Background: an optimization exercise with open tools, aiming at small area, a short achievable clock period and few clock cycles. Do not read the settings as production practice. At most, simulation tests tie the RTL to the original design; equivalence was not proved. Some runs may be left out. An edit can pass the tests and still lose a function that they never use. Function not checked in runs 4 to 7 and 9: the RTL went through the layout flow alone. Power and IR drop assume default switching activity.

--- design/flow/run.sh ---
#!/bin/bash
# synth_recipe.tcl (not shown) runs the flow's synth.tcl, then flattens the netlist and writes it again
# the make line also repeats each setting of config.mk as NAME=value (left out here)
make -C /OpenROAD-flow-scripts/flow DESIGN_CONFIG=/design/flow/config.mk WORK_HOME=/design/flow/orfs CLKGATE_MAP_FILE= SYNTH_SCRIPT=/design/flow/synth_recipe.tcl finish
--- design/flow/config.mk ---
export PLATFORM = sky130hd
export DESIGN_NAME = mips16
export DESIGN_NICKNAME = mips16
export VERILOG_FILES = /design/flow/design.v
export SDC_FILE = /design/flow/constraint.sdc
export NUM_CORES = 4
export LEC_CHECK = 0
export CAP_MARGIN = 20
export CORE_MARGIN = 2
export CORE_UTILIZATION = 40
export SLEW_MARGIN = 20
--- design/flow/constraint.sdc ---
create_clock -name core_clock -period 11.0 [get_ports {clk}]
set_input_delay 2.2000 -clock core_clock [delete_from_list [all_inputs] [get_ports {clk}]]
set_output_delay 2.2000 -clock core_clock [all_outputs]
set_load 0.01 [all_outputs]
--- design/flow/design.v ---
module ALU(a,b,cmd,res);
input [15:0] a,b;
input [2:0] cmd;
output [15:0] res;
assign res = (cmd==0) ? a+b : 
					(cmd==1) ? a-b : 
					(cmd==2) ? a&b : 
					(cmd==3) ? a|b : 
					(cmd==4) ? a^b : 
					(cmd==5) ? a << b : 
					(cmd==6) ? a >> b : 
					a >>> b;
endmodule
module MUX(sel,a,b,out);
parameter n=16;
input sel;
input [n-1:0] a,b;
output [n-1:0] out;
assign out = sel?b:a;
endmodule
module MUX2(sel,a,b,c,out);
parameter n=16;
input [1:0]sel;
input [n-1:0] a,b,c;
output [n-1:0] out;
assign out = sel==0?a:sel==1?b:c;
endmodule
module adder(a,b,result);
input[15:0] a,b;
output [15:0] result;
assign result = a+b;
endmodule
module sign_extend(in,out);
input [5:0] in;
output [15:0] out;
assign out= {{10{in[5]}},in};
endmodule
module controller(opcode,alu_com,w_en,pc_sel,reg1_data,reg2sel,alu_src,mem_write_en,mem_to_reg);
input [3:0] opcode;
input [15:0] reg1_data;
output reg w_en;
output pc_sel,reg2sel,alu_src,mem_write_en,mem_to_reg;
output reg [2:0] alu_com;
assign pc_sel= (opcode==4'b1100 &&reg1_data==0)?1:0;
assign reg2sel = (opcode==11)?1:0;
assign alu_src = (opcode>=9 && opcode <=11)?1:0;
assign mem_write_en = (opcode==11)?1:0;
assign mem_to_reg = (opcode==10)?0:1;
always@(opcode)begin
	case(opcode)
		1: alu_com=0;
		2: alu_com=1;
		3: alu_com=2;
		4: alu_com=3;
		5: alu_com=4;
		6: alu_com=5;
		7: alu_com=6;
		8: alu_com=7;
		9: alu_com=0;
		10: alu_com=0;
		11: alu_com=0;
		default: alu_com=0;
	endcase
	if(opcode>=1 && opcode <=10)
		w_en=1'b1;
	else
		w_en=1'b0;
end
endmodule
module hazard_detection(opcode,r1_decode,r2_decode,w_decode,w_exec,w_mem,w_wb,stall);
input [2:0] r1_decode,r2_decode,w_decode,w_exec,w_mem,w_wb;
input [3:0] opcode;
output stall;
assign stall = ( opcode >=1 && opcode <= 8)?
				(((r1_decode!=0) &&(r1_decode == w_exec || r1_decode==w_mem || r1_decode == w_wb))||
				((r2_decode!=0)&&( r2_decode == w_exec || r2_decode==w_mem || r2_decode == w_wb))?1:0):
				(( opcode== 9 || opcode==12|| opcode==10)?(((r1_decode!=0)&&(r1_decode == w_exec || r1_decode==w_mem || r1_decode == w_wb))?1:0):
				(( opcode == 11)?((((w_decode!=0)&&(w_decode == w_exec || w_decode==w_mem || w_decode == w_wb))||((r1_decode!=0)&&(r1_decode == w_exec || r1_decode==w_mem || r1_decode == w_wb)))?1:0):0));
endmodule
module forwardingUnit(forward_en,wb_mem,wb_wb,mem_reg,reg1,reg2,wb_reg,
									ex_opcode,mem_opcode,ALUsel1,ALUsel2,stall);
input forward_en,wb_mem,wb_wb;
input[2:0] mem_reg,wb_reg,reg1,reg2;
input [3:0] ex_opcode,mem_opcode;
output[1:0] ALUsel1,ALUsel2;
output stall;
assign ALUsel1 = (forward_en==0)?0: (((reg1!=0)&& (reg1==mem_reg))?1:(((reg1!=0)&&(reg1==wb_reg))?2:0))	;
assign ALUsel2 = (forward_en==0)?0: ( ((ex_opcode>=1 && ex_opcode<=8)||ex_opcode==11)?(((reg2!=0)&& (reg2==mem_reg&&wb_mem==1))?1:((reg2!=0)&&(reg2==wb_reg&&wb_wb==1))?2:0):0);
assign stall = (forward_en==0)?0: (((ex_opcode==10&&mem_opcode==11)||(mem_opcode==10)||(ex_opcode==10&&mem_opcode==10))&&(ALUsel1!=0||ALUsel2!=0))?1:0;	
endmodule
module pc(clk,rst,load,in,out);
input clk,rst,load;
input [15:0] in;
output [15:0]out;
reg [15:0] counter;
always@(posedge clk,posedge rst)begin
	if(rst)begin
		counter<=0;
	end
	else if(load) begin
		counter<=in;
	end
end
assign out = counter;
endmodule
module register(clk,rst,en,in,out);
parameter n=16;
input [n-1:0] in;
input clk,rst,en;
output reg [n-1:0] out;
always@(posedge clk,posedge rst) begin
	if(rst) out<=0;
	else if(en)
		out<=in;
end
endmodule
module fetch_id_reg(clk,rst,en,inst_out,inst_out_reg);
input [15:0] inst_out;
input clk,rst,en;
output reg [15:0] inst_out_reg;
always@(posedge clk,posedge rst)begin
 if(rst) inst_out_reg<=0;
 else if(en)
	inst_out_reg<=inst_out;
end
endmodule
module registerFile(clk,rst,rg_wrt_enable,rg_wrt_dest,rg_wrt_data,
		rg_rd_add1,rg_rd_data1,rg_rd_add2,rg_rd_data2,monitor_addr,monitor_data);
input clk,rst;
integer i;
input rg_wrt_enable;
input [2:0] rg_wrt_dest;
input [15:0] rg_wrt_data;
input [2:0] rg_rd_add1,monitor_addr;
output [15:0] rg_rd_data1;
input [2:0] rg_rd_add2;
output [15:0] rg_rd_data2,monitor_data;
reg [15:0] registers [7:0];
assign rg_rd_data1 = registers[rg_rd_add1];
assign rg_rd_data2 = registers[rg_rd_add2];
assign monitor_data = registers[monitor_addr];
always@(negedge clk)begin
	if(rst) begin
		registers [0] <= 0;
		registers [1] <= 0;
		registers [2] <= 0;
		registers [3] <= 0;
		registers [4] <= 0;
		registers [5] <= 0;
		registers [6] <= 0;
		registers [7] <= 0;
	end
	else if(rg_wrt_enable)begin
		registers[rg_wrt_dest] <= rg_wrt_data;
	end
	registers[0] <= 0;
end
endmodule
module mips16(clk,rst,imem_addr,imem_rdata,dmem_addr,dmem_wdata,dmem_we,dmem_rdata,dbg_raddr,dbg_rdata);
defparam id_ex.n=68;
defparam ex_mem.n=42;
defparam mem_wb.n=37;
input clk,rst;
output [15:0] imem_addr;
input [15:0] imem_rdata;
output [15:0] dmem_addr,dmem_wdata;
output dmem_we;
input [15:0] dmem_rdata;
input [2:0] dbg_raddr;
output [15:0] dbg_rdata;
wire pc_sel,reg2sel,alu_src,mem_write_en,mem_to_reg,enable2,enableBase;
wire [15:0] out_src1,out_src2,pc_out,pc_in,adder_out,sign_ex_out,branch_offset,monitor_regFile,aluIn2,mem_out,write_back_data;
wire [15:0] inst_out,inst_out_reg,rg_rd_data1,rg_rd_data2,alu_out,rg_wrt_data,branch_stall;
wire [2:0] alu_com,rg_wrt_dest,reg2src;
wire [67:0] id_ex_reg_out,id_ex_input,id_ex_next;
wire [41:0] ex_mem_reg_out,ex_mem_input;
wire [36:0] mem_wb_reg_out;
wire [1:0] ALUsel1,ALUsel2;
wire w_en,rg_wrt_enable,stall,reg_enable,memory_stall,forward_en,branch_hazard;
wire ready = 1'b0;
sign_extend ex(inst_out_reg[5:0],sign_ex_out);
adder add_offset(sign_ex_out,pc_out,branch_offset);
adder add1(16'd1,pc_out,adder_out);
MUX pc_mux(pc_sel,adder_out,branch_offset,pc_in);
pc p1(clk,rst,enableBase,pc_in,pc_out);
assign imem_addr = pc_out;
assign inst_out = imem_rdata;
assign branch_stall=inst_out& {16{~pc_sel}};
fetch_id_reg fe_id_reg(clk,rst,enableBase,branch_stall,inst_out_reg);
controller control(inst_out_reg[15:12],alu_com,w_en,pc_sel,rg_rd_data1,reg2sel,alu_src,mem_write_en,mem_to_reg);
hazard_detection hazard_detect(inst_out_reg[15:12],inst_out_reg[8:6],inst_out_reg[5:3],
								inst_out_reg[11:9],id_ex_reg_out[37:35],ex_mem_reg_out[2:0],mem_wb_reg_out[2:0],stall);
MUX #(3) reg2mux(reg2sel,inst_out_reg[5:3],inst_out_reg[11:9],reg2src);
registerFile regFile(clk,rst,rg_wrt_enable,rg_wrt_dest,rg_wrt_data,inst_out_reg[8:6],
				rg_rd_data1,reg2src,rg_rd_data2,dbg_raddr,monitor_regFile);
assign dbg_rdata = monitor_regFile;
assign id_ex_input = {inst_out_reg[15:12],inst_out_reg[8:6],reg2src,mem_to_reg,mem_write_en,alu_src,sign_ex_out,w_en,inst_out_reg[11:9],alu_com,rg_rd_data1,rg_rd_data2};
assign id_ex_next = memory_stall ? {id_ex_reg_out[67:32],out_src1,out_src2} : id_ex_input&{68{reg_enable}};
register id_ex(clk,rst,~ready,id_ex_next,id_ex_reg_out);
forwardingUnit fw(forward_en,ex_mem_reg_out[3],mem_wb_reg_out[3],ex_mem_reg_out[2:0]&{3{ex_mem_reg_out[3]}},id_ex_reg_out[63:61],id_ex_reg_out[60:58],mem_wb_reg_out[2:0]&{3{mem_wb_reg_out[3]}},
									id_ex_reg_out[67:64],ex_mem_reg_out[41:38],ALUsel1,ALUsel2,memory_stall);
MUX2 src2(ALUsel2,id_ex_reg_out[15:0],ex_mem_reg_out[19:4],write_back_data,out_src2);
MUX aluMux(id_ex_reg_out[55],out_src2,id_ex_reg_out[54:39],aluIn2);
MUX2 src1(ALUsel1,id_ex_reg_out[31:16],ex_mem_reg_out[19:4],write_back_data,out_src1);
ALU alu(out_src1,aluIn2,id_ex_reg_out[34:32],alu_out);
assign ex_mem_input = {id_ex_reg_out[67:64],id_ex_reg_out[57:56],out_src2,alu_out,id_ex_reg_out[38],id_ex_reg_out[37:35]};
register ex_mem(clk,rst,~ready,ex_mem_input&{42{~memory_stall}},ex_mem_reg_out);
assign dmem_addr = ex_mem_reg_out[19:4];
assign dmem_wdata = ex_mem_reg_out[35:20];
assign dmem_we = ex_mem_reg_out[36];
assign mem_out = dmem_rdata;
register mem_wb(clk,rst,1'b1,{ex_mem_reg_out[37],mem_out,ex_mem_reg_out[19:0]}&{37{~ready}},mem_wb_reg_out);
MUX wb_mux(mem_wb_reg_out[36],mem_wb_reg_out[35:20],mem_wb_reg_out[19:4],write_back_data);
assign rg_wrt_enable=mem_wb_reg_out[3];
assign rg_wrt_dest = mem_wb_reg_out[2:0];
assign rg_wrt_data = write_back_data;
assign forward_en = 1'b1;
assign branch_hazard = stall & (inst_out_reg[15:12]==4'd12);
assign reg_enable = ~branch_hazard;
assign enable2 = (forward_en==1&&memory_stall==1)?0:1;
assign enableBase = enable2 & reg_enable & ~ready;
endmodule
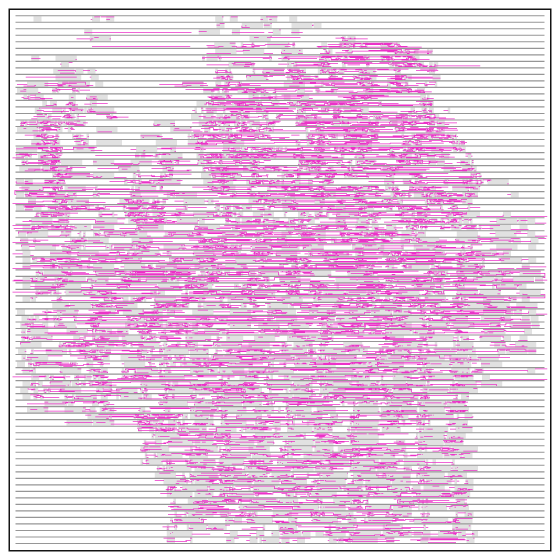
Run 1: the metal 1 layer
Supply wires on this layer in gray.
- main direction: horizontal
- nets with wire on the layer: 2029

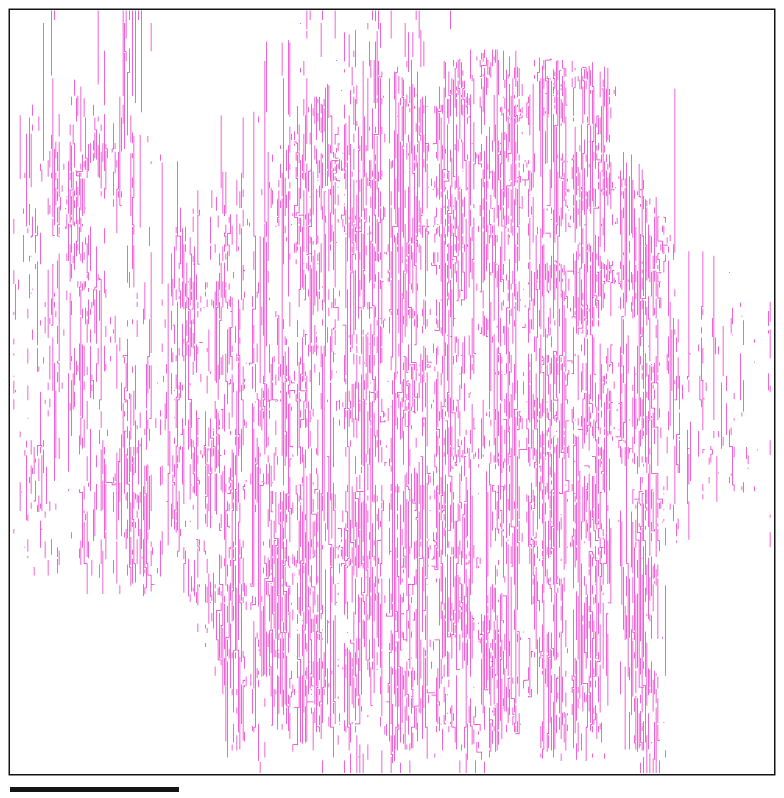
Run 1: met2 routing
Scale bar: 50 microns.
- main direction: vertical
- nets with wire on the layer: 1823

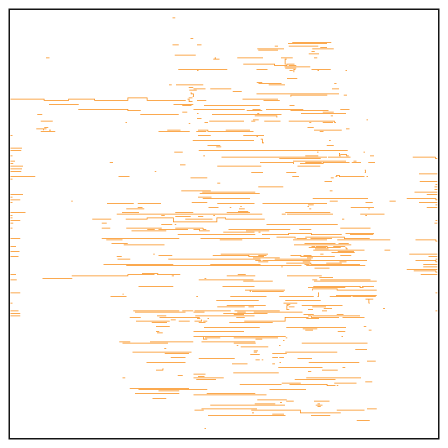
Run 1: the metal 3 layer
- main direction: horizontal
- longest straight run: 92.0 microns
- nets with wire on the layer: 296
- wire length on this layer: 5680 microns

==> flow_summary.yaml, run 1 <==
run_status:
  status: "complete, no violations"
global_route:
  top_usage_layer: "met2"
  grt_use_met1_pct: 34.3
  grt_start_max_net_pins: 141
  grt_pass1_wl_microns: 98100
  first_global_vias: 16500
  grt-ovfl-total: 0
  antenna_found_initial: 1
  grtUsageMet2_pct: 40.2
  grtUsageMet3_pct: 4.97
  grt.total_usage_pct: 25.5
power_and_ir_drop:
  combPwrFrac_pct: 61.8
  seqPwrFrac_pct: 21.1
  p_clk_share_pct: 17.1
  powerDensity_nw_per_um2: 371
  leakagePower_uw: 0.00969
  p_int_uw: 4270
  vdd_drop_max_uv: 186
  switchingPower_uw: 4170
  switching_share_pct: 49.4
synth:
  synth_area_leader_cell: "dfrtp_1"
  yosysMostFrequentCell: "nor2_1"
  yosysUniqueCellTypes: 94
  synth.top_cells.by_count: "nor2_1 (209), dfrtp_1 (169), nand2_1 (142), edfxtp_1 (112), o21ai_0 (107)"
  yosysSeqAreaShare_pct: 40.3
  syn-mean-instance-area_sq_um: 10.2
  ys_warn_count: 7
  ys_ff_latch: 297
  synth-main-ff-cell: "dfrtp_1"
  synth.area.top_cells: "dfrtp_1 (22%), edfxtp_1 (17%), mux4_2 (11%)"
  synth_edf_count: 112
  synth.top_cell.area_share_pct: 21.6
  syn_inst: 1919
  synth_area_sq_um: 19600
  ys_async_sr_fraction_pct: 56.9
worst_setup_path:
  cp_cell_sequence: "mux4_2 -> mux2i_1 -> nand4_1 -> nor4_1 -> and4_1 -> nand2_1 -> fa_1 -> nor2b_1 -> o21ai_0 -> a21boi_0 -> o21ai_0 -> a21boi_0 -> o21ai_0 -> a21o_1 -> a311oi_1 -> o21ai_0 -> nor3b_1 -> o31ai_1"
  cpMaxStageDelayCell: "and4_1"
  crit_fanout: 8
  cp-end-kind: "flop"
  cpPeakStageDelay_ps: 520
  cp_common_cell: "o21ai_0"
  cp_top_family: "compound AO/OA/AOI/OAI gates"
  worstPathRequired_ps: 11440
  crit_buf_inv: 0
  cp.arrival_ps: 11070
  cp-start-kind: "flop"
  critPathKind: "flop to flop"
timing:
  skew_ps: 79.6
  fin_tns_setup_ps: 0
  slew_viol_final: 0
  grt_setup_unrepaired: "false"
  worst_pin_slew_ps: 1180
  finalHoldViolCount: 0
  final-setup-viol-count: 0
  maxSlewHeadroom_pct: 21.3
cts:
  clkTransAtPathRegs_ps: 60
  cts_resized: 0
  h-tree-depth: 2
  cts_tree: "done"
  numCtsBuffers: 37
  post-cts-setup-buffers: 0
  worstSkewPairLatency_ps: 610
  cts.sinks: 297
  clock_path_buffers: 3
  postCtsHoldBufs: 0
  cts-root-buf: "clkbuf_16"
routing:
  detail_route.wl_per_cell_microns: 23.7
  dr.pass1.iters: 5
  drcViolationCount: 0
  drt.antenna.violating_nets: 0
  via_count: 16500
  viasPerCell: 6.04
  drt_wl_total_microns: 64500
  drt-initial-drc-count: 1796
placed_design:
  port_buffers: 101
  gp_congestion: 0.929
  place_hpwl_microns: 43900
  dp_cells: 2533
finish:
  instances_no_fill: 2725
  area_growth_pct: 15.9
  nNetsFinal: 2194
  top_regs: "regFile.registers (128), id_ex.out (58), ex_mem.out (42)"
  fill_cells: 4589
  largest_reg_flops: 128
  antenna-diode-count: 0
  drive_gt1_share_pct: 12.5
  largest_register: "regFile.registers"
die:
  dieArea_sq_um: 50800
  core_sq_um: 48600
  start_util_pct: 40.3
  rows: 81
  dieHeight_microns: 225
  ios: 102
  fp.dieW_microns: 225
hold_path:
  hold_class: "flop to flop"
run:
  drv_cap: 0
Testbench counts for the RTL of run 1, summed over its fixed seeds: cycles 38,078.
run 1: worst register-to-register path: stages, from the launching register on:
cell and delay (ps):
edfxtp_1 400, mux4_2 480, mux2i_1 340, nand4_1 290
nor4_1 310, and4_1 520, nand2_1 170, fa_1 420
nor2b_1 110, o21ai_0 100, a21boi_0 300, o21ai_0 160
a21boi_0 280, o21ai_0 160, a21o_1 210, a311oi_1 250
o21ai_0 140, nor3b_1 160, o31ai_1 190
run 1: worst paths after layout:
check / startpoint / endpoint / slack (ps) / depth (start not counted)
worst max register to register: regFile.registers[3][11] / p1.counter[14] / 380 / 18
worst max-delay path: regFile.registers[3][11] / p1.counter[14] / 380 / 18
worst min-delay path: ex_mem.out[37] / mem_wb.out[36] / 350 / 0
max in group asynchronous: rst / mem_wb.out[11] / 7790 / 3
worst min register to register: ex_mem.out[37] / mem_wb.out[36] / 350 / 0
min in group asynchronous: rst / mem_wb.out[1] / 2110 / 2
run 1: per-layer routing:
| layer | vias to the layer above | routed length, microns |
|---|---|---|
| met5 | - | 13 |
| met4 | 2 | 2510 |
| met3 | 146 | 5680 |
| met2 | 897 | 30000 |
| met1 | 8083 | 26200 |
| li1 | 7341 | - |
run 1: power groups by stage:
stage               clock [uW]  sequential (uW)  combinational [uW]
CTS                       1470             1770                5120
global route              1550             1810                5660
detailed placement        69.7             1790                5090
global placement          69.7             1780                5070
finish                    1440             1780                5220
floorplan                 69.7             1610                3790
run 1: final cells by class:
cell class                 instances  area [sq um]  area share (%)
sequential                       297          7910            34.8
tap                              622           778            3.42
multi-input combinational       1386         10700            46.9
inverter                          81           312            1.37
clock inverter                   147           709            3.12
clock buffer                      46          1000            4.40
timing repair buffer             146          1360            5.96
run 1: cells in the final DEF (no fill, tap or decap), types with 18 or more instances in the layout:
cell	netlist	layout
a21o_1	18	18
a21oi_1	73	73
a31oi_1	24	24
and2_1	26	26
buf_4	36	44
clkbuf_16	0	38
clkdlybuf4s50_1	0	100
dfrtp_1	169	168
edfxtp_1	112	112
ha_1	77	77
inv_1	77	206
mux2_2	23	23
mux2i_1	94	89
mux4_2	96	96
nand2_1	142	142
nand2b_1	27	27
nand3_1	40	40
nand4_1	19	19
nor2_1	209	209
nor3_1	35	35
o211ai_1	21	21
o21a_1	19	19
o21ai_0	107	107
o22ai_1	53	53
xnor2_1	39	39
xor2_1	23	23
run 1: cell families after synthesis:
kind of cell,Yosys count,synth area share (%)
muxes,216,17.4
adders and majority gates,80,5.22
DFF,297,40.3
xor gates and xnor gates,62,2.77
buffers and inverters,251,5.93
and+or+nand+nor,554,12.9
AOI/OAI and AO/OA,458,15.5
other,1,0.0191
run 1: metrics by stage:
step | instance area [sq um] | setup slack, ps | util, % | hold slack, ps | power [uW]
after floorplan | 19700 | 424 | - | 331 | 5470
after global placement | 21000 | 639 | 43.2 | 337 | 6920
after detailed placement | 21000 | 584 | 43.2 | 340 | 6950
after CTS | 22700 | 445 | 46.7 | 352 | 8370
after global routing | 22700 | 110 | 46.7 | 365 | 9020
final | 22700 | 376 | 46.7 | 355 | 8440
==> run 2: changes to the inputs <==
==> design/flow/design.v (replaced) <==
module mips16(clk,rst,imem_addr,imem_rdata,dmem_addr,dmem_wdata,dmem_we,dmem_rdata,dbg_raddr,dbg_rdata);
input clk,rst;
output [15:0] imem_addr;
input [15:0] imem_rdata;
output [15:0] dmem_addr,dmem_wdata;
output dmem_we;
input [15:0] dmem_rdata;
input [2:0] dbg_raddr;
output [15:0] dbg_rdata;
reg [15:0] ir;    
reg [15:0] npc;   
wire [3:0] op = ir[15:12];
wire [2:0] rd = ir[11:9];
wire [2:0] rs = ir[8:6];
wire [2:0] rt = ir[5:3];
wire [15:0] imm = {{10{ir[5]}},ir[5:0]};
reg [111:0] regs;
wire [127:0] rv = {regs,16'h0000};
wire is_st = (op == 4'd11);
wire [2:0] rb = is_st ? rd : rt;
wire [15:0] a = rv[rs*16 +: 16];
wire [15:0] b = rv[rb*16 +: 16];
assign dbg_rdata = rv[dbg_raddr*16 +: 16];
wire [15:0] addr = a + imm;
wire sub = (op == 4'd2);
wire [15:0] sum = a + (b ^ {16{sub}}) + {15'd0,sub};
wire left = (op == 4'd6);
wire [15:0] a_rev, sh_rev;
genvar g;
generate for (g = 0; g < 16; g = g + 1) begin : rev
  assign a_rev[g] = a[15-g];
  assign sh_rev[g] = sh[15-g];
end endgenerate
wire [15:0] sh_in = left ? a_rev : a;
wire [15:0] sh = (|b[15:4]) ? 16'h0000 : (sh_in >> b[3:0]);
wire [15:0] shres = left ? sh_rev : sh;
reg [15:0] res;
always @(*) begin
  case (op)
    4'd1, 4'd2: res = sum;
    4'd3: res = a & b;
    4'd4: res = a | b;
    4'd5: res = a ^ b;
    4'd6, 4'd7, 4'd8: res = shres;
    4'd9: res = addr;
    default: res = dmem_rdata;
  endcase
end
wire we = (op >= 4'd1) && (op <= 4'd10);
integer k;
always @(posedge clk) begin
  for (k = 1; k < 8; k = k + 1)
    if (rst || (we && rd == k))
      regs[(k-1)*16 +: 16] <= rst ? 16'h0000 : res;
end
assign dmem_addr = addr;
assign dmem_wdata = b;
assign dmem_we = is_st;
wire taken = (op == 4'd12) && (a == 16'h0000);
assign imem_addr = taken ? npc + imm : npc;
always @(posedge clk or posedge rst) begin
  if (rst) begin
    ir <= 16'h0000;
    npc <= 16'h0000;
  end else begin
    ir <= imem_rdata;
    npc <= imem_addr + 16'd1;
  end
end
endmodule
--- a/design/flow/config.mk
+++ b/design/flow/config.mk
@@ -8,4 +8,5 @@
 export CAP_MARGIN = 20
 export CORE_MARGIN = 2
 export CORE_UTILIZATION = 40
+export SETUP_SLACK_MARGIN = 5
 export SLEW_MARGIN = 20
==> run 2 against run 1 <==
Compared with the run above: still clean on timing, DRC and antenna; wire length down 27%; largest power group unchanged; first-iteration DRC count down 29%; largest cell class unchanged; core utilization up 3.6 points; global-route usage up 2.1 points; critical path type is now flop to primary output; clock power down 58%.
==> flow_summary.yaml, run 2 <==
routing:
  drt.antenna.violating_nets: 0
  route.layer.met1.wl_microns: 19600
  dr.pass1.iters: 8
  drt-initial-drc-count: 1284
  wl_met2_microns: 21600
  wl_met3_microns: 4340
  detail_route.wl_per_cell_microns: 25.7
  via_count: 11800
  viasPerCell: 6.41
  drcViolationCount: 0
  dr.max_layer_used: "met4"
cts:
  worstSkewPairLatency_ps: 430
  numCtsBuffers: 17
  h-tree-depth: 4
  cts_tree: "done"
  cts-root-buf: "clkbuf_16"
  clock_path_buffers: 2
  clkTransAtPathRegs_ps: 60
  cts.sinks: 144
  postCtsHoldBufs: 0
synth:
  synth.area.top_cells: "edfxtp_1 (26%), mux2i_1 (8.4%), ha_1 (7.8%)"
  synth_fa_ha_area_share_pct: 8.29
  syn-mean-instance-area_sq_um: 9.93
  ys_ff_latch: 144
  synth_area_leader_cell: "edfxtp_1"
  yosysUniqueCellTypes: 84
  synth_compound_area_share_pct: 18.5
  synth_top_family_by_area: "compound AO/OA/AOI/OAI gates"
  yosysSeqAreaShare_pct: 32.5
  ys_warn_count: 1
  syn_inst: 1289
  synthSimpleGateAreaFrac_pct: 13.1
  synth.top_cells.by_count: "edfxtp_1 (112), mux2i_1 (108), a21oi_1 (88), nand2_1 (86), ha_1 (80)"
  synth-xor-area-share_pct: 4.38
  synth_area_sq_um: 12800
  synth-main-ff-cell: "edfxtp_1"
  ys_async_sr_fraction_pct: 22.2
  synth_edf_count: 112
  synth.top_cell.area_share_pct: 26.3
placed_design:
  port_buffers: 101
  place_hpwl_microns: 33200
  gp_congestion: 0.916
finish:
  nNetsFinal: 1543
  layout.cells.most_common: "edfxtp_1"
  largest_register: "regs"
  top_regs: "regs (112), ir (16), npc (16)"
  area_growth_pct: 24.2
  largest_reg_flops: 112
  drive_gt1_share_pct: 22.1
timing:
  maxSlewHeadroom_pct: 23.6
  skew_ps: 12.7
  fin_tns_setup_ps: 0
  grt_setup_unrepaired: "true"
  slew_viol_final: 0
  worst_pin_slew_ps: 1140
  finalHoldViolCount: 0
  final-setup-viol-count: 0
  period_minus_slack_ps: 6130
worst_setup_path:
  rr_worst_depth: 18
  cp.arrival_ps: 3930
  cp-start-kind: "flop"
  critPathKind: "flop to primary output"
  crit_fanout: 6
  critPathLaunch: "ir[6]"
  worstPathRequired_ps: 8800
power_and_ir_drop:
  leakagePower_uw: 0.00651
  powerDensity_nw_per_um2: 149
  design_power_total_uw: 2360
  vdd_drop_max_uv: 93.7
die:
  rows: 65
  core_sq_um: 31600
  fp.dieW_microns: 183
  start_util_pct: 40.6
  dieArea_sq_um: 33400
global_route:
  grt.total_usage_pct: 27.6
  grt_start_max_net_pins: 42
  first_global_vias: 11100
  grt-ovfl-total: 0
  antenna_found_initial: 0
  grt_pass1_wl_microns: 69300
hold_path:
  hold_depth: 3
  hp-start: "npc[0]"
  hold_class: "flop to flop"
run:
  drv_cap: 0
run_status:
  status: "complete, no violations"
Testbench counts for the RTL of run 2, summed over its fixed seeds: cycles 26,648.
## run 2: cell types whose count changed in the layout (fill, tap and decap cells not counted), moves of 56 or more
cell     delta
o21ai_0    -63
nor2_1    -135
mux4_2     -64
nand2_1    -56
inv_1     -156
dfrtp_1   -140
## run 2: area by class of cell
type,count,area (sq um),area share [%]
diodes,1,2.50,0.0157
multi-input cells,1005,8530,53.7
clock buffers,19,433,2.72
well taps,402,503,3.16
inverters,64,263,1.65
flip-flops and latches,144,4170,26.2
clock inverters,13,175,1.10
repair buffers,191,1820,11.4
## run 2: through the flow
stage               setup slack [ps]  area [sq um]  instances  hold slack, ps  utilization (%)
floorplan                       5080         12800       1289             612                -
global placement                3990         14300       1751             582             45.2
detailed placement              4000         14300       1751             590             45.2
CTS                             4830         15500       1820             602             49.2
global route                    4730         15900       1838             655             50.4
finish                          4870         15900       1839             623             50.4
## run 2: path summary, 6_finish.rpt
kind,end,slack [ps]
hold reg to reg,npc[0],620
max in group asynchronous,ir[8],7910
min in group asynchronous,ir[6],2520
hold / removal,npc[0],620
setup / recovery,dmem_addr[14],4870
setup reg to reg,regs[42],5250
## run 2: cells by family (layout without fill, tap and decap cells)
group / count (synthesis) / count (layout)
multiplexers: 186 / 186
buffers and inverters: 141 / 287
XOR/XNOR: 64 / 64
AO/OA/AOI/OAI: 346 / 346
other: 0 / 1
AND/OR/NAND/NOR: 325 / 326
adder cells (fa/ha/maj): 83 / 83
flip-flops: 144 / 144
## run 2: report_power, final
| part | internal (uW) | switching, uW | total, uW |
|---|---|---|---|
| sequential | 658 | 61.1 | 719 |
| combinational | 445 | 595 | 1040 |
| clock | 362 | 241 | 604 |
## run 2: what timing repair did
| action | CTS | global route |
|---|---|---|
| gates resized for setup | 120 | 71 |
| endpoints found under the hold margin | 0 | 0 |
| buffers inserted | 32 | 16 |
| cloned | 5 | 1 |
| pin swaps | 16 | 21 |
| setup endpoints to repair | 76 | 93 |
## run 2: per-layer routing
metal	track usage [%]	up-vias
li1	-	5211
met1	37.4	5774
met2	43.8	683
met5	0	-
met4	10.6	0
met3	5.20	116
## run 2: critical path, stage by stage (launching register included)
cell       delay, ps
dfrtp_2          460
bufbuf_16        300
mux2_2           350
o22ai_2          120
a21o_2           160
inv_1            100
ha_2             200
fa_2             380
a211oi_2         260
nor2_1           100
o211ai_1         260
a21oi_2          110
nor2_1           110
a211o_1          150
o21ai_1           70
xor2_1           200
buf_2            170
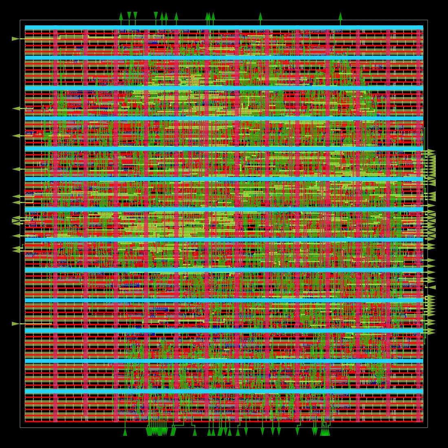
Run 2: top view of the die
total I/O pin count: 102
fin util: 50.4%
fin cells: 1839
Die Y-Extent: 183 microns
final wirelength: 47400 microns

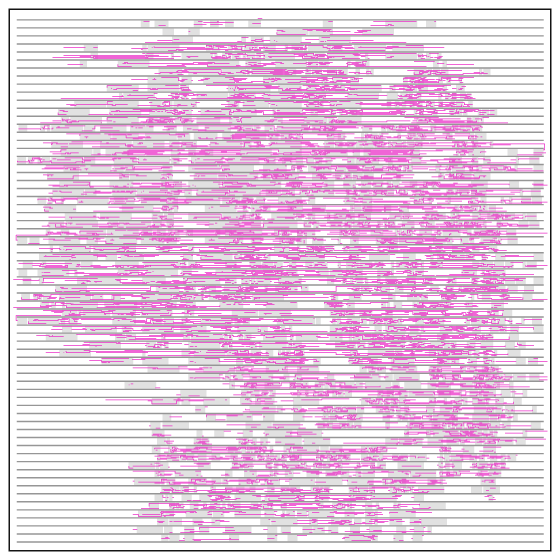
Run 2: the metal 1 layer
Supply wires on this layer in gray.
- share of all routed wire: 41%
- wire length on this layer: 19600 microns
- main direction: horizontal

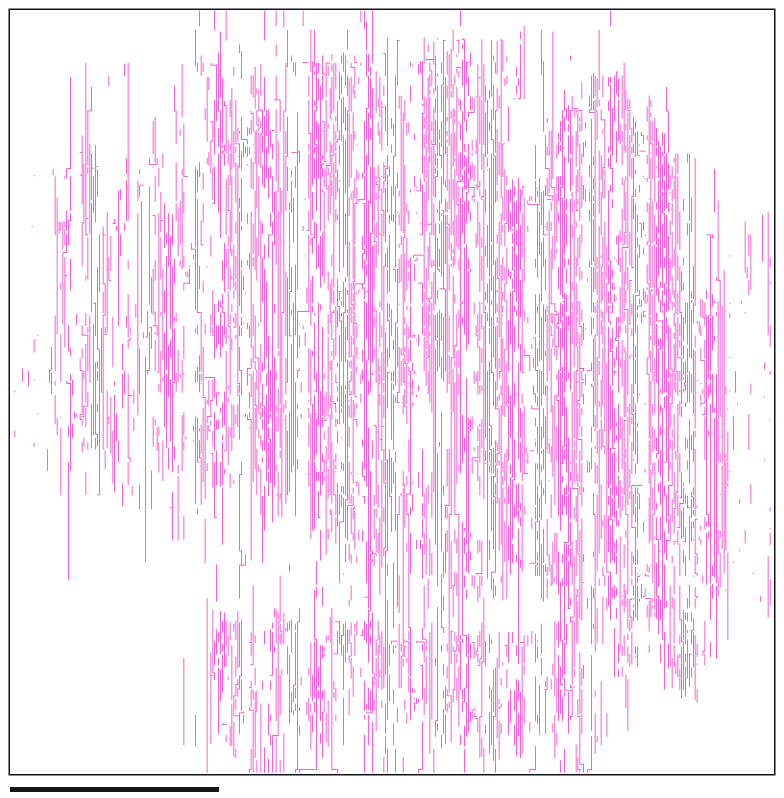
Run 2: met2 routing
Scale bar: 50 microns.
- longest straight run: 72.4 microns
- wire length on this layer: 21.6 mm
- share of all routed wire: 46%
- nets with wire on the layer: 1306
- main direction: vertical

==> run 3: changes to the inputs <==
--- a/design/flow/config.mk
+++ b/design/flow/config.mk
@@ -8,5 +8,4 @@
 export CAP_MARGIN = 20
 export CORE_MARGIN = 2
 export CORE_UTILIZATION = 40
-export SETUP_SLACK_MARGIN = 5
 export SLEW_MARGIN = 20
==> run 3 against run 2 <==
Compared with the run above: still clean on timing, DRC and antenna; flip-flop and latch count is the same; global-route usage fell by 1.1 points; via count down 4.1%; register-to-register slack worse by 1200 ps; critical path type unchanged; largest cell class unchanged; largest power group unchanged.
==> flow_summary.yaml, run 3 <==
power_and_ir_drop:
  seqPwrFrac_pct: 31.5
  p_clk_share_pct: 26.5
  combPwrFrac_pct: 42.0
  powerDensity_nw_per_um2: 153
  vdd_drop_max_uv: 93.7
  leakagePower_uw: 0.00601
  switchingPower_uw: 851
  p_int_uw: 1420
  switching_share_pct: 37.5
routing:
  drcViolationCount: 0
  drt-initial-drc-count: 1251
  drt.antenna.violating_nets: 0
  viasPerCell: 6.33
  dr.pass1.iters: 6
synth:
  ys_async_sr_fraction_pct: 22.2
  synth_area_sq_um: 12800
  synth.top_cells.by_count: "edfxtp_1 (112), mux2i_1 (108), a21oi_1 (88), nand2_1 (86), ha_1 (80)"
  synth_area_leader_cell: "edfxtp_1"
  synth.top_cell.area_share_pct: 26.3
  yosysMostFrequentCell: "edfxtp_1"
  synth_edf_count: 112
  ys_warn_count: 1
  yosysSeqAreaShare_pct: 32.5
  syn_inst: 1289
  ys_ff_latch: 144
  yosysUniqueCellTypes: 84
  synth.area.top_cells: "edfxtp_1 (26%), mux2i_1 (8.4%), ha_1 (7.8%)"
  synth-main-ff-cell: "edfxtp_1"
  syn-mean-instance-area_sq_um: 9.93
timing:
  maxSlewHeadroom_pct: 21.5
  period_minus_slack_ps: 7510
  finalHoldViolCount: 0
  min_period_over_period_pct: 68.3
  fin_ws_ps: 3490
  worst_pin_slew_ps: 1170
  fmax_ghz: 0.133
  final-setup-viol-count: 0
  grt_setup_unrepaired: "false"
  skew_ps: 11.3
  fin_tns_setup_ps: 0
  slew_viol_final: 0
die:
  core_sq_um: 31600
  start_util_pct: 40.6
  fp.dieW_microns: 183
  dieHeight_microns: 183
  dieArea_sq_um: 33400
  rows: 65
  ios: 102
worst_setup_path:
  cp-start-kind: "flop"
  worstPathRequired_ps: 8800
  cp.arrival_ps: 5310
  crit_fanout: 50
  cp-end-kind: "primary output"
  cp_cell_sequence: "buf_4 -> mux4_2 -> mux2i_1 -> inv_1 -> ha_1 -> o21a_1 -> o21ai_0 -> inv_1 -> a41oi_1 -> a211o_1 -> o21ai_0 -> o21a_1 -> nor2_1 -> xnor2_1 -> clkdlybuf4s50_1"
  cpMaxStageDelayCell: "mux4_2"
  critPathKind: "flop to primary output"
  cpPeakStageDelay_ps: 610
hold_path:
  hold_class: "flop to flop"
cts:
  postCtsHoldBufs: 0
  clkTransAtPathRegs_ps: 60
  h-tree-depth: 4
  cts_resized: 0
  cts-root-buf: "clkbuf_16"
  numCtsBuffers: 17
  post-cts-setup-buffers: 0
  worstSkewPairLatency_ps: 430
  clock_path_buffers: 2
  cts_tree: "done"
  cts.sinks: 144
placed_design:
  place_hpwl_microns: 33200
  pre_cts_slack_ps: 4000
  port_buffers: 101
  gp_congestion: 0.916
global_route:
  grt.total_usage_pct: 26.5
  first_global_vias: 10700
  grt_start_max_net_pins: 51
  grt_pass1_wl_microns: 66700
  grt-ovfl-total: 0
  antenna_found_initial: 0
finish:
  area_growth_pct: 16.4
  layout_common_cells: "edfxtp_1 (112), mux2i_1 (107), clkdlybuf4s50_1 (99), a21oi_1 (88), nand2_1 (86)"
  layout.cells.most_common: "edfxtp_1"
  largest_reg_flops: 112
  fill_cells: 2988
  top_regs: "regs (112), ir (16), npc (16)"
  multi_input_area_sq_um: 8080
  drive_gt1_share_pct: 13.2
  nNetsFinal: 1489
  regArea_sq_um: 4170
  largest_register: "regs"
run_status:
  status: "complete, no violations"
run:
  drv_cap: 0
run 3: cells by family (layout without fill, tap and decap cells):
family | after synthesis | count (layout) | share of synthesized area, %
buffers and inverters | 141 | 234 | 4.97
adders and majority gates | 83 | 83 | 8.29
xor gates and xnor gates | 64 | 64 | 4.38
muxes | 186 | 186 | 18.2
DFF | 144 | 144 | 32.5
AOI/OAI and AO/OA | 346 | 346 | 18.5
other | 0 | 2 | 0
and+or+nand+nor | 325 | 325 | 13.1
run 3: cell type report:
class / count / share of cell area (%)
sequential: 144 / 28.0
antenna: 2 / 0.0336
timing repair buffer: 138 / 8.64
tap: 402 / 3.38
inverter: 64 / 1.64
clock buffer: 19 / 2.91
clock inverter: 13 / 1.18
multi-input combinational: 1004 / 54.3
run 3: per-stage QoR:
stage | cells | util, % | total power (uW) | hold slack [ps] | cell area, sq um
5_1_grt | 1784 | 47.2 | 2380 | 617 | 14900
6_report | 1786 | 47.2 | 2270 | 597 | 14900
2_1_floorplan | 1289 | - | 1320 | 612 | 12800
3_5_place_dp | 1751 | 45.2 | 1660 | 590 | 14300
3_3_place_gp | 1751 | 45.2 | 1650 | 582 | 14300
4_1_cts | 1783 | 47.1 | 2260 | 602 | 14900
run 3: final timing paths:
| kind | start | end | slack [ps] | cells past startpoint |
|---|---|---|---|---|
| max in group asynchronous | rst | ir[6] | 7950 | 3 |
| min | npc[15] | npc[15] | 600 | 2 |
| max | ir[6] | dmem_addr[15] | 3490 | 15 |
| min reg2reg | npc[15] | npc[15] | 600 | 2 |
| min in group asynchronous | rst | ir[6] | 2500 | 3 |
| max reg2reg | ir[15] | regs[76] | 4090 | 19 |
run 3: worst max-delay path: cells and delay by family, from the launching register on:
kind	cells	cell delay, ps
buffers and inverters	4	1460
AOI/OAI and AO/OA	6	1240
muxes	2	1150
adders and majority gates	1	380
DFF	1	340
xor gates and xnor gates	1	140
and+or+nand+nor	1	110
run 3: power by group through the flow:
| stage | Combinational (uW) | Clock [uW] | Sequential, uW |
|---|---|---|---|
| final | 954 | 603 | 716 |
| after floorplan | 618 | 0 | 699 |
| after global routing | 1020 | 633 | 722 |
| after global placement | 926 | 0 | 724 |
| after detailed placement | 931 | 0 | 725 |
| after CTS | 937 | 612 | 714 |
run 3: metal layers:
layer | vias to the layer above | wire [microns] | global-route usage [%]
met5 | - | 0 | 0
met4 | 0 | 1330 | 9.41
met3 | 90 | 3620 | 4.21
met2 | 540 | 20100 | 41.7
met1 | 5574 | 19500 | 37.1
li1 | 5096 | - | -
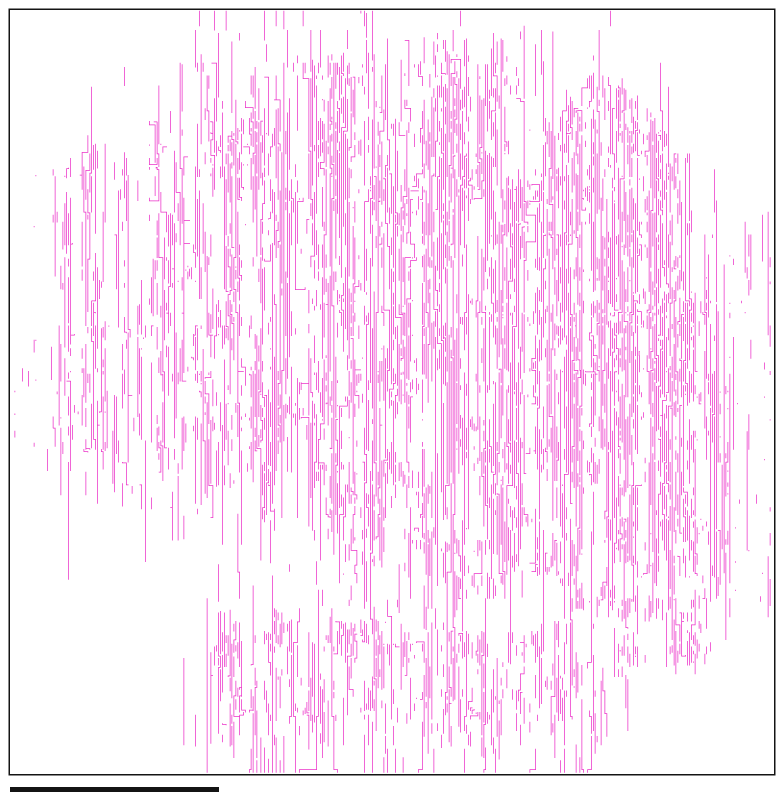
Run 3: met2 routing
Scale bar: 50 microns.
- main direction: vertical
- nets with wire on the layer: 1238
- wire length on this layer: 20.1 mm

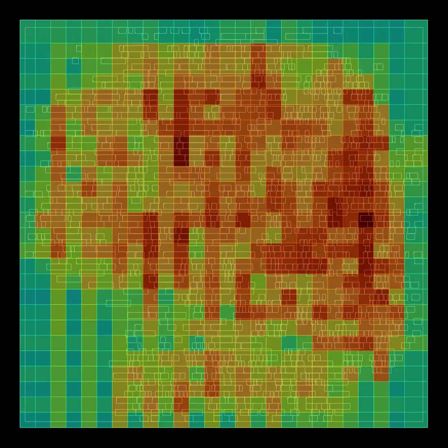
Run 3: routing congestion map
met3 Use GR: 4.21%
Avg WL per Cell: 25.0 microns
fin util: 47.2%
global route hottest layer: met2
met1 Use GR: 37.1%

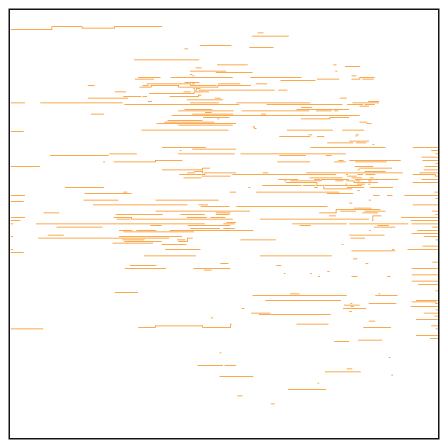
Run 3: the metal 3 layer
final wirelength: 44600 microns
vias: 11300

==> run 4: changes to the inputs <==
==> design/flow/design.v (replaced) <==
module mips16(clk,rst,imem_addr,imem_rdata,dmem_addr,dmem_wdata,dmem_we,dmem_rdata,dbg_raddr,dbg_rdata);
input clk,rst;
output [15:0] imem_addr;
input [15:0] imem_rdata;
output [15:0] dmem_addr,dmem_wdata;
output dmem_we;
input [15:0] dmem_rdata;
input [2:0] dbg_raddr;
output [15:0] dbg_rdata;
reg [15:0] ir;    
reg [15:0] npc;   
wire [3:0] op = ir[15:12];
wire [2:0] rd = ir[11:9];
wire [2:0] rs = ir[8:6];
wire [2:0] rt = ir[5:3];
wire [15:0] imm = {{10{ir[5]}},ir[5:0]};
wire is_sub = (op == 4'd2);
wire is_bz  = (op == 4'd12);
wire is_st  = (op == 4'd11);
wire use_imm = is_bz || (op == 4'd9) || (op == 4'd10) || is_st;
reg [111:0] regs;
wire [127:0] rv = {regs,16'h0000};
wire [2:0] rb = is_st ? rd : rt;
wire [15:0] a = rv[rs*16 +: 16];
wire [15:0] b = rv[rb*16 +: 16];
assign dbg_rdata = rv[dbg_raddr*16 +: 16];
wire [15:0] x = is_bz ? npc : a;
wire [15:0] y = use_imm ? imm : (b ^ {16{is_sub}});
wire [15:0] sum = x + y + {15'd0,is_sub};
wire left = (op == 4'd6);
wire [3:0] s = b[3:0];
wire [3:0] r = left ? (4'd0 - s) : s;
wire [15:0] r1 = r[0] ? {a[0],a[15:1]} : a;
wire [15:0] r2 = r[1] ? {r1[1:0],r1[15:2]} : r1;
wire [15:0] r3 = r[2] ? {r2[3:0],r2[15:4]} : r2;
wire [15:0] r4 = r[3] ? {r3[7:0],r3[15:8]} : r3;
wire [15:0] mask;
genvar g;
generate for (g = 0; g < 16; g = g + 1) begin : m
  assign mask[g] = left ? (s <= g) : (s <= 15 - g);
end endgenerate
wire [15:0] shres = (|b[15:4]) ? 16'h0000 : (r4 & mask);
reg [15:0] res;
always @(*) begin
  case (op)
    4'd1, 4'd2, 4'd9: res = sum;
    4'd3: res = a & b;
    4'd4: res = a | b;
    4'd5: res = a ^ b;
    4'd6, 4'd7, 4'd8: res = shres;
    default: res = dmem_rdata;
  endcase
end
wire we = (op >= 4'd1) && (op <= 4'd10);
integer k;
always @(posedge clk) begin
  for (k = 1; k < 8; k = k + 1)
    if (rst || (we && rd == k))
      regs[(k-1)*16 +: 16] <= rst ? 16'h0000 : res;
end
assign dmem_addr = sum;
assign dmem_wdata = b;
assign dmem_we = is_st;
wire taken = is_bz && (a == 16'h0000);
assign imem_addr = taken ? sum : npc;
always @(posedge clk or posedge rst) begin
  if (rst) begin
    ir <= 16'h0000;
    npc <= 16'h0000;
  end else begin
    ir <= imem_rdata;
    npc <= imem_addr + 16'd1;
  end
end
endmodule
==> design/flow/flow/run.sh (new file) <==
#!/bin/bash
set -euo pipefail
export SETUP_SLACK_MARGIN=5.9
export BUFFER_PORTS_ARGS="-buffer_cell sky130_fd_sc_hd__buf_2"
bash standard.sh > standard.log 2>&1
==> design/flow/standard.sh (new file) <==
#!/bin/bash
# synth_recipe.tcl (not shown) runs the flow's synth.tcl, then flattens the netlist and writes it again
# the make line also repeats each setting of config.mk as NAME=value (left out here)
make -C /OpenROAD-flow-scripts/flow DESIGN_CONFIG=/design/flow/config.mk WORK_HOME=/design/flow/orfs CLKGATE_MAP_FILE= SYNTH_SCRIPT=/design/flow/synth_recipe.tcl "${@:-finish}"
--- a/design/flow/config.mk
+++ b/design/flow/config.mk
@@ -7,5 +7,5 @@
 export LEC_CHECK = 0
 export CAP_MARGIN = 20
 export CORE_MARGIN = 2
-export CORE_UTILIZATION = 40
+export CORE_UTILIZATION = 65
 export SLEW_MARGIN = 20
removed: design/flow/run.sh
==> run 4 against run 3 <==
Compared with the run above: the flow now stops in global routing (5_1_grt); synthesized area decreased by 9.2%; synthesized cell count decreased by 11%.
==> flow_summary.yaml, run 4 <==
run_status:
  status: "aborted with a tool error"
  stop_stage: "global routing (5_1_grt)"
  first-error: "[ERROR GRT-0232] Routing congestion too high. Check the congestion heatmap in the GUI."
cts:
  clock_path_buffers: 2
  h-tree-depth: 4
  numCtsBuffers: 17
  cts-root-buf: "clkbuf_16"
  cts.sinks: 144
synth:
  ys_async_sr_fraction_pct: 22.2
  syn-mean-instance-area_sq_um: 10.1
  synth.top_cells.by_count: "mux2i_1 (117), edfxtp_1 (112), a21oi_1 (103), nand2_1 (82), o21ai_0 (75)"
  synth_area_leader_cell: "edfxtp_1"
  synth_edf_count: 112
  synth-main-ff-cell: "edfxtp_1"
  yosysMostFrequentCell: "mux2i_1"
  ys_ff_latch: 144
  yosysUniqueCellTypes: 79
  synth.area.top_cells: "edfxtp_1 (29%), mux2i_1 (10%), dfrtp_1 (6.9%)"
  ys_warn_count: 1
  yosysSeqAreaShare_pct: 35.8
  synth_area_sq_um: 11600
  syn_inst: 1149
  synth.top_cell.area_share_pct: 29.0
die:
  ios: 102
  start_util_pct: 66.9
  dieHeight_microns: 138
  fp.dieW_microns: 138
  rows: 48
placed_design:
  placed_area_sq_um: 12600
  pre_cts_slack_ps: 3030
  port_buffers: 101
  place_hpwl_microns: 25400
  dp_cells: 1428
  gp_congestion: 0.999
global_route:
  grt.total_usage_pct: 71.7
  grt_start_max_net_pins: 42
  grt-ovfl-total: 9
timing:
  grt-worst-endpoint: "imem_addr[14]"
  worst_endpoint_kind: "top-level output"
==> run 4: cell types whose count changed after synthesis, sizes merged, moves of 6 or more <==
| cell | change |
|---|---|
| a211oi | -15 |
| mux2i | +9 |
| buf | -6 |
| a21oi | +15 |
| nor2 | -28 |
| nor3 | -31 |
| xor2 | -8 |
| o22ai | -8 |
| xnor2 | -14 |
| a21o | -12 |
| a22oi | +6 |
| ha | -30 |
| o21ai | +18 |
==> run 4: power groups by stage <==
stage,Sequential [uW],Clock [uW],Combinational (uW)
4_1_cts,708,615,1130
3_5_place_dp,718,0,823
3_3_place_gp,716,0,810
2_1_floorplan,702,0,597
==> run 4: cells by family after synthesis <==
| family | after synthesis | share of synthesized area [%] |
|---|---|---|
| buffers and inverters | 144 | 5.39 |
| adder cells (fa/ha/maj) | 52 | 5.73 |
| XOR/XNOR | 42 | 3.23 |
| AND/OR/NAND/NOR | 240 | 10.3 |
| flip-flops | 144 | 35.8 |
| AO/OA/AOI/OAI | 335 | 19.3 |
| multiplexers | 192 | 20.3 |
==> run 4: metrics by stage <==
stage                     power (uW)  utilization [%]
after CTS                       2460             86.8
after detailed placement        1540             72.8
after global placement          1530             72.8
after floorplan                 1300                -
==> run 4: how the worst max path moves through the flow <==
stage	start	to	slack, ps	cells after the start
global placement	ir[14]	imem_addr[14]	3210	22
floorplan	ir[14]	imem_addr[14]	4340	19
CTS	ir[14]	imem_addr[14]	4020	21
detailed placement	ir[14]	imem_addr[14]	3030	22
==> run 4: what timing repair did <==
item	in CTS
hold buffers	0
pin swaps	41
buffers inserted	119
cloned	11
setup endpoints to repair	189
resized for setup	139
==> run 4: metal layers <==
| layer | global-route usage [%] | overflow |
|---|---|---|
| met1 | 75.1 | 0 |
| met2 | 86.5 | 4 |
| met3 | 58.1 | 0 |
| met4 | 62.8 | 5 |
| met5 | 31.1 | 0 |
==> run 5: changes to the inputs <==
==> design/flow/flow/run.sh (replaced) <==
#!/bin/bash
set -euo pipefail
export SETUP_SLACK_MARGIN=5.5
export BUFFER_PORTS_ARGS="-buffer_cell sky130_fd_sc_hd__buf_2"
bash standard.sh > standard.log 2>&1
--- a/design/flow/config.mk
+++ b/design/flow/config.mk
@@ -7,5 +7,5 @@
 export LEC_CHECK = 0
 export CAP_MARGIN = 20
 export CORE_MARGIN = 2
-export CORE_UTILIZATION = 65
+export CORE_UTILIZATION = 45
 export SLEW_MARGIN = 20
==> run 5 against run 4 <==
Compared with the run above: now clean on timing, DRC and antenna; synthesized area unchanged; synthesized cell count did not move.
==> flow_summary.yaml, run 5 <==
run_status:
  status: "complete, no violations"
routing:
  drt-initial-drc-count: 1288
  via_count: 10900
  drt.antenna.violating_nets: 0
  detail_route.wl_per_cell_microns: 26.2
  drcViolationCount: 0
  dr.pass1.iters: 6
  viasPerCell: 6.46
synth:
  synth.area.top_cells: "edfxtp_1 (29%), mux2i_1 (10%), dfrtp_1 (6.9%)"
  synth-xor-area-share_pct: 3.23
  post_synth_mux_area_share_pct: 20.3
  yosysSeqAreaShare_pct: 35.8
  yosysUniqueCellTypes: 79
  syn-mean-instance-area_sq_um: 10.1
  synth_edf_count: 112
  ys_async_sr_fraction_pct: 22.2
  synth.top_cell.area_share_pct: 29.0
  ys_ff_latch: 144
  syn_inst: 1149
  synthSimpleGateAreaFrac_pct: 10.3
  synth.top_cells.by_count: "mux2i_1 (117), edfxtp_1 (112), a21oi_1 (103), nand2_1 (82), o21ai_0 (75)"
  synth_top_family_by_area: "multiplexers"
  synth_fa_ha_area_share_pct: 5.73
  synth-main-ff-cell: "edfxtp_1"
  yosysMostFrequentCell: "mux2i_1"
  ys_warn_count: 1
  synth_area_leader_cell: "edfxtp_1"
  synth_compound_area_share_pct: 19.3
worst_setup_path:
  critPathKind: "flop to primary output"
  critPathLaunch: "ir[14]"
  cp_num_cells: 19
  crit_fanout: 6
  worstPathRequired_ps: 8800
  cp_cell_sequence: "nand4b_4 -> mux2_4 -> and2_4 -> a221oi_4 -> buf_12 -> nand2_4 -> nand3_2 -> o21ai_2 -> fa_2 -> fa_2 -> nor2b_4 -> o31a_1 -> o211ai_1 -> a32oi_2 -> a21o_1 -> a21oi_2 -> xnor2_2 -> mux2_4 -> buf_6"
  rr_endpoint: "regs[62]"
  cp.arrival_ps: 4840
  setup.worst_path.end: "imem_addr[14]"
  cp-start-kind: "flop"
  cpMaxStageDelayCell: "dfrtp_2"
  timing.rr.start: "ir[14]"
  r2r_slack_ps: 5490
  cpPeakStageDelay_ps: 420
  cp_top_family: "compound AO/OA/AOI/OAI gates"
  cp-end-kind: "primary output"
  rr_worst_depth: 20
  crit_buf_inv: 2
placed_design:
  gp_congestion: 0.963
  port_buffers: 101
  place_hpwl_microns: 28300
finish:
  area_growth_pct: 31.3
  layout.cells.most_common: "edfxtp_1"
  antenna-diode-count: 0
  top_regs: "regs (112), ir (16), npc (16)"
  largest_reg_flops: 112
  layout_common_cells: "edfxtp_1 (112), mux2i_1 (108), buf_4 (108), a21oi_1 (82), buf_2 (82)"
  nNetsFinal: 1433
  largest_register: "regs"
timing:
  maxSlewHeadroom_pct: 29.1
  min_period_over_period_pct: 64.0
  skew_ps: 18.1
  fin_tns_setup_ps: 0
  slew_viol_final: 0
  period_minus_slack_ps: 7040
  final-setup-viol-count: 0
  hold_slack_ps: 632
  worst_pin_slew_ps: 1060
  fmax_ghz: 0.142
  grt_setup_unrepaired: "true"
  finalHoldViolCount: 0
die:
  dieArea_sq_um: 27100
  fp.dieW_microns: 165
  core_sq_um: 25300
  ios: 102
  dieHeight_microns: 165
  rows: 58
  start_util_pct: 46.0
run:
  drv_cap: 0
cts:
  worstSkewPairLatency_ps: 440
  h-tree-depth: 4
  clock_path_buffers: 2
  numCtsBuffers: 17
  cts_tree: "done"
  postCtsHoldBufs: 0
  clkTransAtPathRegs_ps: 70
  cts-root-buf: "clkbuf_16"
global_route:
  grt.total_usage_pct: 32.3
  grt_pass1_wl_microns: 64100
  grt_start_max_net_pins: 43
  antenna_found_initial: 0
  grt-ovfl-total: 0
power_and_ir_drop:
  vdd_drop_max_uv: 138
  leakagePower_uw: 0.00647
  powerDensity_nw_per_um2: 162
hold_path:
  hold_class: "flop to flop"
==> run 5: report_power, final <==
part	internal [uW]	leakage, uW	total, uW	switching [uW]
Sequential	660	0.00154	717	57.1
Combinational	556	0.00466	1190	634
Clock	313	0.000268	561	248
Total	1530	0.00647	2470	939
==> run 5: final cells by class <==
cell class	count	area [sq um]
fill	2061	10000
inverter	69	285
tap	330	413
clock inverter	15	135
clock buffer	17	425
multi-input combinational	863	7660
timing repair buffer	249	2160
sequential	144	4180
==> run 5: per-stage QoR <==
step / utilization [%] / cell area [sq um] / cells / setup WS, ps / total power (uW)
CTS: 58.0 / 14600 / 1654 / 3970 / 2340
finish: 60.4 / 15300 / 1687 / 3960 / 2470
detailed placement: 50.0 / 12600 / 1533 / 2650 / 1550
global route: 60.4 / 15300 / 1687 / 3790 / 2570
global placement: 49.9 / 12600 / 1533 / 2760 / 1540
floorplan: - / 11800 / 1149 / 4340 / 1280
==> run 5: worst reg2reg max path, cell delays in order, from the launching register on <==
cell      delay [ps]
dfrtp_2          420
nand4b_4         280
mux2_4           410
and2_4           210
a221oi_4         350
buf_12           190
nand2_4           60
nand3_2          100
o21ai_2           90
fa_2             370
fa_2             390
nor2b_4          130
o31a_1           190
o211ai_1         150
a32oi_2          280
a21o_1           160
a21oi_2           60
xnor2_2          150
buf_4            140
a221oi_1         700
a211oi_2         330
==> run 5: kinds of logic (layout without fill, tap and decap cells) <==
kind of cell / after synthesis / after routing
DFF: 144 / 144
muxes: 192 / 193
adders and majority gates: 52 / 52
xor gates and xnor gates: 42 / 42
AOI/OAI and AO/OA: 335 / 336
buffers and inverters: 144 / 350
and+or+nand+nor: 240 / 240
==> run 5: what timing repair did <==
| action | 4_1_cts | 5_1_grt |
|---|---|---|
| resized for setup | 125 | 87 |
| buffers inserted | 80 | 32 |
| gates cloned | 9 | 1 |
| pin swaps | 40 | 38 |
| endpoints found under the setup margin | 185 | 140 |
==> run 5: worst min path at each step <==
stage / cells after the start / slack, ps / end / from
finish: 3 / 630 / npc[1] / npc[1]
CTS: 3 / 630 / npc[1] / npc[1]
global placement: 3 / 620 / npc[1] / npc[1]
detailed placement: 3 / 620 / npc[1] / npc[1]
floorplan: 2 / 600 / npc[4] / npc[4]
global route: 2 / 660 / npc[9] / npc[9]
==> run 5: per-layer routing <==
metal	routed length, microns	part of all wire [%]	track usage, %
met3	3770	8.5	6.30
met2	20800	47	52.8
met4	2080	4.7	14.4
met1	17500	40	41.6
met5	0	0	0
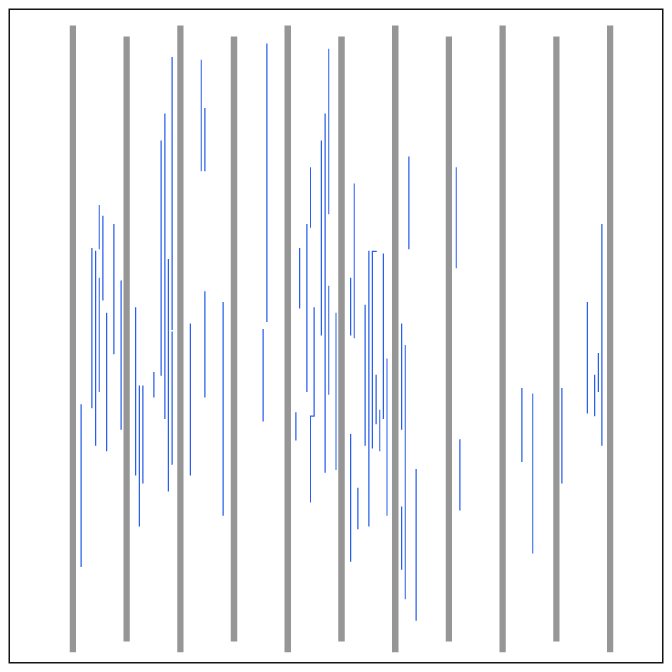
Run 5: M4 wires
Supply wires on this layer in gray.
- main direction: vertical
- share of all routed wire: 4.7%
- nets with wire on the layer: 54
- longest straight run: 90.4 microns

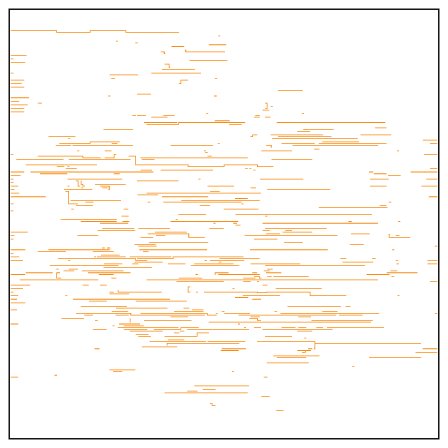
Run 5: the metal 3 layer
- wire length on this layer: 3770 microns
- main direction: horizontal
- nets with wire on the layer: 257
- share of all routed wire: 8.5%

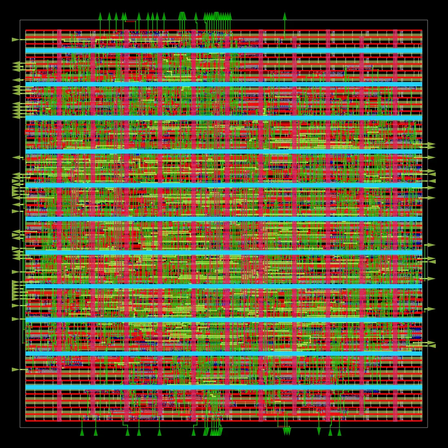
Run 5: top view of the die
fin area: 15300 sq um
fin cells: 1687
fin util: 60.4%
final wirelength: 44100 microns

==> run 6: changes to the inputs <==
==> design/flow/design.v (replaced) <==
module mips16(clk,rst,imem_addr,imem_rdata,dmem_addr,dmem_wdata,dmem_we,dmem_rdata,dbg_raddr,dbg_rdata);
input clk,rst;
output [15:0] imem_addr;
input [15:0] imem_rdata;
output [15:0] dmem_addr,dmem_wdata;
output dmem_we;
input [15:0] dmem_rdata;
input [2:0] dbg_raddr;
output [15:0] dbg_rdata;
wire [3:0] fop = imem_rdata[15:12];
wire [2:0] frd = imem_rdata[11:9];
wire [2:0] frs = imem_rdata[8:6];
wire [2:0] frt = imem_rdata[5:3];
wire f_st = (fop == 4'd11);
wire [2:0] frb = f_st ? frd : frt;
reg [111:0] regs;
wire [127:0] rv = {regs,16'h0000};
wire [15:0] ra = rv[frs*16 +: 16];
wire [15:0] rb = rv[frb*16 +: 16];
assign dbg_rdata = rv[dbg_raddr*16 +: 16];
reg e_we, e_st, e_bz;             
reg e_ld, e_addi, e_sum, e_sub, e_and, e_or, e_xor, e_sh, e_left;
reg [2:0] e_rd;
reg [5:0] e_imm;
reg [15:0] e_a, e_b;
reg [15:0] e_pc1;                 
wire [15:0] e_res;
wire fwd_a = e_we && (e_rd == frs);
wire fwd_b = e_we && (e_rd == frb);
always @(posedge clk) begin
  e_ld   <= (fop == 4'd10);
  e_addi <= (fop == 4'd9);
  e_sum  <= (fop == 4'd1) || (fop == 4'd2);
  e_sub  <= (fop == 4'd2);
  e_and  <= (fop == 4'd3);
  e_or   <= (fop == 4'd4);
  e_xor  <= (fop == 4'd5);
  e_sh   <= (fop == 4'd6) || (fop == 4'd7) || (fop == 4'd8);
  e_left <= (fop == 4'd6);
  e_rd   <= frd;
  e_imm  <= imem_rdata[5:0];
  e_a    <= fwd_a ? e_res : ra;
  e_b    <= fwd_b ? e_res : rb;
end
always @(posedge clk or posedge rst) begin
  if (rst) begin
    e_we <= 1'b0;
    e_st <= 1'b0;
    e_bz <= 1'b0;
    e_pc1 <= 16'h0000;
  end else begin
    e_we <= (fop >= 4'd1) && (fop <= 4'd10) && (frd != 3'd0);
    e_st <= f_st;
    e_bz <= (fop == 4'd12);
    e_pc1 <= imem_addr + 16'd1;
  end
end
wire [15:0] imm = {{10{e_imm[5]}},e_imm};
wire [15:0] addr = e_a + imm;
wire [15:0] sum = e_a + (e_b ^ {16{e_sub}}) + {15'd0,e_sub};
wire [15:0] a_rev, sh_rev, sh;
genvar g;
generate for (g = 0; g < 16; g = g + 1) begin : rev
  assign a_rev[g] = e_a[15-g];
  assign sh_rev[g] = sh[15-g];
end endgenerate
wire [15:0] sh_in = e_left ? a_rev : e_a;
assign sh = (|e_b[15:4]) ? 16'h0000 : (sh_in >> e_b[3:0]);
wire [15:0] shres = e_left ? sh_rev : sh;
assign e_res = ({16{e_sum}}  & sum)
             | ({16{e_and}}  & (e_a & e_b))
             | ({16{e_or}}   & (e_a | e_b))
             | ({16{e_xor}}  & (e_a ^ e_b))
             | ({16{e_sh}}   & shres)
             | ({16{e_addi}} & addr)
             | ({16{e_ld}}   & dmem_rdata);
integer k;
always @(posedge clk) begin
  for (k = 1; k < 8; k = k + 1)
    if (rst || (e_we && e_rd == k))
      regs[(k-1)*16 +: 16] <= rst ? 16'h0000 : e_res;
end
assign dmem_addr = addr;
assign dmem_wdata = e_b;
assign dmem_we = e_st;
wire taken = e_bz && (e_a == 16'h0000);
assign imem_addr = taken ? e_pc1 + imm : e_pc1;
endmodule
==> design/flow/run.sh (new file) <==
#!/bin/bash
# synth_recipe.tcl (not shown) runs the flow's synth.tcl, then flattens the netlist and writes it again
# the make line also repeats each setting of config.mk as NAME=value (left out here)
make -C /OpenROAD-flow-scripts/flow DESIGN_CONFIG=/design/flow/config.mk WORK_HOME=/design/flow/orfs CLKGATE_MAP_FILE= SYNTH_SCRIPT=/design/flow/synth_recipe.tcl finish
--- a/design/flow/config.mk
+++ b/design/flow/config.mk
@@ -7,5 +7,6 @@
 export LEC_CHECK = 0
 export CAP_MARGIN = 20
 export CORE_MARGIN = 2
-export CORE_UTILIZATION = 45
+export CORE_UTILIZATION = 40
+export SETUP_SLACK_MARGIN = 5
 export SLEW_MARGIN = 20
removed: design/flow/flow/run.sh
removed: design/flow/standard.sh
==> run 6 against run 5 <==
Compared with the run above: final area increased by 0.41%; largest cell class unchanged; register-to-register slack better by 1100 ps; via count rose by 2.8%; count of clock-buffer cells in the layout did not move; worst setup slack better by 1100 ps; clock skew about the same; global-route usage decreased by 7.6 points; critical endpoint is now dbg_rdata[15].
==> flow_summary.yaml, run 6 <==
routing:
  dr.max_layer_used: "met4"
  viasPerCell: 6.14
  via_count: 11200
  dr.pass1.iters: 7
  route.layer.met1.wl_microns: 18400
  drcViolationCount: 0
  detail_route.wl_per_cell_microns: 22.9
  drt.antenna.violating_nets: 0
  wl_met3_microns: 3180
  drt-initial-drc-count: 992
  wl_met2_microns: 18900
finish:
  drive_gt1_share_pct: 13.0
  largest_register: "regs"
  antenna-diode-count: 0
  regArea_sq_um: 4840
  nNetsFinal: 1489
  layout.cells.most_common: "nand2_1"
  area_growth_pct: 16.6
  layout_common_cells: "nand2_1 (143), edfxtp_1 (112), clkdlybuf4s50_1 (83), ha_1 (79), a21oi_1 (75)"
  largest_reg_flops: 112
  fill_cells: 2964
  multi_input_area_sq_um: 7840
cts:
  h-tree-depth: 4
  clkTransAtPathRegs_ps: 70
  worstSkewPairLatency_ps: 460
  cts_tree: "done"
  cts.sinks: 181
  postCtsHoldBufs: 0
  cts-root-buf: "clkbuf_16"
  numCtsBuffers: 17
  clock_path_buffers: 2
timing:
  fmax_ghz: 0.169
  fin_tns_setup_ps: 0
  period_minus_slack_ps: 5930
  finalHoldViolCount: 0
  grt_setup_unrepaired: "true"
  worst_pin_slew_ps: 1140
  maxSlewHeadroom_pct: 23.8
  slew_viol_final: 0
  skew_ps: 17.9
  final-setup-viol-count: 0
  min_period_over_period_pct: 53.9
power_and_ir_drop:
  design_power_total_uw: 2480
  powerDensity_nw_per_um2: 162
  vdd_drop_max_uv: 149
  leakagePower_uw: 0.00595
synth:
  synth_area_sq_um: 13100
  syn-mean-instance-area_sq_um: 10.1
  yosysMostFrequentCell: "nand2_1"
  ys_ff_latch: 181
  yosysUniqueCellTypes: 75
  yosysSeqAreaShare_pct: 36.8
  syn_inst: 1305
  ys_async_sr_fraction_pct: 10.5
  synth.top_cells.by_count: "nand2_1 (143), edfxtp_1 (112), ha_1 (79), a21oi_1 (75), o21ai_0 (75)"
  synth.top_cell.area_share_pct: 25.6
  synth.area.top_cells: "edfxtp_1 (26%), dfxtp_1 (7.6%), mux4_2 (7.5%)"
  synth_edf_count: 112
  synth_area_leader_cell: "edfxtp_1"
  ys_warn_count: 1
  synth-main-ff-cell: "edfxtp_1"
die:
  core_sq_um: 32500
  ios: 102
  dieHeight_microns: 185
  dieArea_sq_um: 34300
  fp.dieW_microns: 185
  start_util_pct: 40.5
  rows: 66
placed_design:
  port_buffers: 101
  gp_congestion: 0.910
  place_hpwl_microns: 28000
  dp_cells: 1781
worst_setup_path:
  cp-end-kind: "primary output"
  cp.arrival_ps: 3730
  critPathKind: "primary input to primary output"
  crit_fanout: 8
  cp-start-kind: "primary input"
  worstPathRequired_ps: 8800
global_route:
  grt.total_usage_pct: 24.7
  antenna_found_initial: 0
  first_global_vias: 10600
  grt_pass1_wl_microns: 63500
  grt_start_max_net_pins: 51
  grt-ovfl-total: 0
run_status:
  status: "complete, no violations"
hold_path:
  hold_class: "flop to flop"
run:
  drv_cap: 0
## run 6: kinds of logic (layout without fill, tap and decap cells)
kind of cell | Yosys count | in the layout | synth area share, %
AO/OA/AOI/OAI | 389 | 389 | 20.6
AND/OR/NAND/NOR | 329 | 329 | 11.9
flip-flops | 181 | 181 | 36.8
buffers and inverters | 137 | 215 | 4.14
multiplexers | 117 | 117 | 13.9
adder cells (fa/ha/maj) | 82 | 82 | 7.98
XOR/XNOR | 70 | 70 | 4.67
## run 6: through the flow
step	area, sq um	setup slack (ps)	hold WS [ps]	util [%]
final	15300	5070	629	47.2
after global routing	15300	4910	680	47.2
after CTS	15300	4930	632	47.1
after detailed placement	14500	3920	620	44.8
after global placement	14500	3910	606	44.8
after floorplan	13100	5090	602	-
## run 6: final cells by class
| class | count | area share [%] |
|---|---|---|
| Tap cell | 442 | 3.61 |
| Multi-Input combinational cell | 987 | 51.2 |
| Clock buffer | 17 | 2.78 |
| Clock inverter | 15 | 1.01 |
| Timing Repair Buffer | 131 | 8.49 |
| Sequential cell | 181 | 31.6 |
| Inverter | 52 | 1.27 |
## run 6: final timing paths
kind                                   start            end  slack [ps]  cells after the start
worst max-delay path            dbg_raddr[0]  dbg_rdata[15]        5070                      7
worst min-delay path               e_pc1[11]      e_pc1[11]         630                      3
worst max register to register         e_sub       regs[93]        6600                     11
worst min register to register     e_pc1[11]      e_pc1[11]         630                      3
max in group asynchronous                rst      e_pc1[11]        7880                      3
min in group asynchronous                rst           e_bz        2850                      3
## run 6: worst max-delay path: stages
cell and delay, ps:
clkdlybuf4s15_2 260, buf_12 160, buf_4 150, mux4_2 500, nand2_1 70, o21ai_0 70, dlygate4sd2_1 310
## run 6: report_power, final
| group | switching, uW | leakage (uW) | internal, uW | total, uW |
|---|---|---|---|---|
| combinational | 512 | 0.00385 | 423 | 935 |
| clock | 310 | 0.000274 | 303 | 612 |
| sequential | 119 | 0.00183 | 814 | 933 |
| total | 941 | 0.00595 | 1540 | 2480 |
## run 6: routing by layer
metal,vias up,GRT usage (%)
met5,-,0
li1,5103,-
met1,5519,34.3
met4,0,8.44
met3,71,3.95
met2,512,39.0
## run 6: timing repair
| item | CTS | global route |
|---|---|---|
| resized for setup | 31 | 12 |
| setup buffers | 10 | 0 |
| endpoints found under the setup margin | 18 | 5 |
| gates cloned | 2 | 0 |
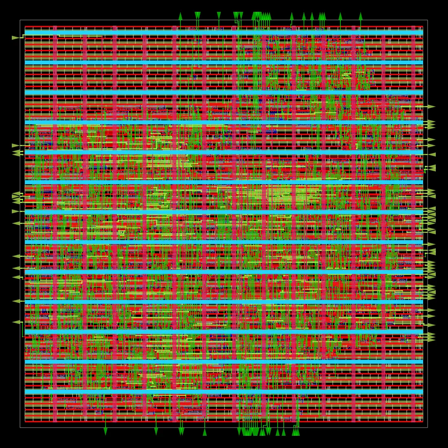
Run 6: top view of the die
fin util: 47.2%
fin cells: 1825
final wirelength: 41800 microns

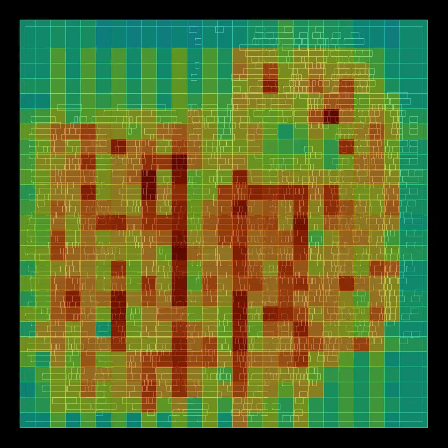
Run 6: routing congestion map
met1 Use GR: 34.3%
met2 Usage GRT: 39.0%

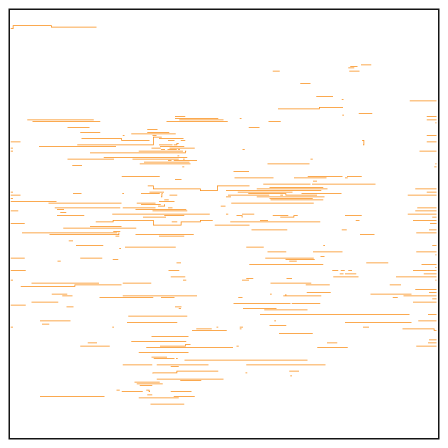
Run 6: the metal 3 layer
- wire length on this layer: 3180 microns
- longest straight run: 64.4 microns
- main direction: horizontal

==> run 7: changes to the inputs <==
--- a/design/flow/config.mk
+++ b/design/flow/config.mk
@@ -7,6 +7,7 @@
 export LEC_CHECK = 0
 export CAP_MARGIN = 20
 export CORE_MARGIN = 2
-export CORE_UTILIZATION = 40
+export CORE_UTILIZATION = 65
+export CTS_BUF_LIST = sky130_fd_sc_hd__clkbuf_4 sky130_fd_sc_hd__clkbuf_8
 export SETUP_SLACK_MARGIN = 5
 export SLEW_MARGIN = 20
==> run 7 against run 6 <==
Compared with the run above: maximum frequency fell by 1.3%; clock power is 23% lower; clock skew down 2.1 ps; combinational power down 0.7%; die area down 38%; critical endpoint is now dbg_rdata[4].
==> flow_summary.yaml, run 7 <==
synth:
  synth_fa_ha_area_share_pct: 7.98
  synth_edf_count: 112
  ys_warn_count: 1
  synth-xor-area-share_pct: 4.67
  synth.top_cells.by_count: "nand2_1 (143), edfxtp_1 (112), ha_1 (79), a21oi_1 (75), o21ai_0 (75)"
  synth_top_family_by_area: "compound AO/OA/AOI/OAI gates"
  ys_async_sr_fraction_pct: 10.5
  synthSimpleGateAreaFrac_pct: 11.9
  synth_compound_area_share_pct: 20.6
  post_synth_mux_area_share_pct: 13.9
  yosysMostFrequentCell: "nand2_1"
  yosysUniqueCellTypes: 75
  ys_ff_latch: 181
  synth_area_sq_um: 13100
  yosysSeqAreaShare_pct: 36.8
  synth-main-ff-cell: "edfxtp_1"
  syn-mean-instance-area_sq_um: 10.1
  synth_area_leader_cell: "edfxtp_1"
  synth.area.top_cells: "edfxtp_1 (26%), dfxtp_1 (7.6%), mux4_2 (7.5%)"
  syn_inst: 1305
  synth.top_cell.area_share_pct: 25.6
power_and_ir_drop:
  leakagePower_uw: 0.00588
  vdd_drop_max_uv: 116
  powerDensity_nw_per_um2: 157
  design_power_total_uw: 2330
routing:
  viasPerCell: 6.89
  dr.max_layer_used: "met4"
  drt.antenna.violating_nets: 0
  dr.pass1.iters: 6
  wl_met2_microns: 18100
  drcViolationCount: 0
  wl_met3_microns: 3680
  drt-initial-drc-count: 1289
  via_count: 11400
  route.layer.met1.wl_microns: 15600
die:
  fp.dieW_microns: 146
  start_util_pct: 65.6
  ios: 102
  core_sq_um: 20000
  rows: 52
worst_setup_path:
  cp-end-kind: "primary output"
  timing.rr.start: "e_sub"
  cp_cell_sequence: "buf_2 -> buf_12 -> nor2b_4 -> a22oi_1 -> o21ai_2 -> clkdlybuf4s50_1"
  critPathLaunch: "dbg_raddr[1]"
  cp-start-kind: "primary input"
  cpPeakStageDelay_ps: 580
  crit_fanout: 33
  critPathKind: "primary input to primary output"
  cp.arrival_ps: 3810
  worstPathRequired_ps: 8800
  cpMaxStageDelayCell: "clkdlybuf4s50_1"
timing:
  slew_viol_final: 0
  grt_setup_unrepaired: "true"
  fin_tns_setup_ps: 0
  worst_pin_slew_ps: 1090
  period_minus_slack_ps: 6010
  skew_ps: 15.8
  fmax_ghz: 0.166
  hold_slack_ps: 639
  finalHoldViolCount: 0
  final-setup-viol-count: 0
  maxSlewHeadroom_pct: 26.9
  min_period_over_period_pct: 54.6
cts:
  h-tree-depth: 4
  clock_path_buffers: 2
  cts-root-buf: "clkbuf_8"
  clkTransAtPathRegs_ps: 110
  cts_tree: "done"
  postCtsHoldBufs: 0
  numCtsBuffers: 17
  cts.sinks: 181
  worstSkewPairLatency_ps: 480
run_status:
  status: "complete, no violations"
hold_path:
  hp-start: "e_pc1[10]"
  hold_class: "flop to flop"
finish:
  area_growth_pct: 13.4
  largest_register: "regs"
  layout_common_cells: "nand2_1 (143), edfxtp_1 (112), clkdlybuf4s50_1 (83), ha_1 (79), a21oi_1 (74)"
  drive_gt1_share_pct: 12.9
  layout.cells.most_common: "nand2_1"
  antenna-diode-count: 0
  largest_reg_flops: 112
  nNetsFinal: 1489
global_route:
  grt-ovfl-total: 0
  first_global_vias: 10600
  antenna_found_initial: 0
  grt_start_max_net_pins: 51
  grt_pass1_wl_microns: 59800
placed_design:
  gp_congestion: 0.996
  place_hpwl_microns: 26100
  port_buffers: 101
run:
  drv_cap: 0
-- run 7: worst paths after layout --
check / to / slack, ps / depth (start not counted)
min in group asynchronous: e_pc1[12] / 3010 / 2
worst max-delay path: dbg_rdata[4] / 4990 / 6
worst max register to register: regs[62] / 6690 / 11
worst min register to register: e_pc1[10] / 640 / 3
worst min-delay path: e_pc1[10] / 640 / 3
max in group asynchronous: e_pc1[1] / 7390 / 2
-- run 7: report_power, final --
group,total (uW),switching [uW],internal (uW),leakage [uW]
clock,469,275,194,0.000207
sequential,936,123,813,0.00183
combinational,928,507,421,0.00385
total,2330,905,1430,0.00588
-- run 7: critical path, delay by kind of cell --
family                 cells  cell delay (ps)
AO/OA/AOI/OAI              2              340
buffers and inverters      3              920
AND/OR/NAND/NOR            1              320
-- run 7: kinds of logic (layout without fill, tap and decap cells) --
group,Yosys count,after routing
AOI/OAI and AO/OA,389,389
and+or+nand+nor,329,329
xor gates and xnor gates,70,70
DFF,181,181
muxes,117,117
buffers and inverters,137,215
adders and majority gates,82,82
-- run 7: final cells by class --
class                   count  area (sq um)
inverters                  52           195
fillers                  1488          5150
clock buffers              17           234
well taps                 270           338
multi-input cells         987          7830
clock inverters            15           179
flip-flops and latches    181          4840
repair buffers            131          1270
-- run 7: per-layer routing --
layer  vias up  global-route usage (%)
li1       5128                       -
met1      5438                    49.1
met2       703                    57.5
met3       115                    7.53
met4         0                    13.0
met5         -                       0
-- run 7: timing repair --
| action | 4_1_cts | 5_1_grt |
|---|---|---|
| cloned | 1 | 0 |
| hold endpoints to repair | 0 | 0 |
| gates resized for setup | 30 | 12 |
| setup endpoints to repair | 23 | 8 |
| setup buffers | 10 | 5 |
-- run 7: per-stage QoR --
step | area [sq um] | std cells | setup slack (ps)
2_1_floorplan | 13100 | 1305 | 5090
3_3_place_gp | 14300 | 1605 | 3970
3_5_place_dp | 14300 | 1605 | 3900
4_1_cts | 14800 | 1648 | 4860
5_1_grt | 14900 | 1653 | 4980
6_report | 14900 | 1653 | 4990
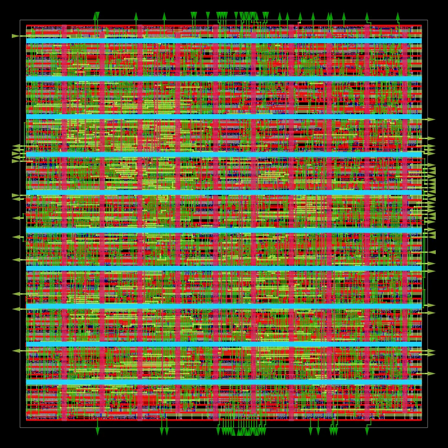
Run 7: top view of the die
final wirelength: 38900 microns
fin cells: 1653
Die Y-Extent: 146 microns
die area: 21400 sq um

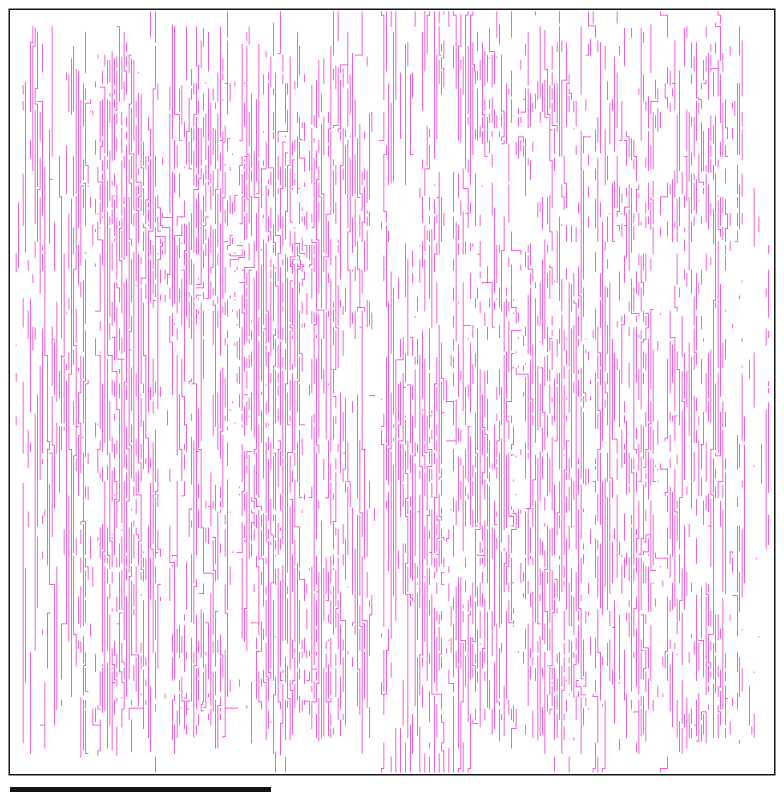
Run 7: met2 routing
Scale bar: 50 microns.
- longest straight run: 54.7 microns
- share of all routed wire: 47%
- wire length on this layer: 18100 microns
- main direction: vertical

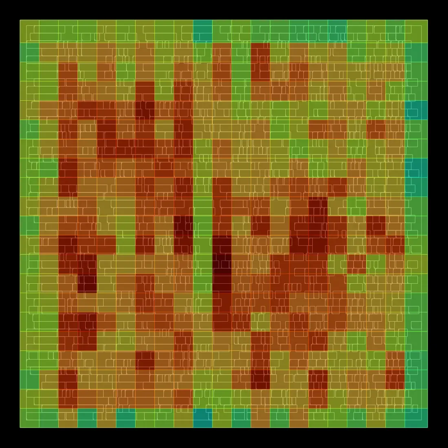
Run 7: routing congestion map
met3 Use GR: 7.53%
fin util: 74.3%
Avg WL per Cell: 23.6 microns
Overall Global Routing Usage: 36.0%

==> run 8: changes to the inputs <==
==> design/flow/design.v (replaced) <==
module mips16(clk,rst,imem_addr,imem_rdata,dmem_addr,dmem_wdata,dmem_we,dmem_rdata,dbg_raddr,dbg_rdata);
input clk,rst;
output [15:0] imem_addr;
input [15:0] imem_rdata;
output [15:0] dmem_addr,dmem_wdata;
output dmem_we;
input [15:0] dmem_rdata;
input [2:0] dbg_raddr;
output [15:0] dbg_rdata;
wire [3:0] fop = imem_rdata[15:12];
wire [2:0] frd = imem_rdata[11:9];
wire [2:0] frs = imem_rdata[8:6];
wire [2:0] frt = imem_rdata[5:3];
wire f_st = (fop == 4'd11);
wire [2:0] frb = f_st ? frd : frt;
reg [111:0] regs;
wire [127:0] rv = {regs,16'h0000};
wire [15:0] ra = rv[frs*16 +: 16];
wire [15:0] rb = rv[frb*16 +: 16];
assign dbg_rdata = rv[dbg_raddr*16 +: 16];
reg e_we, e_st, e_bz;             
reg e_ld, e_useimm, e_sum, e_sub, e_and, e_or, e_xor, e_sh, e_left;
reg [2:0] e_rd;
reg [5:0] e_imm;
reg [15:0] e_a, e_b;
reg [15:0] e_pc1;                 
wire [15:0] e_res;
wire fwd_a = e_we && (e_rd == frs);
wire fwd_b = e_we && (e_rd == frb);
always @(posedge clk) begin
  e_ld    <= (fop == 4'd10);
  e_useimm <= (fop >= 4'd9) && (fop <= 4'd12);
  e_sum   <= (fop == 4'd1) || (fop == 4'd2) || (fop == 4'd9);
  e_sub   <= (fop == 4'd2);
  e_and   <= (fop == 4'd3);
  e_or    <= (fop == 4'd4);
  e_xor   <= (fop == 4'd5);
  e_sh    <= (fop == 4'd6) || (fop == 4'd7) || (fop == 4'd8);
  e_left  <= (fop == 4'd6);
  e_rd    <= frd;
  e_imm   <= imem_rdata[5:0];
  e_a     <= fwd_a ? e_res : ra;
  e_b     <= fwd_b ? e_res : rb;
end
always @(posedge clk or posedge rst) begin
  if (rst) begin
    e_we <= 1'b0;
    e_st <= 1'b0;
    e_bz <= 1'b0;
    e_pc1 <= 16'h0000;
  end else begin
    e_we <= (fop >= 4'd1) && (fop <= 4'd10) && (frd != 3'd0);
    e_st <= f_st;
    e_bz <= (fop == 4'd12);
    e_pc1 <= imem_addr + 16'd1;
  end
end
wire [15:0] imm = {{10{e_imm[5]}},e_imm};
wire [15:0] x = e_bz ? e_pc1 : e_a;
wire [15:0] y = e_useimm ? imm : (e_b ^ {16{e_sub}});
wire [15:0] sum = x + y + {15'd0,e_sub};
wire [3:0] s = e_b[3:0];
wire [3:0] r = e_left ? (4'd0 - s) : s;
wire [15:0] r1 = r[0] ? {e_a[0],e_a[15:1]} : e_a;
wire [15:0] r2 = r[1] ? {r1[1:0],r1[15:2]} : r1;
wire [15:0] r3 = r[2] ? {r2[3:0],r2[15:4]} : r2;
wire [15:0] r4 = r[3] ? {r3[7:0],r3[15:8]} : r3;
wire [15:0] mask;
genvar g;
generate for (g = 0; g < 16; g = g + 1) begin : m
  assign mask[g] = e_left ? (s <= g) : (s <= 15 - g);
end endgenerate
wire [15:0] shres = (|e_b[15:4]) ? 16'h0000 : (r4 & mask);
assign e_res = ({16{e_sum}} & sum)
             | ({16{e_and}} & (e_a & e_b))
             | ({16{e_or}}  & (e_a | e_b))
             | ({16{e_xor}} & (e_a ^ e_b))
             | ({16{e_sh}}  & shres)
             | ({16{e_ld}}  & dmem_rdata);
integer k;
always @(posedge clk) begin
  for (k = 1; k < 8; k = k + 1)
    if (rst || (e_we && e_rd == k))
      regs[(k-1)*16 +: 16] <= rst ? 16'h0000 : e_res;
end
assign dmem_addr = sum;
assign dmem_wdata = e_b;
assign dmem_we = e_st;
wire taken = e_bz && (e_a == 16'h0000);
assign imem_addr = taken ? sum : e_pc1;
endmodule
==> design/flow/flow/run.sh (new file) <==
#!/bin/bash
set -euo pipefail
export SETUP_SLACK_MARGIN=5.5
export BUFFER_PORTS_ARGS="-buffer_cell sky130_fd_sc_hd__buf_2"
bash standard.sh > standard.log 2>&1
==> design/flow/standard.sh (new file) <==
#!/bin/bash
# synth_recipe.tcl (not shown) runs the flow's synth.tcl, then flattens the netlist and writes it again
# the make line also repeats each setting of config.mk as NAME=value (left out here)
make -C /OpenROAD-flow-scripts/flow DESIGN_CONFIG=/design/flow/config.mk WORK_HOME=/design/flow/orfs CLKGATE_MAP_FILE= SYNTH_SCRIPT=/design/flow/synth_recipe.tcl "${@:-finish}"
==> design/flow/config.mk (replaced) <==
export PLATFORM = sky130hd
export DESIGN_NAME = mips16
export DESIGN_NICKNAME = mips16
export VERILOG_FILES = /design/flow/design.v
export SDC_FILE = /design/flow/constraint.sdc
export NUM_CORES = 4
export LEC_CHECK = 0
export CAP_MARGIN = 20
export CORE_MARGIN = 2
export CORE_UTILIZATION = 45
export SLEW_MARGIN = 20
removed: design/flow/run.sh
==> run 8 against run 7 <==
Compared with the run above: still clean; worst setup slack better by 380 ps; maximum frequency up 6.7%; die area grew 34%; count of clock-buffer cells in the layout grew 3; synthesized area fell by 6.2%; clock power increased by 31%; synthesized cell count down 5.4%; combinational power up 9.9%; wire length grew 8.2%.
==> flow_summary.yaml, run 8 <==
run_status:
  status: "complete, no violations"
die:
  rows: 60
  dieArea_sq_um: 28700
  core_sq_um: 27000
  fp.dieW_microns: 169
  dieHeight_microns: 169
  start_util_pct: 45.7
worst_setup_path:
  crit_fanout: 3
  cp-end-kind: "primary output"
  rr_worst_depth: 11
  r2r_slack_ps: 6380
  cp_top_family: "adder cells"
  crit_buf_inv: 3
  cp_cell_sequence: "buf_12 -> xnor2_1 -> nor2_1 -> a21oi_2 -> fa_2 -> fa_2 -> and2b_2 -> o2111ai_4 -> and3_4 -> o311ai_4 -> xor2_2 -> mux2i_2 -> inv_1 -> buf_2"
  cpMaxStageDelayCell: "fa_2"
  cp.arrival_ps: 3430
  rr_endpoint: "regs[22]"
  timing.rr.start: "e_b[0]"
cts:
  cts_tree: "done"
  cts-root-buf: "clkbuf_16"
  h-tree-depth: 4
  numCtsBuffers: 17
  cts.sinks: 181
  postCtsHoldBufs: 0
synth:
  yosysSeqAreaShare_pct: 39.3
  ys_warn_count: 1
  syn-mean-instance-area_sq_um: 9.98
  syn_inst: 1235
  synth.area.top_cells: "edfxtp_1 (27%), dfxtp_1 (8.1%), mux4_2 (8.0%)"
  synth_edf_count: 112
  ys_ff_latch: 181
  synth.top_cell.area_share_pct: 27.3
  yosysUniqueCellTypes: 76
  ys_async_sr_fraction_pct: 10.5
timing:
  grt_setup_unrepaired: "true"
  final-setup-viol-count: 0
  skew_ps: 12.5
  period_minus_slack_ps: 5630
  finalHoldViolCount: 0
  worst_pin_slew_ps: 1100
  maxSlewHeadroom_pct: 27.0
  min_period_over_period_pct: 51.2
  fin_tns_setup_ps: 0
  fmax_ghz: 0.178
routing:
  drt-initial-drc-count: 1034
  dr.pass1.iters: 5
  drcViolationCount: 0
  viasPerCell: 6.39
  drt.antenna.violating_nets: 0
run:
  drv_cap: 0
power_and_ir_drop:
  seqPwrFrac_pct: 35.8
  combPwrFrac_pct: 40.1
  vdd_drop_max_uv: 105
  powerDensity_nw_per_um2: 172
  p_int_uw: 1600
  leakagePower_uw: 0.00602
finish:
  largest_reg_flops: 112
  largest_register: "regs"
  antenna-diode-count: 0
  layout_common_cells: "nand2_1 (147), edfxtp_1 (112), buf_2 (94), o21ai_0 (81), nor2_1 (61)"
  area_growth_pct: 20.4
  layout.cells.most_common: "nand2_1"
  nNetsFinal: 1429
hold_path:
  holdPathEnd: "e_pc1[6]"
  hp-start: "e_pc1[6]"
  hold_class: "flop to flop"
global_route:
  grt-ovfl-total: 0
  grt_pass1_wl_microns: 63300
  antenna_found_initial: 0
placed_design:
  gp_congestion: 0.929
  place_hpwl_microns: 27500
Testbench counts for the RTL of run 8, summed over its fixed seeds: cycles 26,648.
## run 8: cell types whose count changed after synthesis, sizes merged, moves of 11 or more
cell   delta
a21o     -13
xor2     -14
o21ai    +12
a21oi    -19
xnor2    -11
mux2i    +33
ha       -29
## run 8: through the flow
| step | hold slack (ps) | total power [uW] | instances | worst slack, ps | instance area [sq um] |
|---|---|---|---|---|---|
| floorplan | 595 | 1440 | 1235 | 5530 | 12400 |
| detailed placement | 598 | 1730 | 1597 | 4340 | 13000 |
| finish | 609 | 2550 | 1694 | 5370 | 14800 |
| CTS | 628 | 2440 | 1666 | 5410 | 14400 |
| global route | 656 | 2660 | 1694 | 5240 | 14800 |
| global placement | 601 | 1720 | 1597 | 4400 | 13000 |
## run 8: worst register-to-register path, cell delays in order, from the launching register on
cell,delay (ps)
dfxtp_2,330
buf_12,120
buf_4,200
inv_1,540
ha_1,380
mux2i_4,600
mux2i_1,400
mux2i_1,160
mux2i_1,250
mux2i_1,160
a221oi_1,840
nor2_1,310
## run 8: logic make-up (layout without fill, tap and decap cells)
kind of cell    count (synthesis)  count (layout)  share of synthesized area, %
fa+ha+maj                      52              52                          5.40
mux                           146             146                          16.8
buf+inv                       149             267                          4.80
simple gates                  334             334                          12.5
xor+xnor                       45              45                          3.20
flops                         181             181                          39.3
compound gates                328             328                          18.0
## run 8: layout make-up
type	count	area [sq um]	area share, %
clock buffer	20	437	2.94
tap	341	427	2.88
inverter	58	218	1.47
timing repair buffer	177	1390	9.36
sequential	181	4870	32.8
multi-input combinational	905	7370	49.7
clock inverter	12	129	0.869
## run 8: power by group through the flow
stage / clock network [uW] / registers (uW) / logic (uW)
floorplan: 0 / 877 / 560
global placement: 0 / 923 / 801
detailed placement: 0 / 925 / 807
CTS: 615 / 909 / 915
global route: 647 / 920 / 1090
finish: 614 / 914 / 1020
## run 8: worst max path at each step
stage	from	end	slack, ps	depth (start not counted)
after detailed placement	dbg_raddr[1]	dbg_rdata[0]	4340	5
after CTS	e_b[0]	imem_addr[14]	5410	14
after global routing	e_b[0]	imem_addr[14]	5240	14
after global placement	dbg_raddr[1]	dbg_rdata[0]	4400	5
after floorplan	e_b[0]	imem_addr[14]	5530	13
final	e_b[0]	imem_addr[14]	5370	14
## run 8: per-layer routing
| metal | vias up | part of all wire [%] | GRT usage (%) |
|---|---|---|---|
| met5 | - | 0 | 0 |
| met4 | 0 | 3.5 | 11.1 |
| met3 | 93 | 8.0 | 4.85 |
| met2 | 530 | 48 | 48.9 |
| met1 | 5363 | 41 | 38.3 |
| li1 | 4836 | - | - |
## run 8: what timing repair did
action / 4_1_cts / 5_1_grt
resized for setup: 105 / 47
setup endpoints to repair: 42 / 33
pin swaps: 23 / 18
endpoints found under the hold margin: 0 / 0
cloned: 4 / 0
buffers inserted: 33 / 27
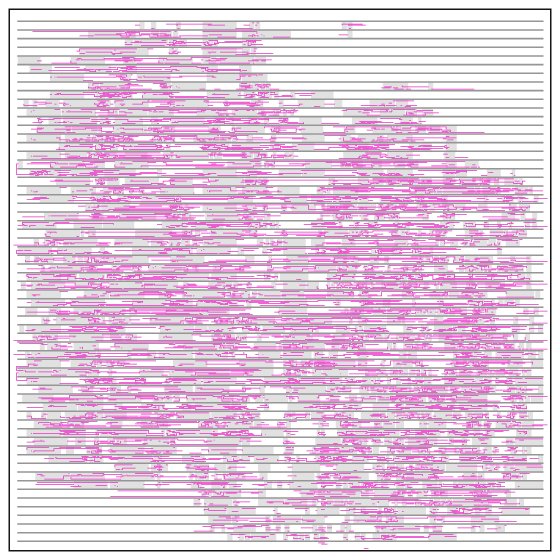
Run 8: the metal 1 layer
Supply wires on this layer in gray.
- wire length on this layer: 17100 microns
- nets with wire on the layer: 1293

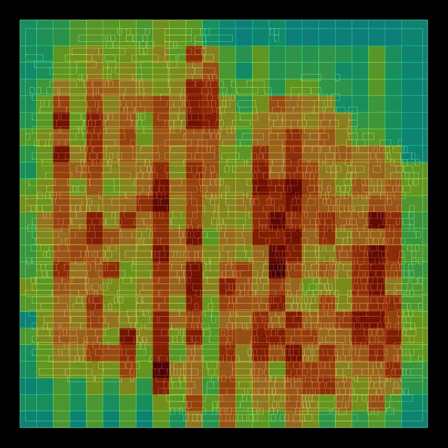
Run 8: routing congestion map
met2 Usage GRT: 48.9%
Overall Global Routing Usage: 29.3%
Avg WL per Cell: 24.9 microns
fin util: 55.0%
met1 Use GR: 38.3%

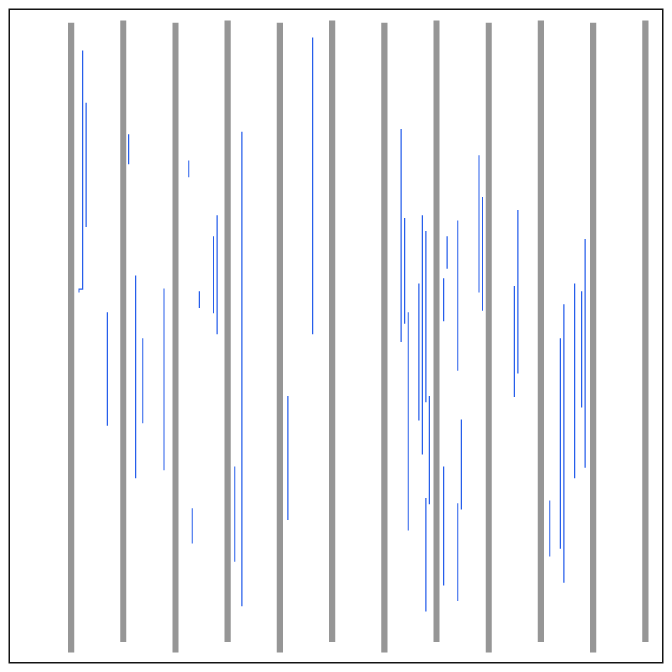
Run 8: M4 wires
Supply wires on this layer in gray.
vias: 10800
final wirelength: 42100 microns

==> run 9: changes to the inputs <==
--- a/design/flow/design.v
+++ b/design/flow/design.v
@@ -19,7 +19,7 @@
 wire [15:0] rb = rv[frb*16 +: 16];
 assign dbg_rdata = rv[dbg_raddr*16 +: 16];
 reg e_we, e_st, e_bz;             
-reg e_ld, e_useimm, e_sum, e_sub, e_and, e_or, e_xor, e_sh, e_left;
+reg e_ld, e_useimm, e_sum, e_sub, e_selg, e_selp, e_sh, e_left;
 reg [2:0] e_rd;
 reg [5:0] e_imm;
 reg [15:0] e_a, e_b;
@@ -32,9 +32,8 @@
   e_useimm <= (fop >= 4'd9) && (fop <= 4'd12);
   e_sum   <= (fop == 4'd1) || (fop == 4'd2) || (fop == 4'd9);
   e_sub   <= (fop == 4'd2);
-  e_and   <= (fop == 4'd3);
-  e_or    <= (fop == 4'd4);
-  e_xor   <= (fop == 4'd5);
+  e_selg  <= (fop == 4'd3) || (fop == 4'd4);    
+  e_selp  <= (fop == 4'd4) || (fop == 4'd5);    
   e_sh    <= (fop == 4'd6) || (fop == 4'd7) || (fop == 4'd8);
   e_left  <= (fop == 4'd6);
   e_rd    <= frd;
@@ -58,23 +57,75 @@
 wire [15:0] imm = {{10{e_imm[5]}},e_imm};
 wire [15:0] x = e_bz ? e_pc1 : e_a;
 wire [15:0] y = e_useimm ? imm : (e_b ^ {16{e_sub}});
+wire [15:0] p = x ^ y;
+wire [15:0] gg = x & y;
+wire [15:0] g0 = {gg[15:1], gg[0] | (p[0] & e_sub)};
+wire [15:0] G1, P1, G2, P2, G3, P3, G4, P4;
+genvar g;
+generate for (g = 0; g < 16; g = g + 1) begin : pfx
+  if (g & 1) begin : l1
+    assign G1[g] = g0[g] | (p[g] & g0[g-1]);
+    assign P1[g] = p[g] & p[g-1];
+  end else begin : l1n
+    assign G1[g] = g0[g];
+    assign P1[g] = p[g];
+  end
+  if (g & 2) begin : l2
+    assign G2[g] = G1[g] | (P1[g] & G1[(g & ~3) + 1]);
+    assign P2[g] = P1[g] & P1[(g & ~3) + 1];
+  end else begin : l2n
+    assign G2[g] = G1[g];
+    assign P2[g] = P1[g];
+  end
+  if (g & 4) begin : l3
+    assign G3[g] = G2[g] | (P2[g] & G2[(g & ~7) + 3]);
+    assign P3[g] = P2[g] & P2[(g & ~7) + 3];
+  end else begin : l3n
+    assign G3[g] = G2[g];
+    assign P3[g] = P2[g];
+  end
+  if (g & 8) begin : l4
+    assign G4[g] = G3[g] | (P3[g] & G3[7]);
+  end else begin : l4n
+    assign G4[g] = G3[g];
+  end
+end endgenerate
+wire [15:0] carry = {G4[14:0], e_sub};
 wire [15:0] sum = x + y + {15'd0,e_sub};
 wire [3:0] s = e_b[3:0];
 wire [3:0] r = e_left ? (4'd0 - s) : s;
-wire [15:0] r1 = r[0] ? {e_a[0],e_a[15:1]} : e_a;
-wire [15:0] r2 = r[1] ? {r1[1:0],r1[15:2]} : r1;
-wire [15:0] r3 = r[2] ? {r2[3:0],r2[15:4]} : r2;
-wire [15:0] r4 = r[3] ? {r3[7:0],r3[15:8]} : r3;
+wire [31:0] a2 = {e_a, e_a};
+reg [15:0] q1, q2;
+integer i;
+always @(*) begin
+  for (i = 0; i < 16; i = i + 1) begin
+    case (r[1:0])
+      2'd0: q1[i] = a2[i];
+      2'd1: q1[i] = a2[i+1];
+      2'd2: q1[i] = a2[i+2];
+      default: q1[i] = a2[i+3];
+    endcase
+  end
+end
+wire [31:0] q1d = {q1, q1};
+always @(*) begin
+  for (i = 0; i < 16; i = i + 1) begin
+    case (r[3:2])
+      2'd0: q2[i] = q1d[i];
+      2'd1: q2[i] = q1d[i+4];
+      2'd2: q2[i] = q1d[i+8];
+      default: q2[i] = q1d[i+12];
+    endcase
+  end
+end
 wire [15:0] mask;
-genvar g;
 generate for (g = 0; g < 16; g = g + 1) begin : m
   assign mask[g] = e_left ? (s <= g) : (s <= 15 - g);
 end endgenerate
-wire [15:0] shres = (|e_b[15:4]) ? 16'h0000 : (r4 & mask);
+wire [15:0] shres = (|e_b[15:4]) ? 16'h0000 : (q2 & mask);
 assign e_res = ({16{e_sum}} & sum)
-             | ({16{e_and}} & (e_a & e_b))
-             | ({16{e_or}}  & (e_a | e_b))
-             | ({16{e_xor}} & (e_a ^ e_b))
+             | ({16{e_selg}} & gg)
+             | ({16{e_selp}} & p)
              | ({16{e_sh}}  & shres)
              | ({16{e_ld}}  & dmem_rdata);
 integer k;
==> run 9 against run 8 <==
Compared with the run above: global-route usage decreased by 0.26 points; first-iteration DRC count increased by 13%; core utilization increased by 0.43 points; final area decreased by 5.6%; still clean on timing, DRC and antenna; total power decreased by 0.33%; sequential share of layout area increased by 1.7 points; die area decreased by 5.4%.
==> flow_summary.yaml, run 9 <==
timing:
  finalHoldViolCount: 0
  worst_pin_slew_ps: 1100
  period_minus_slack_ps: 5600
  final-setup-viol-count: 0
  grt_setup_unrepaired: "true"
  maxSlewHeadroom_pct: 26.9
  hold_slack_ps: 649
  fin_tns_setup_ps: 0
  fin_ws_ps: 5400
  fmax_ghz: 0.179
  skew_ps: 17.8
  slew_viol_final: 0
  min_period_over_period_pct: 50.9
synth:
  yosysUniqueCellTypes: 69
  syn_inst: 1152
  ys_ff_latch: 180
  synth_area_sq_um: 11600
  synth_edf_count: 112
  synth.top_cells.by_count: "nand2_1 (136), edfxtp_1 (112), o21ai_0 (92), nor2_1 (78), clkbuf_1 (71)"
  yosysMostFrequentCell: "nand2_1"
  synth-main-ff-cell: "edfxtp_1"
  ys_async_sr_fraction_pct: 10.6
  synth.area.top_cells: "edfxtp_1 (29%), dfxtp_1 (8.4%), mux4_2 (6.6%)"
  yosysSeqAreaShare_pct: 41.4
  synth_area_leader_cell: "edfxtp_1"
  syn-mean-instance-area_sq_um: 10.1
  ys_warn_count: 1
  synth.top_cell.area_share_pct: 28.9
routing:
  drt.antenna.violating_nets: 0
  via_count: 10200
  drt_wl_total_microns: 39600
  drt-initial-drc-count: 1165
  viasPerCell: 6.45
  drcViolationCount: 0
  dr.pass1.iters: 7
die:
  ios: 102
  start_util_pct: 46.1
  core_sq_um: 25300
finish:
  largest_reg_flops: 112
  nNetsFinal: 1304
  layout.cells.most_common: "nand2_1"
  fill_cells: 2197
  final_area_sq_um: 14000
  drive_gt1_share_pct: 29.8
  antenna-diode-count: 0
  largest_register: "regs"
  area_growth_pct: 20.3
  layout_common_cells: "nand2_1 (128), edfxtp_1 (112), buf_2 (94), nor2_1 (75), o21ai_0 (73)"
cts:
  cts-root-buf: "clkbuf_16"
  h-tree-depth: 4
  clkTransAtPathRegs_ps: 80
  clock_path_buffers: 2
  cts_tree: "done"
  cts.sinks: 180
  worstSkewPairLatency_ps: 450
  numCtsBuffers: 17
hold_path:
  holdPathEnd: "e_pc1[6]"
  hold_depth: 2
  hp-start: "e_pc1[6]"
  hold_class: "flop to flop"
worst_setup_path:
  cpPeakStageDelay_ps: 520
  critPathKind: "flop to primary output"
  cp-start-kind: "flop"
  rr_endpoint: "regs[94]"
  cp-end-kind: "primary output"
  cp_common_cell: "mux2_4"
  r2r_slack_ps: 7160
  cp_top_family: "compound AO/OA/AOI/OAI gates"
  cpMaxStageDelayCell: "dfrtp_4"
  cp.arrival_ps: 3400
  crit_fanout: 6
  cp_cell_sequence: "buf_12 -> mux2_4 -> ha_4 -> o21a_1 -> o31a_1 -> o2111ai_4 -> a311o_1 -> a21oi_2 -> nor2_2 -> xnor2_2 -> mux2_4 -> buf_6"
  worstPathRequired_ps: 8800
  timing.rr.start: "e_bz"
  rr_worst_depth: 15
  crit_buf_inv: 2
global_route:
  grt_start_max_net_pins: 51
  grt-ovfl-total: 0
  grt_pass1_wl_microns: 58500
  antenna_found_initial: 0
  first_global_vias: 9652
power_and_ir_drop:
  powerDensity_nw_per_um2: 182
  vdd_drop_max_uv: 106
  leakagePower_uw: 0.00552
placed_design:
  pre_cts_slack_ps: 4460
  port_buffers: 101
  place_hpwl_microns: 25300
  gp_congestion: 0.925
  placed_area_sq_um: 12300
run:
  drv_cap: 0
run_status:
  status: "complete, no violations"
==> run 9: cell types whose count changed after synthesis, sizes merged, moves of 15 or more <==
cell	previous run	this run
inv	58	31
mux2	39	56
ha	50	21
nand2	152	136
a222oi	1	27
mux2i	63	48
==> run 9: cell families (layout without fill, tap and decap cells) <==
logic type	Yosys count	after routing	share of synthesized area [%]
adders and majority gates	23	23	2.60
muxes	138	138	16.1
AOI/OAI and AO/OA	333	333	20.1
DFF	180	180	41.4
buffers and inverters	126	230	4.32
xor gates and xnor gates	45	45	3.45
and+or+nand+nor	307	308	12.0
==> run 9: worst max-delay path by stage <==
stage	from	endpoint	slack (ps)	cells past startpoint
finish	e_bz	imem_addr[15]	5400	12
global route	e_bz	imem_addr[15]	5290	12
global placement	dbg_raddr[1]	dbg_rdata[5]	4500	6
floorplan	dbg_raddr[0]	dbg_rdata[13]	5510	6
CTS	e_bz	imem_addr[14]	5360	12
detailed placement	dbg_raddr[1]	dbg_rdata[5]	4460	6
==> run 9: power by group <==
part / internal, uW / total [uW] / leakage, uW / switching, uW
clock: 328 / 644 / 0.000294 / 315
combinational: 414 / 971 / 0.00341 / 558
sequential: 820 / 927 / 0.00182 / 107
==> run 9: stage by stage <==
stage / power (uW) / std cells / util [%]
finish: 2540 / 1587 / 55.5
global route: 2650 / 1587 / 55.5
CTS: 2470 / 1566 / 54.0
detailed placement: 1750 / 1503 / 48.9
global placement: 1740 / 1503 / 48.9
floorplan: 1460 / 1152 / -
==> run 9: final cells by class <==
class | count | area (sq um) | area share [%]
Clock inverter | 15 | 184 | 1.31
Sequential cell | 180 | 4840 | 34.6
Inverter | 31 | 116 | 0.831
Clock buffer | 17 | 425 | 3.04
Tap cell | 330 | 413 | 2.95
Multi-Input combinational cell | 847 | 6750 | 48.2
Timing Repair Buffer | 167 | 1270 | 9.09
==> run 9: worst min-delay path, stage by stage (launching register included) <==
cell     delay (ps)
dfrtp_1         400
xor2_1           80
mux2i_1         120
==> run 9: layer usage <==
| metal | global-route usage [%] | vias up | share of wire, % |
|---|---|---|---|
| met5 | 0 | - | 0 |
| met4 | 13.1 | 0 | 4.4 |
| met3 | 4.57 | 113 | 7.9 |
| met2 | 48.1 | 561 | 48 |
| met1 | 37.6 | 4991 | 40 |
| li1 | - | 4578 | - |
==> run 9: timing repair <==
item / 4_1_cts / 5_1_grt
endpoints found under the hold margin: 0 / 0
hold buffers: 0 / 0
gates resized for setup: 102 / 41
pin swaps: 13 / 21
setup endpoints to repair: 40 / 32
setup buffers: 26 / 19
gates cloned: 5 / 2
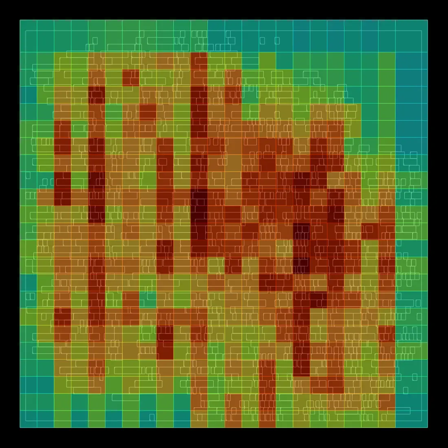
Run 9: routing congestion map
Overall Global Routing Usage: 29.0%
Avg WL per Cell: 25.0 microns

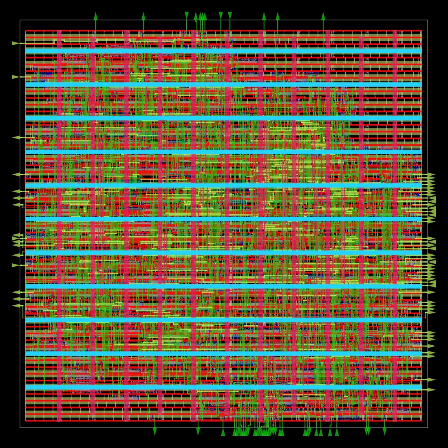
Run 9: top view of the die
Die Width: 165 microns
die area: 27200 sq um
Cell Rows: 58
Die Y-Extent: 165 microns
fin cells: 1587

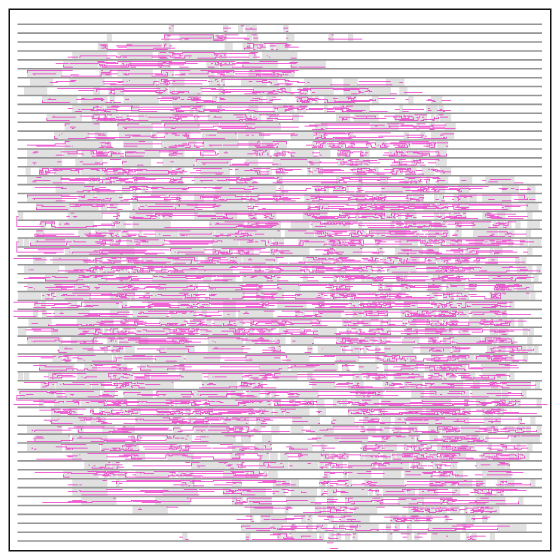
Run 9: the metal 1 layer
Supply wires on this layer in gray.
- share of all routed wire: 40%
- wire length on this layer: 15800 microns

==> run 10: changes to the inputs <==
--- a/design/flow/design.v
+++ b/design/flow/design.v
@@ -91,7 +91,7 @@
   end
 end endgenerate
 wire [15:0] carry = {G4[14:0], e_sub};
-wire [15:0] sum = x + y + {15'd0,e_sub};
+wire [15:0] sum = p ^ carry;
 wire [3:0] s = e_b[3:0];
 wire [3:0] r = e_left ? (4'd0 - s) : s;
 wire [31:0] a2 = {e_a, e_a};
--- a/design/flow/config.mk
+++ b/design/flow/config.mk
@@ -8,4 +8,6 @@
 export CAP_MARGIN = 20
 export CORE_MARGIN = 2
 export CORE_UTILIZATION = 45
+export CTS_CLUSTER_DIAMETER = 100
+export CTS_CLUSTER_SIZE = 40
 export SLEW_MARGIN = 20
==> run 10 against run 9 <==
Compared with the run above: non-clock buffer count shrank 9; maximum frequency shrank 0.97%; largest power group is now sequential cells; sequential share of layout area is essentially flat.
==> flow_summary.yaml, run 10 <==
run_status:
  status: "complete, no violations"
die:
  dieArea_sq_um: 27600
  core_sq_um: 25900
  dieHeight_microns: 166
  ios: 102
  start_util_pct: 45.7
  rows: 59
cts:
  worstSkewPairLatency_ps: 450
  clkTransAtPathRegs_ps: 80
  cts_tree: "done"
  numCtsBuffers: 17
  cts.sinks: 180
  h-tree-depth: 4
timing:
  fmax_ghz: 0.177
  finalHoldViolCount: 0
  slew_viol_final: 0
  worst_pin_slew_ps: 1090
  final-setup-viol-count: 0
  grt_setup_unrepaired: "true"
  maxSlewHeadroom_pct: 27.3
  hold_slack_ps: 660
synth:
  synth.top_cells.by_count: "nand2_1 (146), edfxtp_1 (112), o21ai_0 (88), nor2_1 (78), a21oi_1 (64)"
  synth_fa_ha_area_share_pct: 3.06
  yosysSeqAreaShare_pct: 40.7
  yosysMostFrequentCell: "nand2_1"
  synth_top_family_by_area: "compound AO/OA/AOI/OAI gates"
  synth_area_sq_um: 11800
  ys_async_sr_fraction_pct: 10.6
  synth_area_leader_cell: "edfxtp_1"
  ys_ff_latch: 180
  synth_compound_area_share_pct: 18.8
  syn-mean-instance-area_sq_um: 10.2
  yosysUniqueCellTypes: 78
  ys_warn_count: 1
  synth_edf_count: 112
  synth-xor-area-share_pct: 3.34
  synth.top_cell.area_share_pct: 28.4
  post_synth_mux_area_share_pct: 16.6
  syn_inst: 1156
  synth.area.top_cells: "edfxtp_1 (28%), mux4_2 (8.7%), dfxtp_1 (8.3%)"
  synth-main-ff-cell: "edfxtp_1"
worst_setup_path:
  cpPeakStageDelay_ps: 430
  worstPathRequired_ps: 8800
  cp-start-kind: "flop"
  cp.arrival_ps: 3450
  cp-end-kind: "primary output"
routing:
  drcViolationCount: 0
  dr.pass1.iters: 8
  drt.antenna.violating_nets: 0
  viasPerCell: 6.35
global_route:
  grt_start_max_net_pins: 51
  antenna_found_initial: 0
  grt_pass1_wl_microns: 58500
  first_global_vias: 9626
finish:
  layout.cells.most_common: "nand2_1"
  drive_gt1_share_pct: 30.1
  largest_register: "regs"
  area_growth_pct: 18.4
  layout_common_cells: "nand2_1 (138), edfxtp_1 (112), buf_2 (95), nor2_1 (77), o21ai_0 (65)"
power_and_ir_drop:
  vdd_drop_max_uv: 147
  leakagePower_uw: 0.00549
placed_design:
  port_buffers: 101
  pre_cts_slack_ps: 4520
run:
  drv_cap: 0
hold_path:
  hold_class: "flop to flop"
Testbench counts for the RTL of run 10, summed over its fixed seeds: cycles 26,648.
## run 10: cell count changes in the layout (fill, tap and decap cells not counted), sizes merged, moves of 6 or more
| cell | previous run | this run |
|---|---|---|
| inv | 39 | 46 |
| mux4 | 34 | 46 |
| a222oi | 27 | 14 |
| a22oi | 17 | 32 |
| nand2 | 136 | 148 |
| mux2i | 48 | 34 |
| buf | 164 | 157 |
| mux2 | 56 | 49 |
| a21oi | 59 | 65 |
## run 10: area by class of cell
cell class                      count  area (sq um)
Timing Repair Buffer              158          1180
Fill cell                        2244         11900
Clock inverter                     15           188
Multi-Input combinational cell    848          6820
Clock buffer                       17           425
Sequential cell                   180          4840
Inverter                           38           143
Tap cell                          335           419
## run 10: cell families after synthesis
group           after synthesis
compound gates              325
xor+xnor                     43
fa+ha+maj                    26
buf+inv                     128
flops                       180
mux                         129
simple gates                325
## run 10: layer usage
layer	GRT usage (%)	vias to the layer above	share of wire, %
li1	-	4531	-
met1	36.8	4981	41
met2	43.9	501	46
met3	5.70	96	8.3
met4	12.2	0	4.1
met5	0	-	0
## run 10: final timing paths
path	to	slack, ps	startpoint	cells past startpoint
min in group asynchronous	e_pc1[1]	2020	rst	3
worst min-delay path	e_pc1[0]	660	e_pc1[0]	2
worst max register to register	regs[89]	6440	e_b[0]	17
worst min register to register	e_pc1[0]	660	e_pc1[0]	2
max in group asynchronous	e_bz	8640	rst	3
worst max-delay path	imem_addr[15]	5350	e_b[0]	13
## run 10: worst max-delay path: cells and delay by family (launching register included)
| kind | cells | cell delay [ps] |
|---|---|---|
| fa+ha+maj | 2 | 720 |
| compound gates | 5 | 1050 |
| xor+xnor | 2 | 230 |
| mux | 1 | 280 |
| simple gates | 1 | 170 |
| flops | 1 | 370 |
| buf+inv | 2 | 190 |
## run 10: timing repair
action,CTS,global route
endpoints found under the setup margin,44,33
pin swaps,12,15
cloned,5,0
gates resized for setup,86,38
endpoints found under the hold margin,0,0
hold buffers,0,0
setup buffers,30,10
## run 10: through the flow
stage | util (%) | cell area (sq um) | total power, uW | std cells
after floorplan | - | 11900 | 1460 | 1156
after global placement | 48.1 | 12500 | 1730 | 1514
after detailed placement | 48.1 | 12500 | 1740 | 1514
after CTS | 53.1 | 13800 | 2440 | 1581
after global routing | 54.1 | 14000 | 2610 | 1591
final | 54.1 | 14000 | 2510 | 1591
## run 10: power breakdown
group,switching (uW),internal (uW)
combinational,522,409
clock,329,313
sequential,111,823
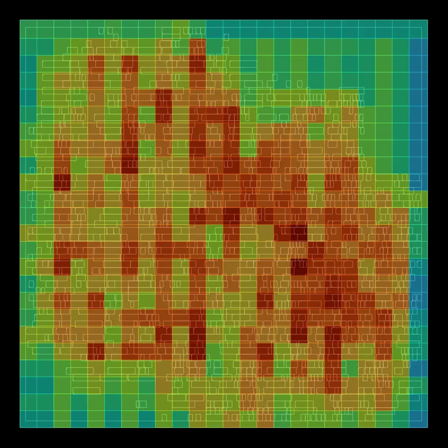
Run 10: routing congestion map
fin util: 54.1%
met3 Use GR: 5.70%
met2 Usage GRT: 43.9%
Overall Global Routing Usage: 27.7%
Avg WL per Cell: 24.4 microns

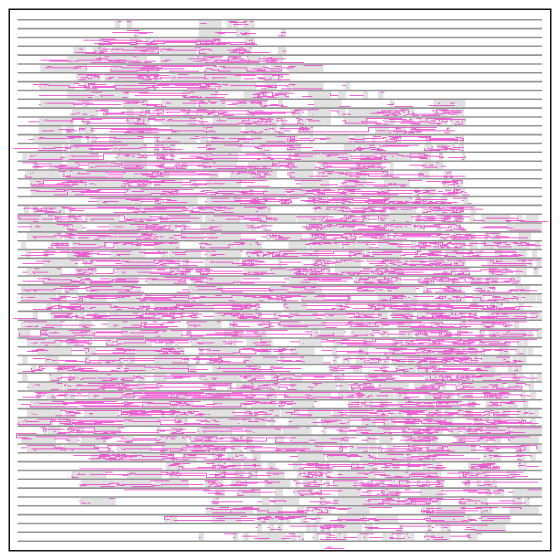
Run 10: the metal 1 layer
Supply wires on this layer in gray.
- nets with wire on the layer: 1170
- wire length on this layer: 16100 microns
- main direction: horizontal

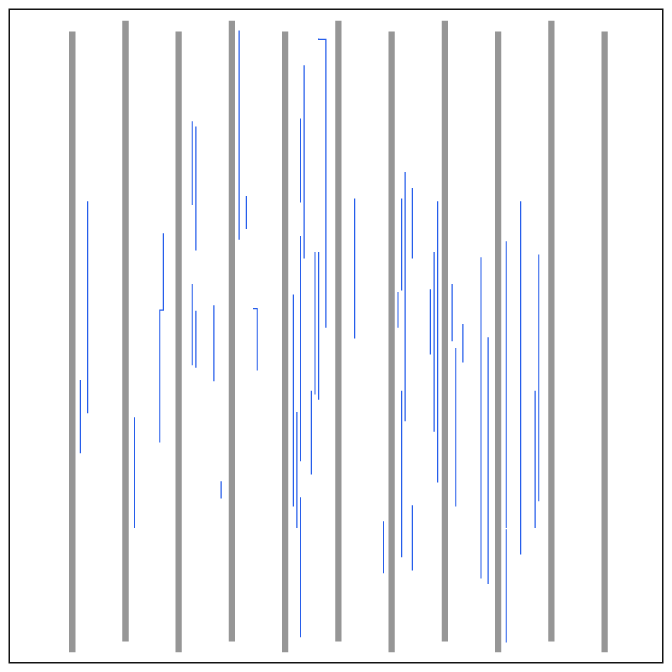
Run 10: M4 wires
Supply wires on this layer in gray.
final wirelength: 38800 microns
vias: 10100


==> screenshots <==
The metal 1 layer.
Supply wires on this layer in gray.
(a)
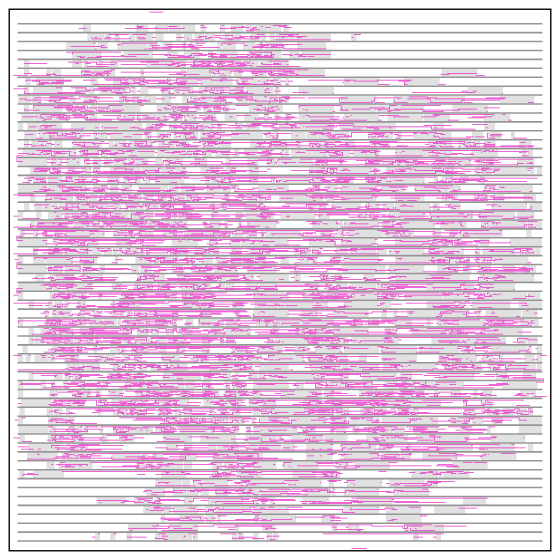
(b)
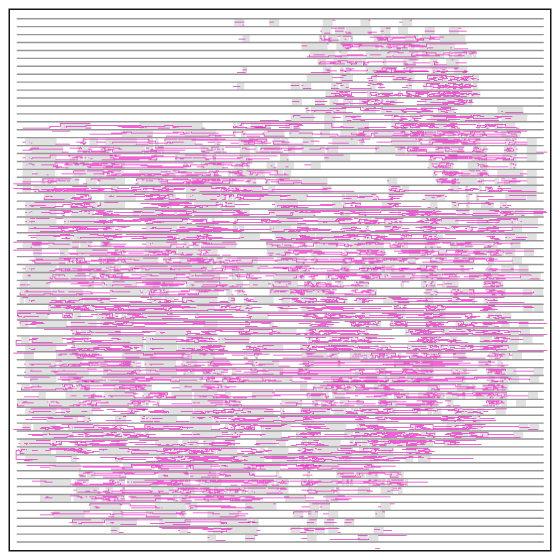
(c)
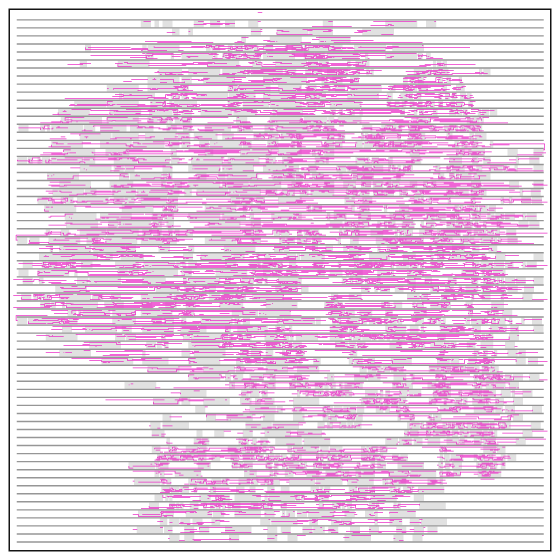
(d)
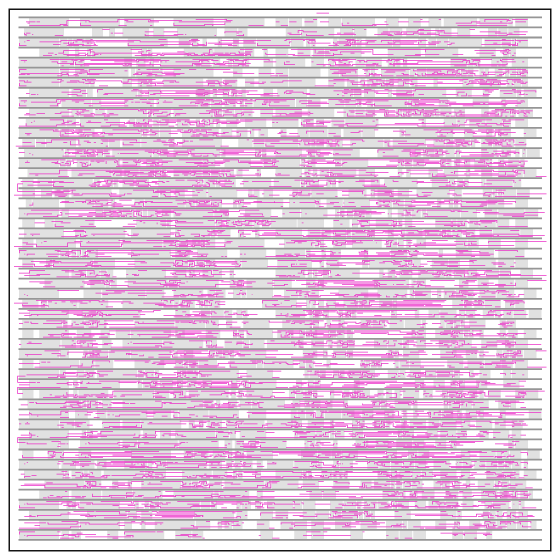
For run 7, see (d).
For run 6, see (b).
For run 5, see (a).
For run 3, see (c).


## Gallery

Top view of the die.
picture 1
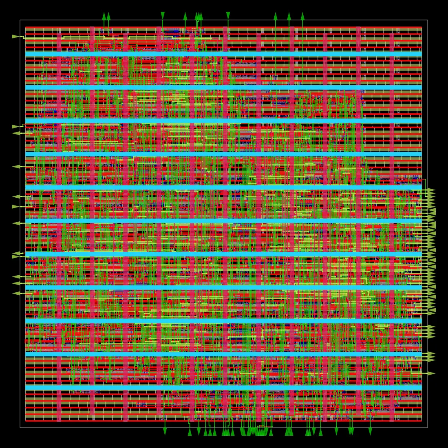
picture 2
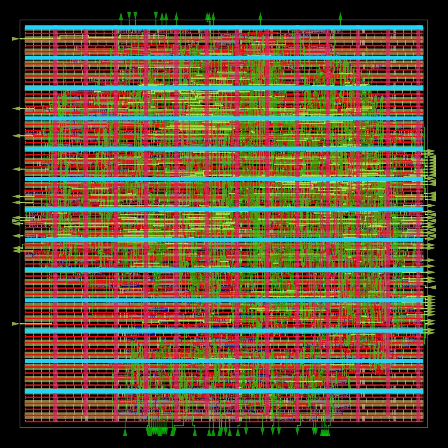
picture 3
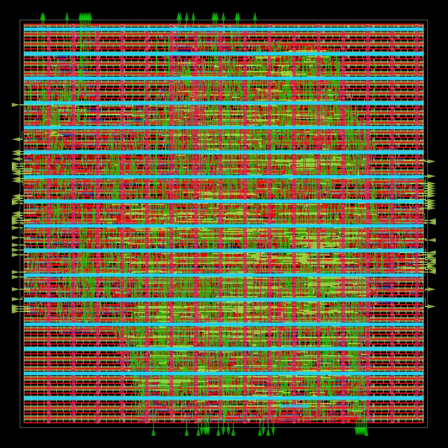
Picture 2 is run 3.
Picture 3 is run 1.
Picture 1 is run 10.

[afterwards: timing with drivers on the ports]
The results above use ideal ports. As a check the final layouts listed here were re-extracted and re-timed, cells and wires unchanged. Step 1 assumes that a clkbuf_16 drives the clock port and a buf_2 every other input. Step 2 moves the port delays by t, midway between the first and last clock arrival at a register: inputs arrive t later, outputs are due t later. That takes back most of the time a late clock gives input paths. Three values: ideal ports, drivers, drivers and shift; two values: the first two.
run | t, ns | slack for setup (ns) | worst slew at a driven data input, ns
run 2 | 0.475 | 4.870 / 4.818 / 5.046 | 0.05
run 3 | 0.478 | 3.488 / 3.435 / 3.914 | 0.05
run 5 | 0.482 | 3.960 / 3.909 / 4.391 | 0.14
run 6 | 0.501 | 5.068 / 5.044 / 5.044 | 0.05
run 7 | 0.514 | 4.989 / 4.967 / 4.967 | 0.05
run 8 | 0.484 | 5.369 / 5.316 / 5.355 | 0.16
run 9 | 0.488 | 5.401 / 5.349 / 5.386 | 0.06
run 10 | 0.490 | 5.346 / 5.297 / 5.367 | 0.06
After both steps setup and hold are still met in every run listed. The setup slack of run 6, which loses most, moves by -0.024 ns with the drivers and by -0.024 ns with both steps.
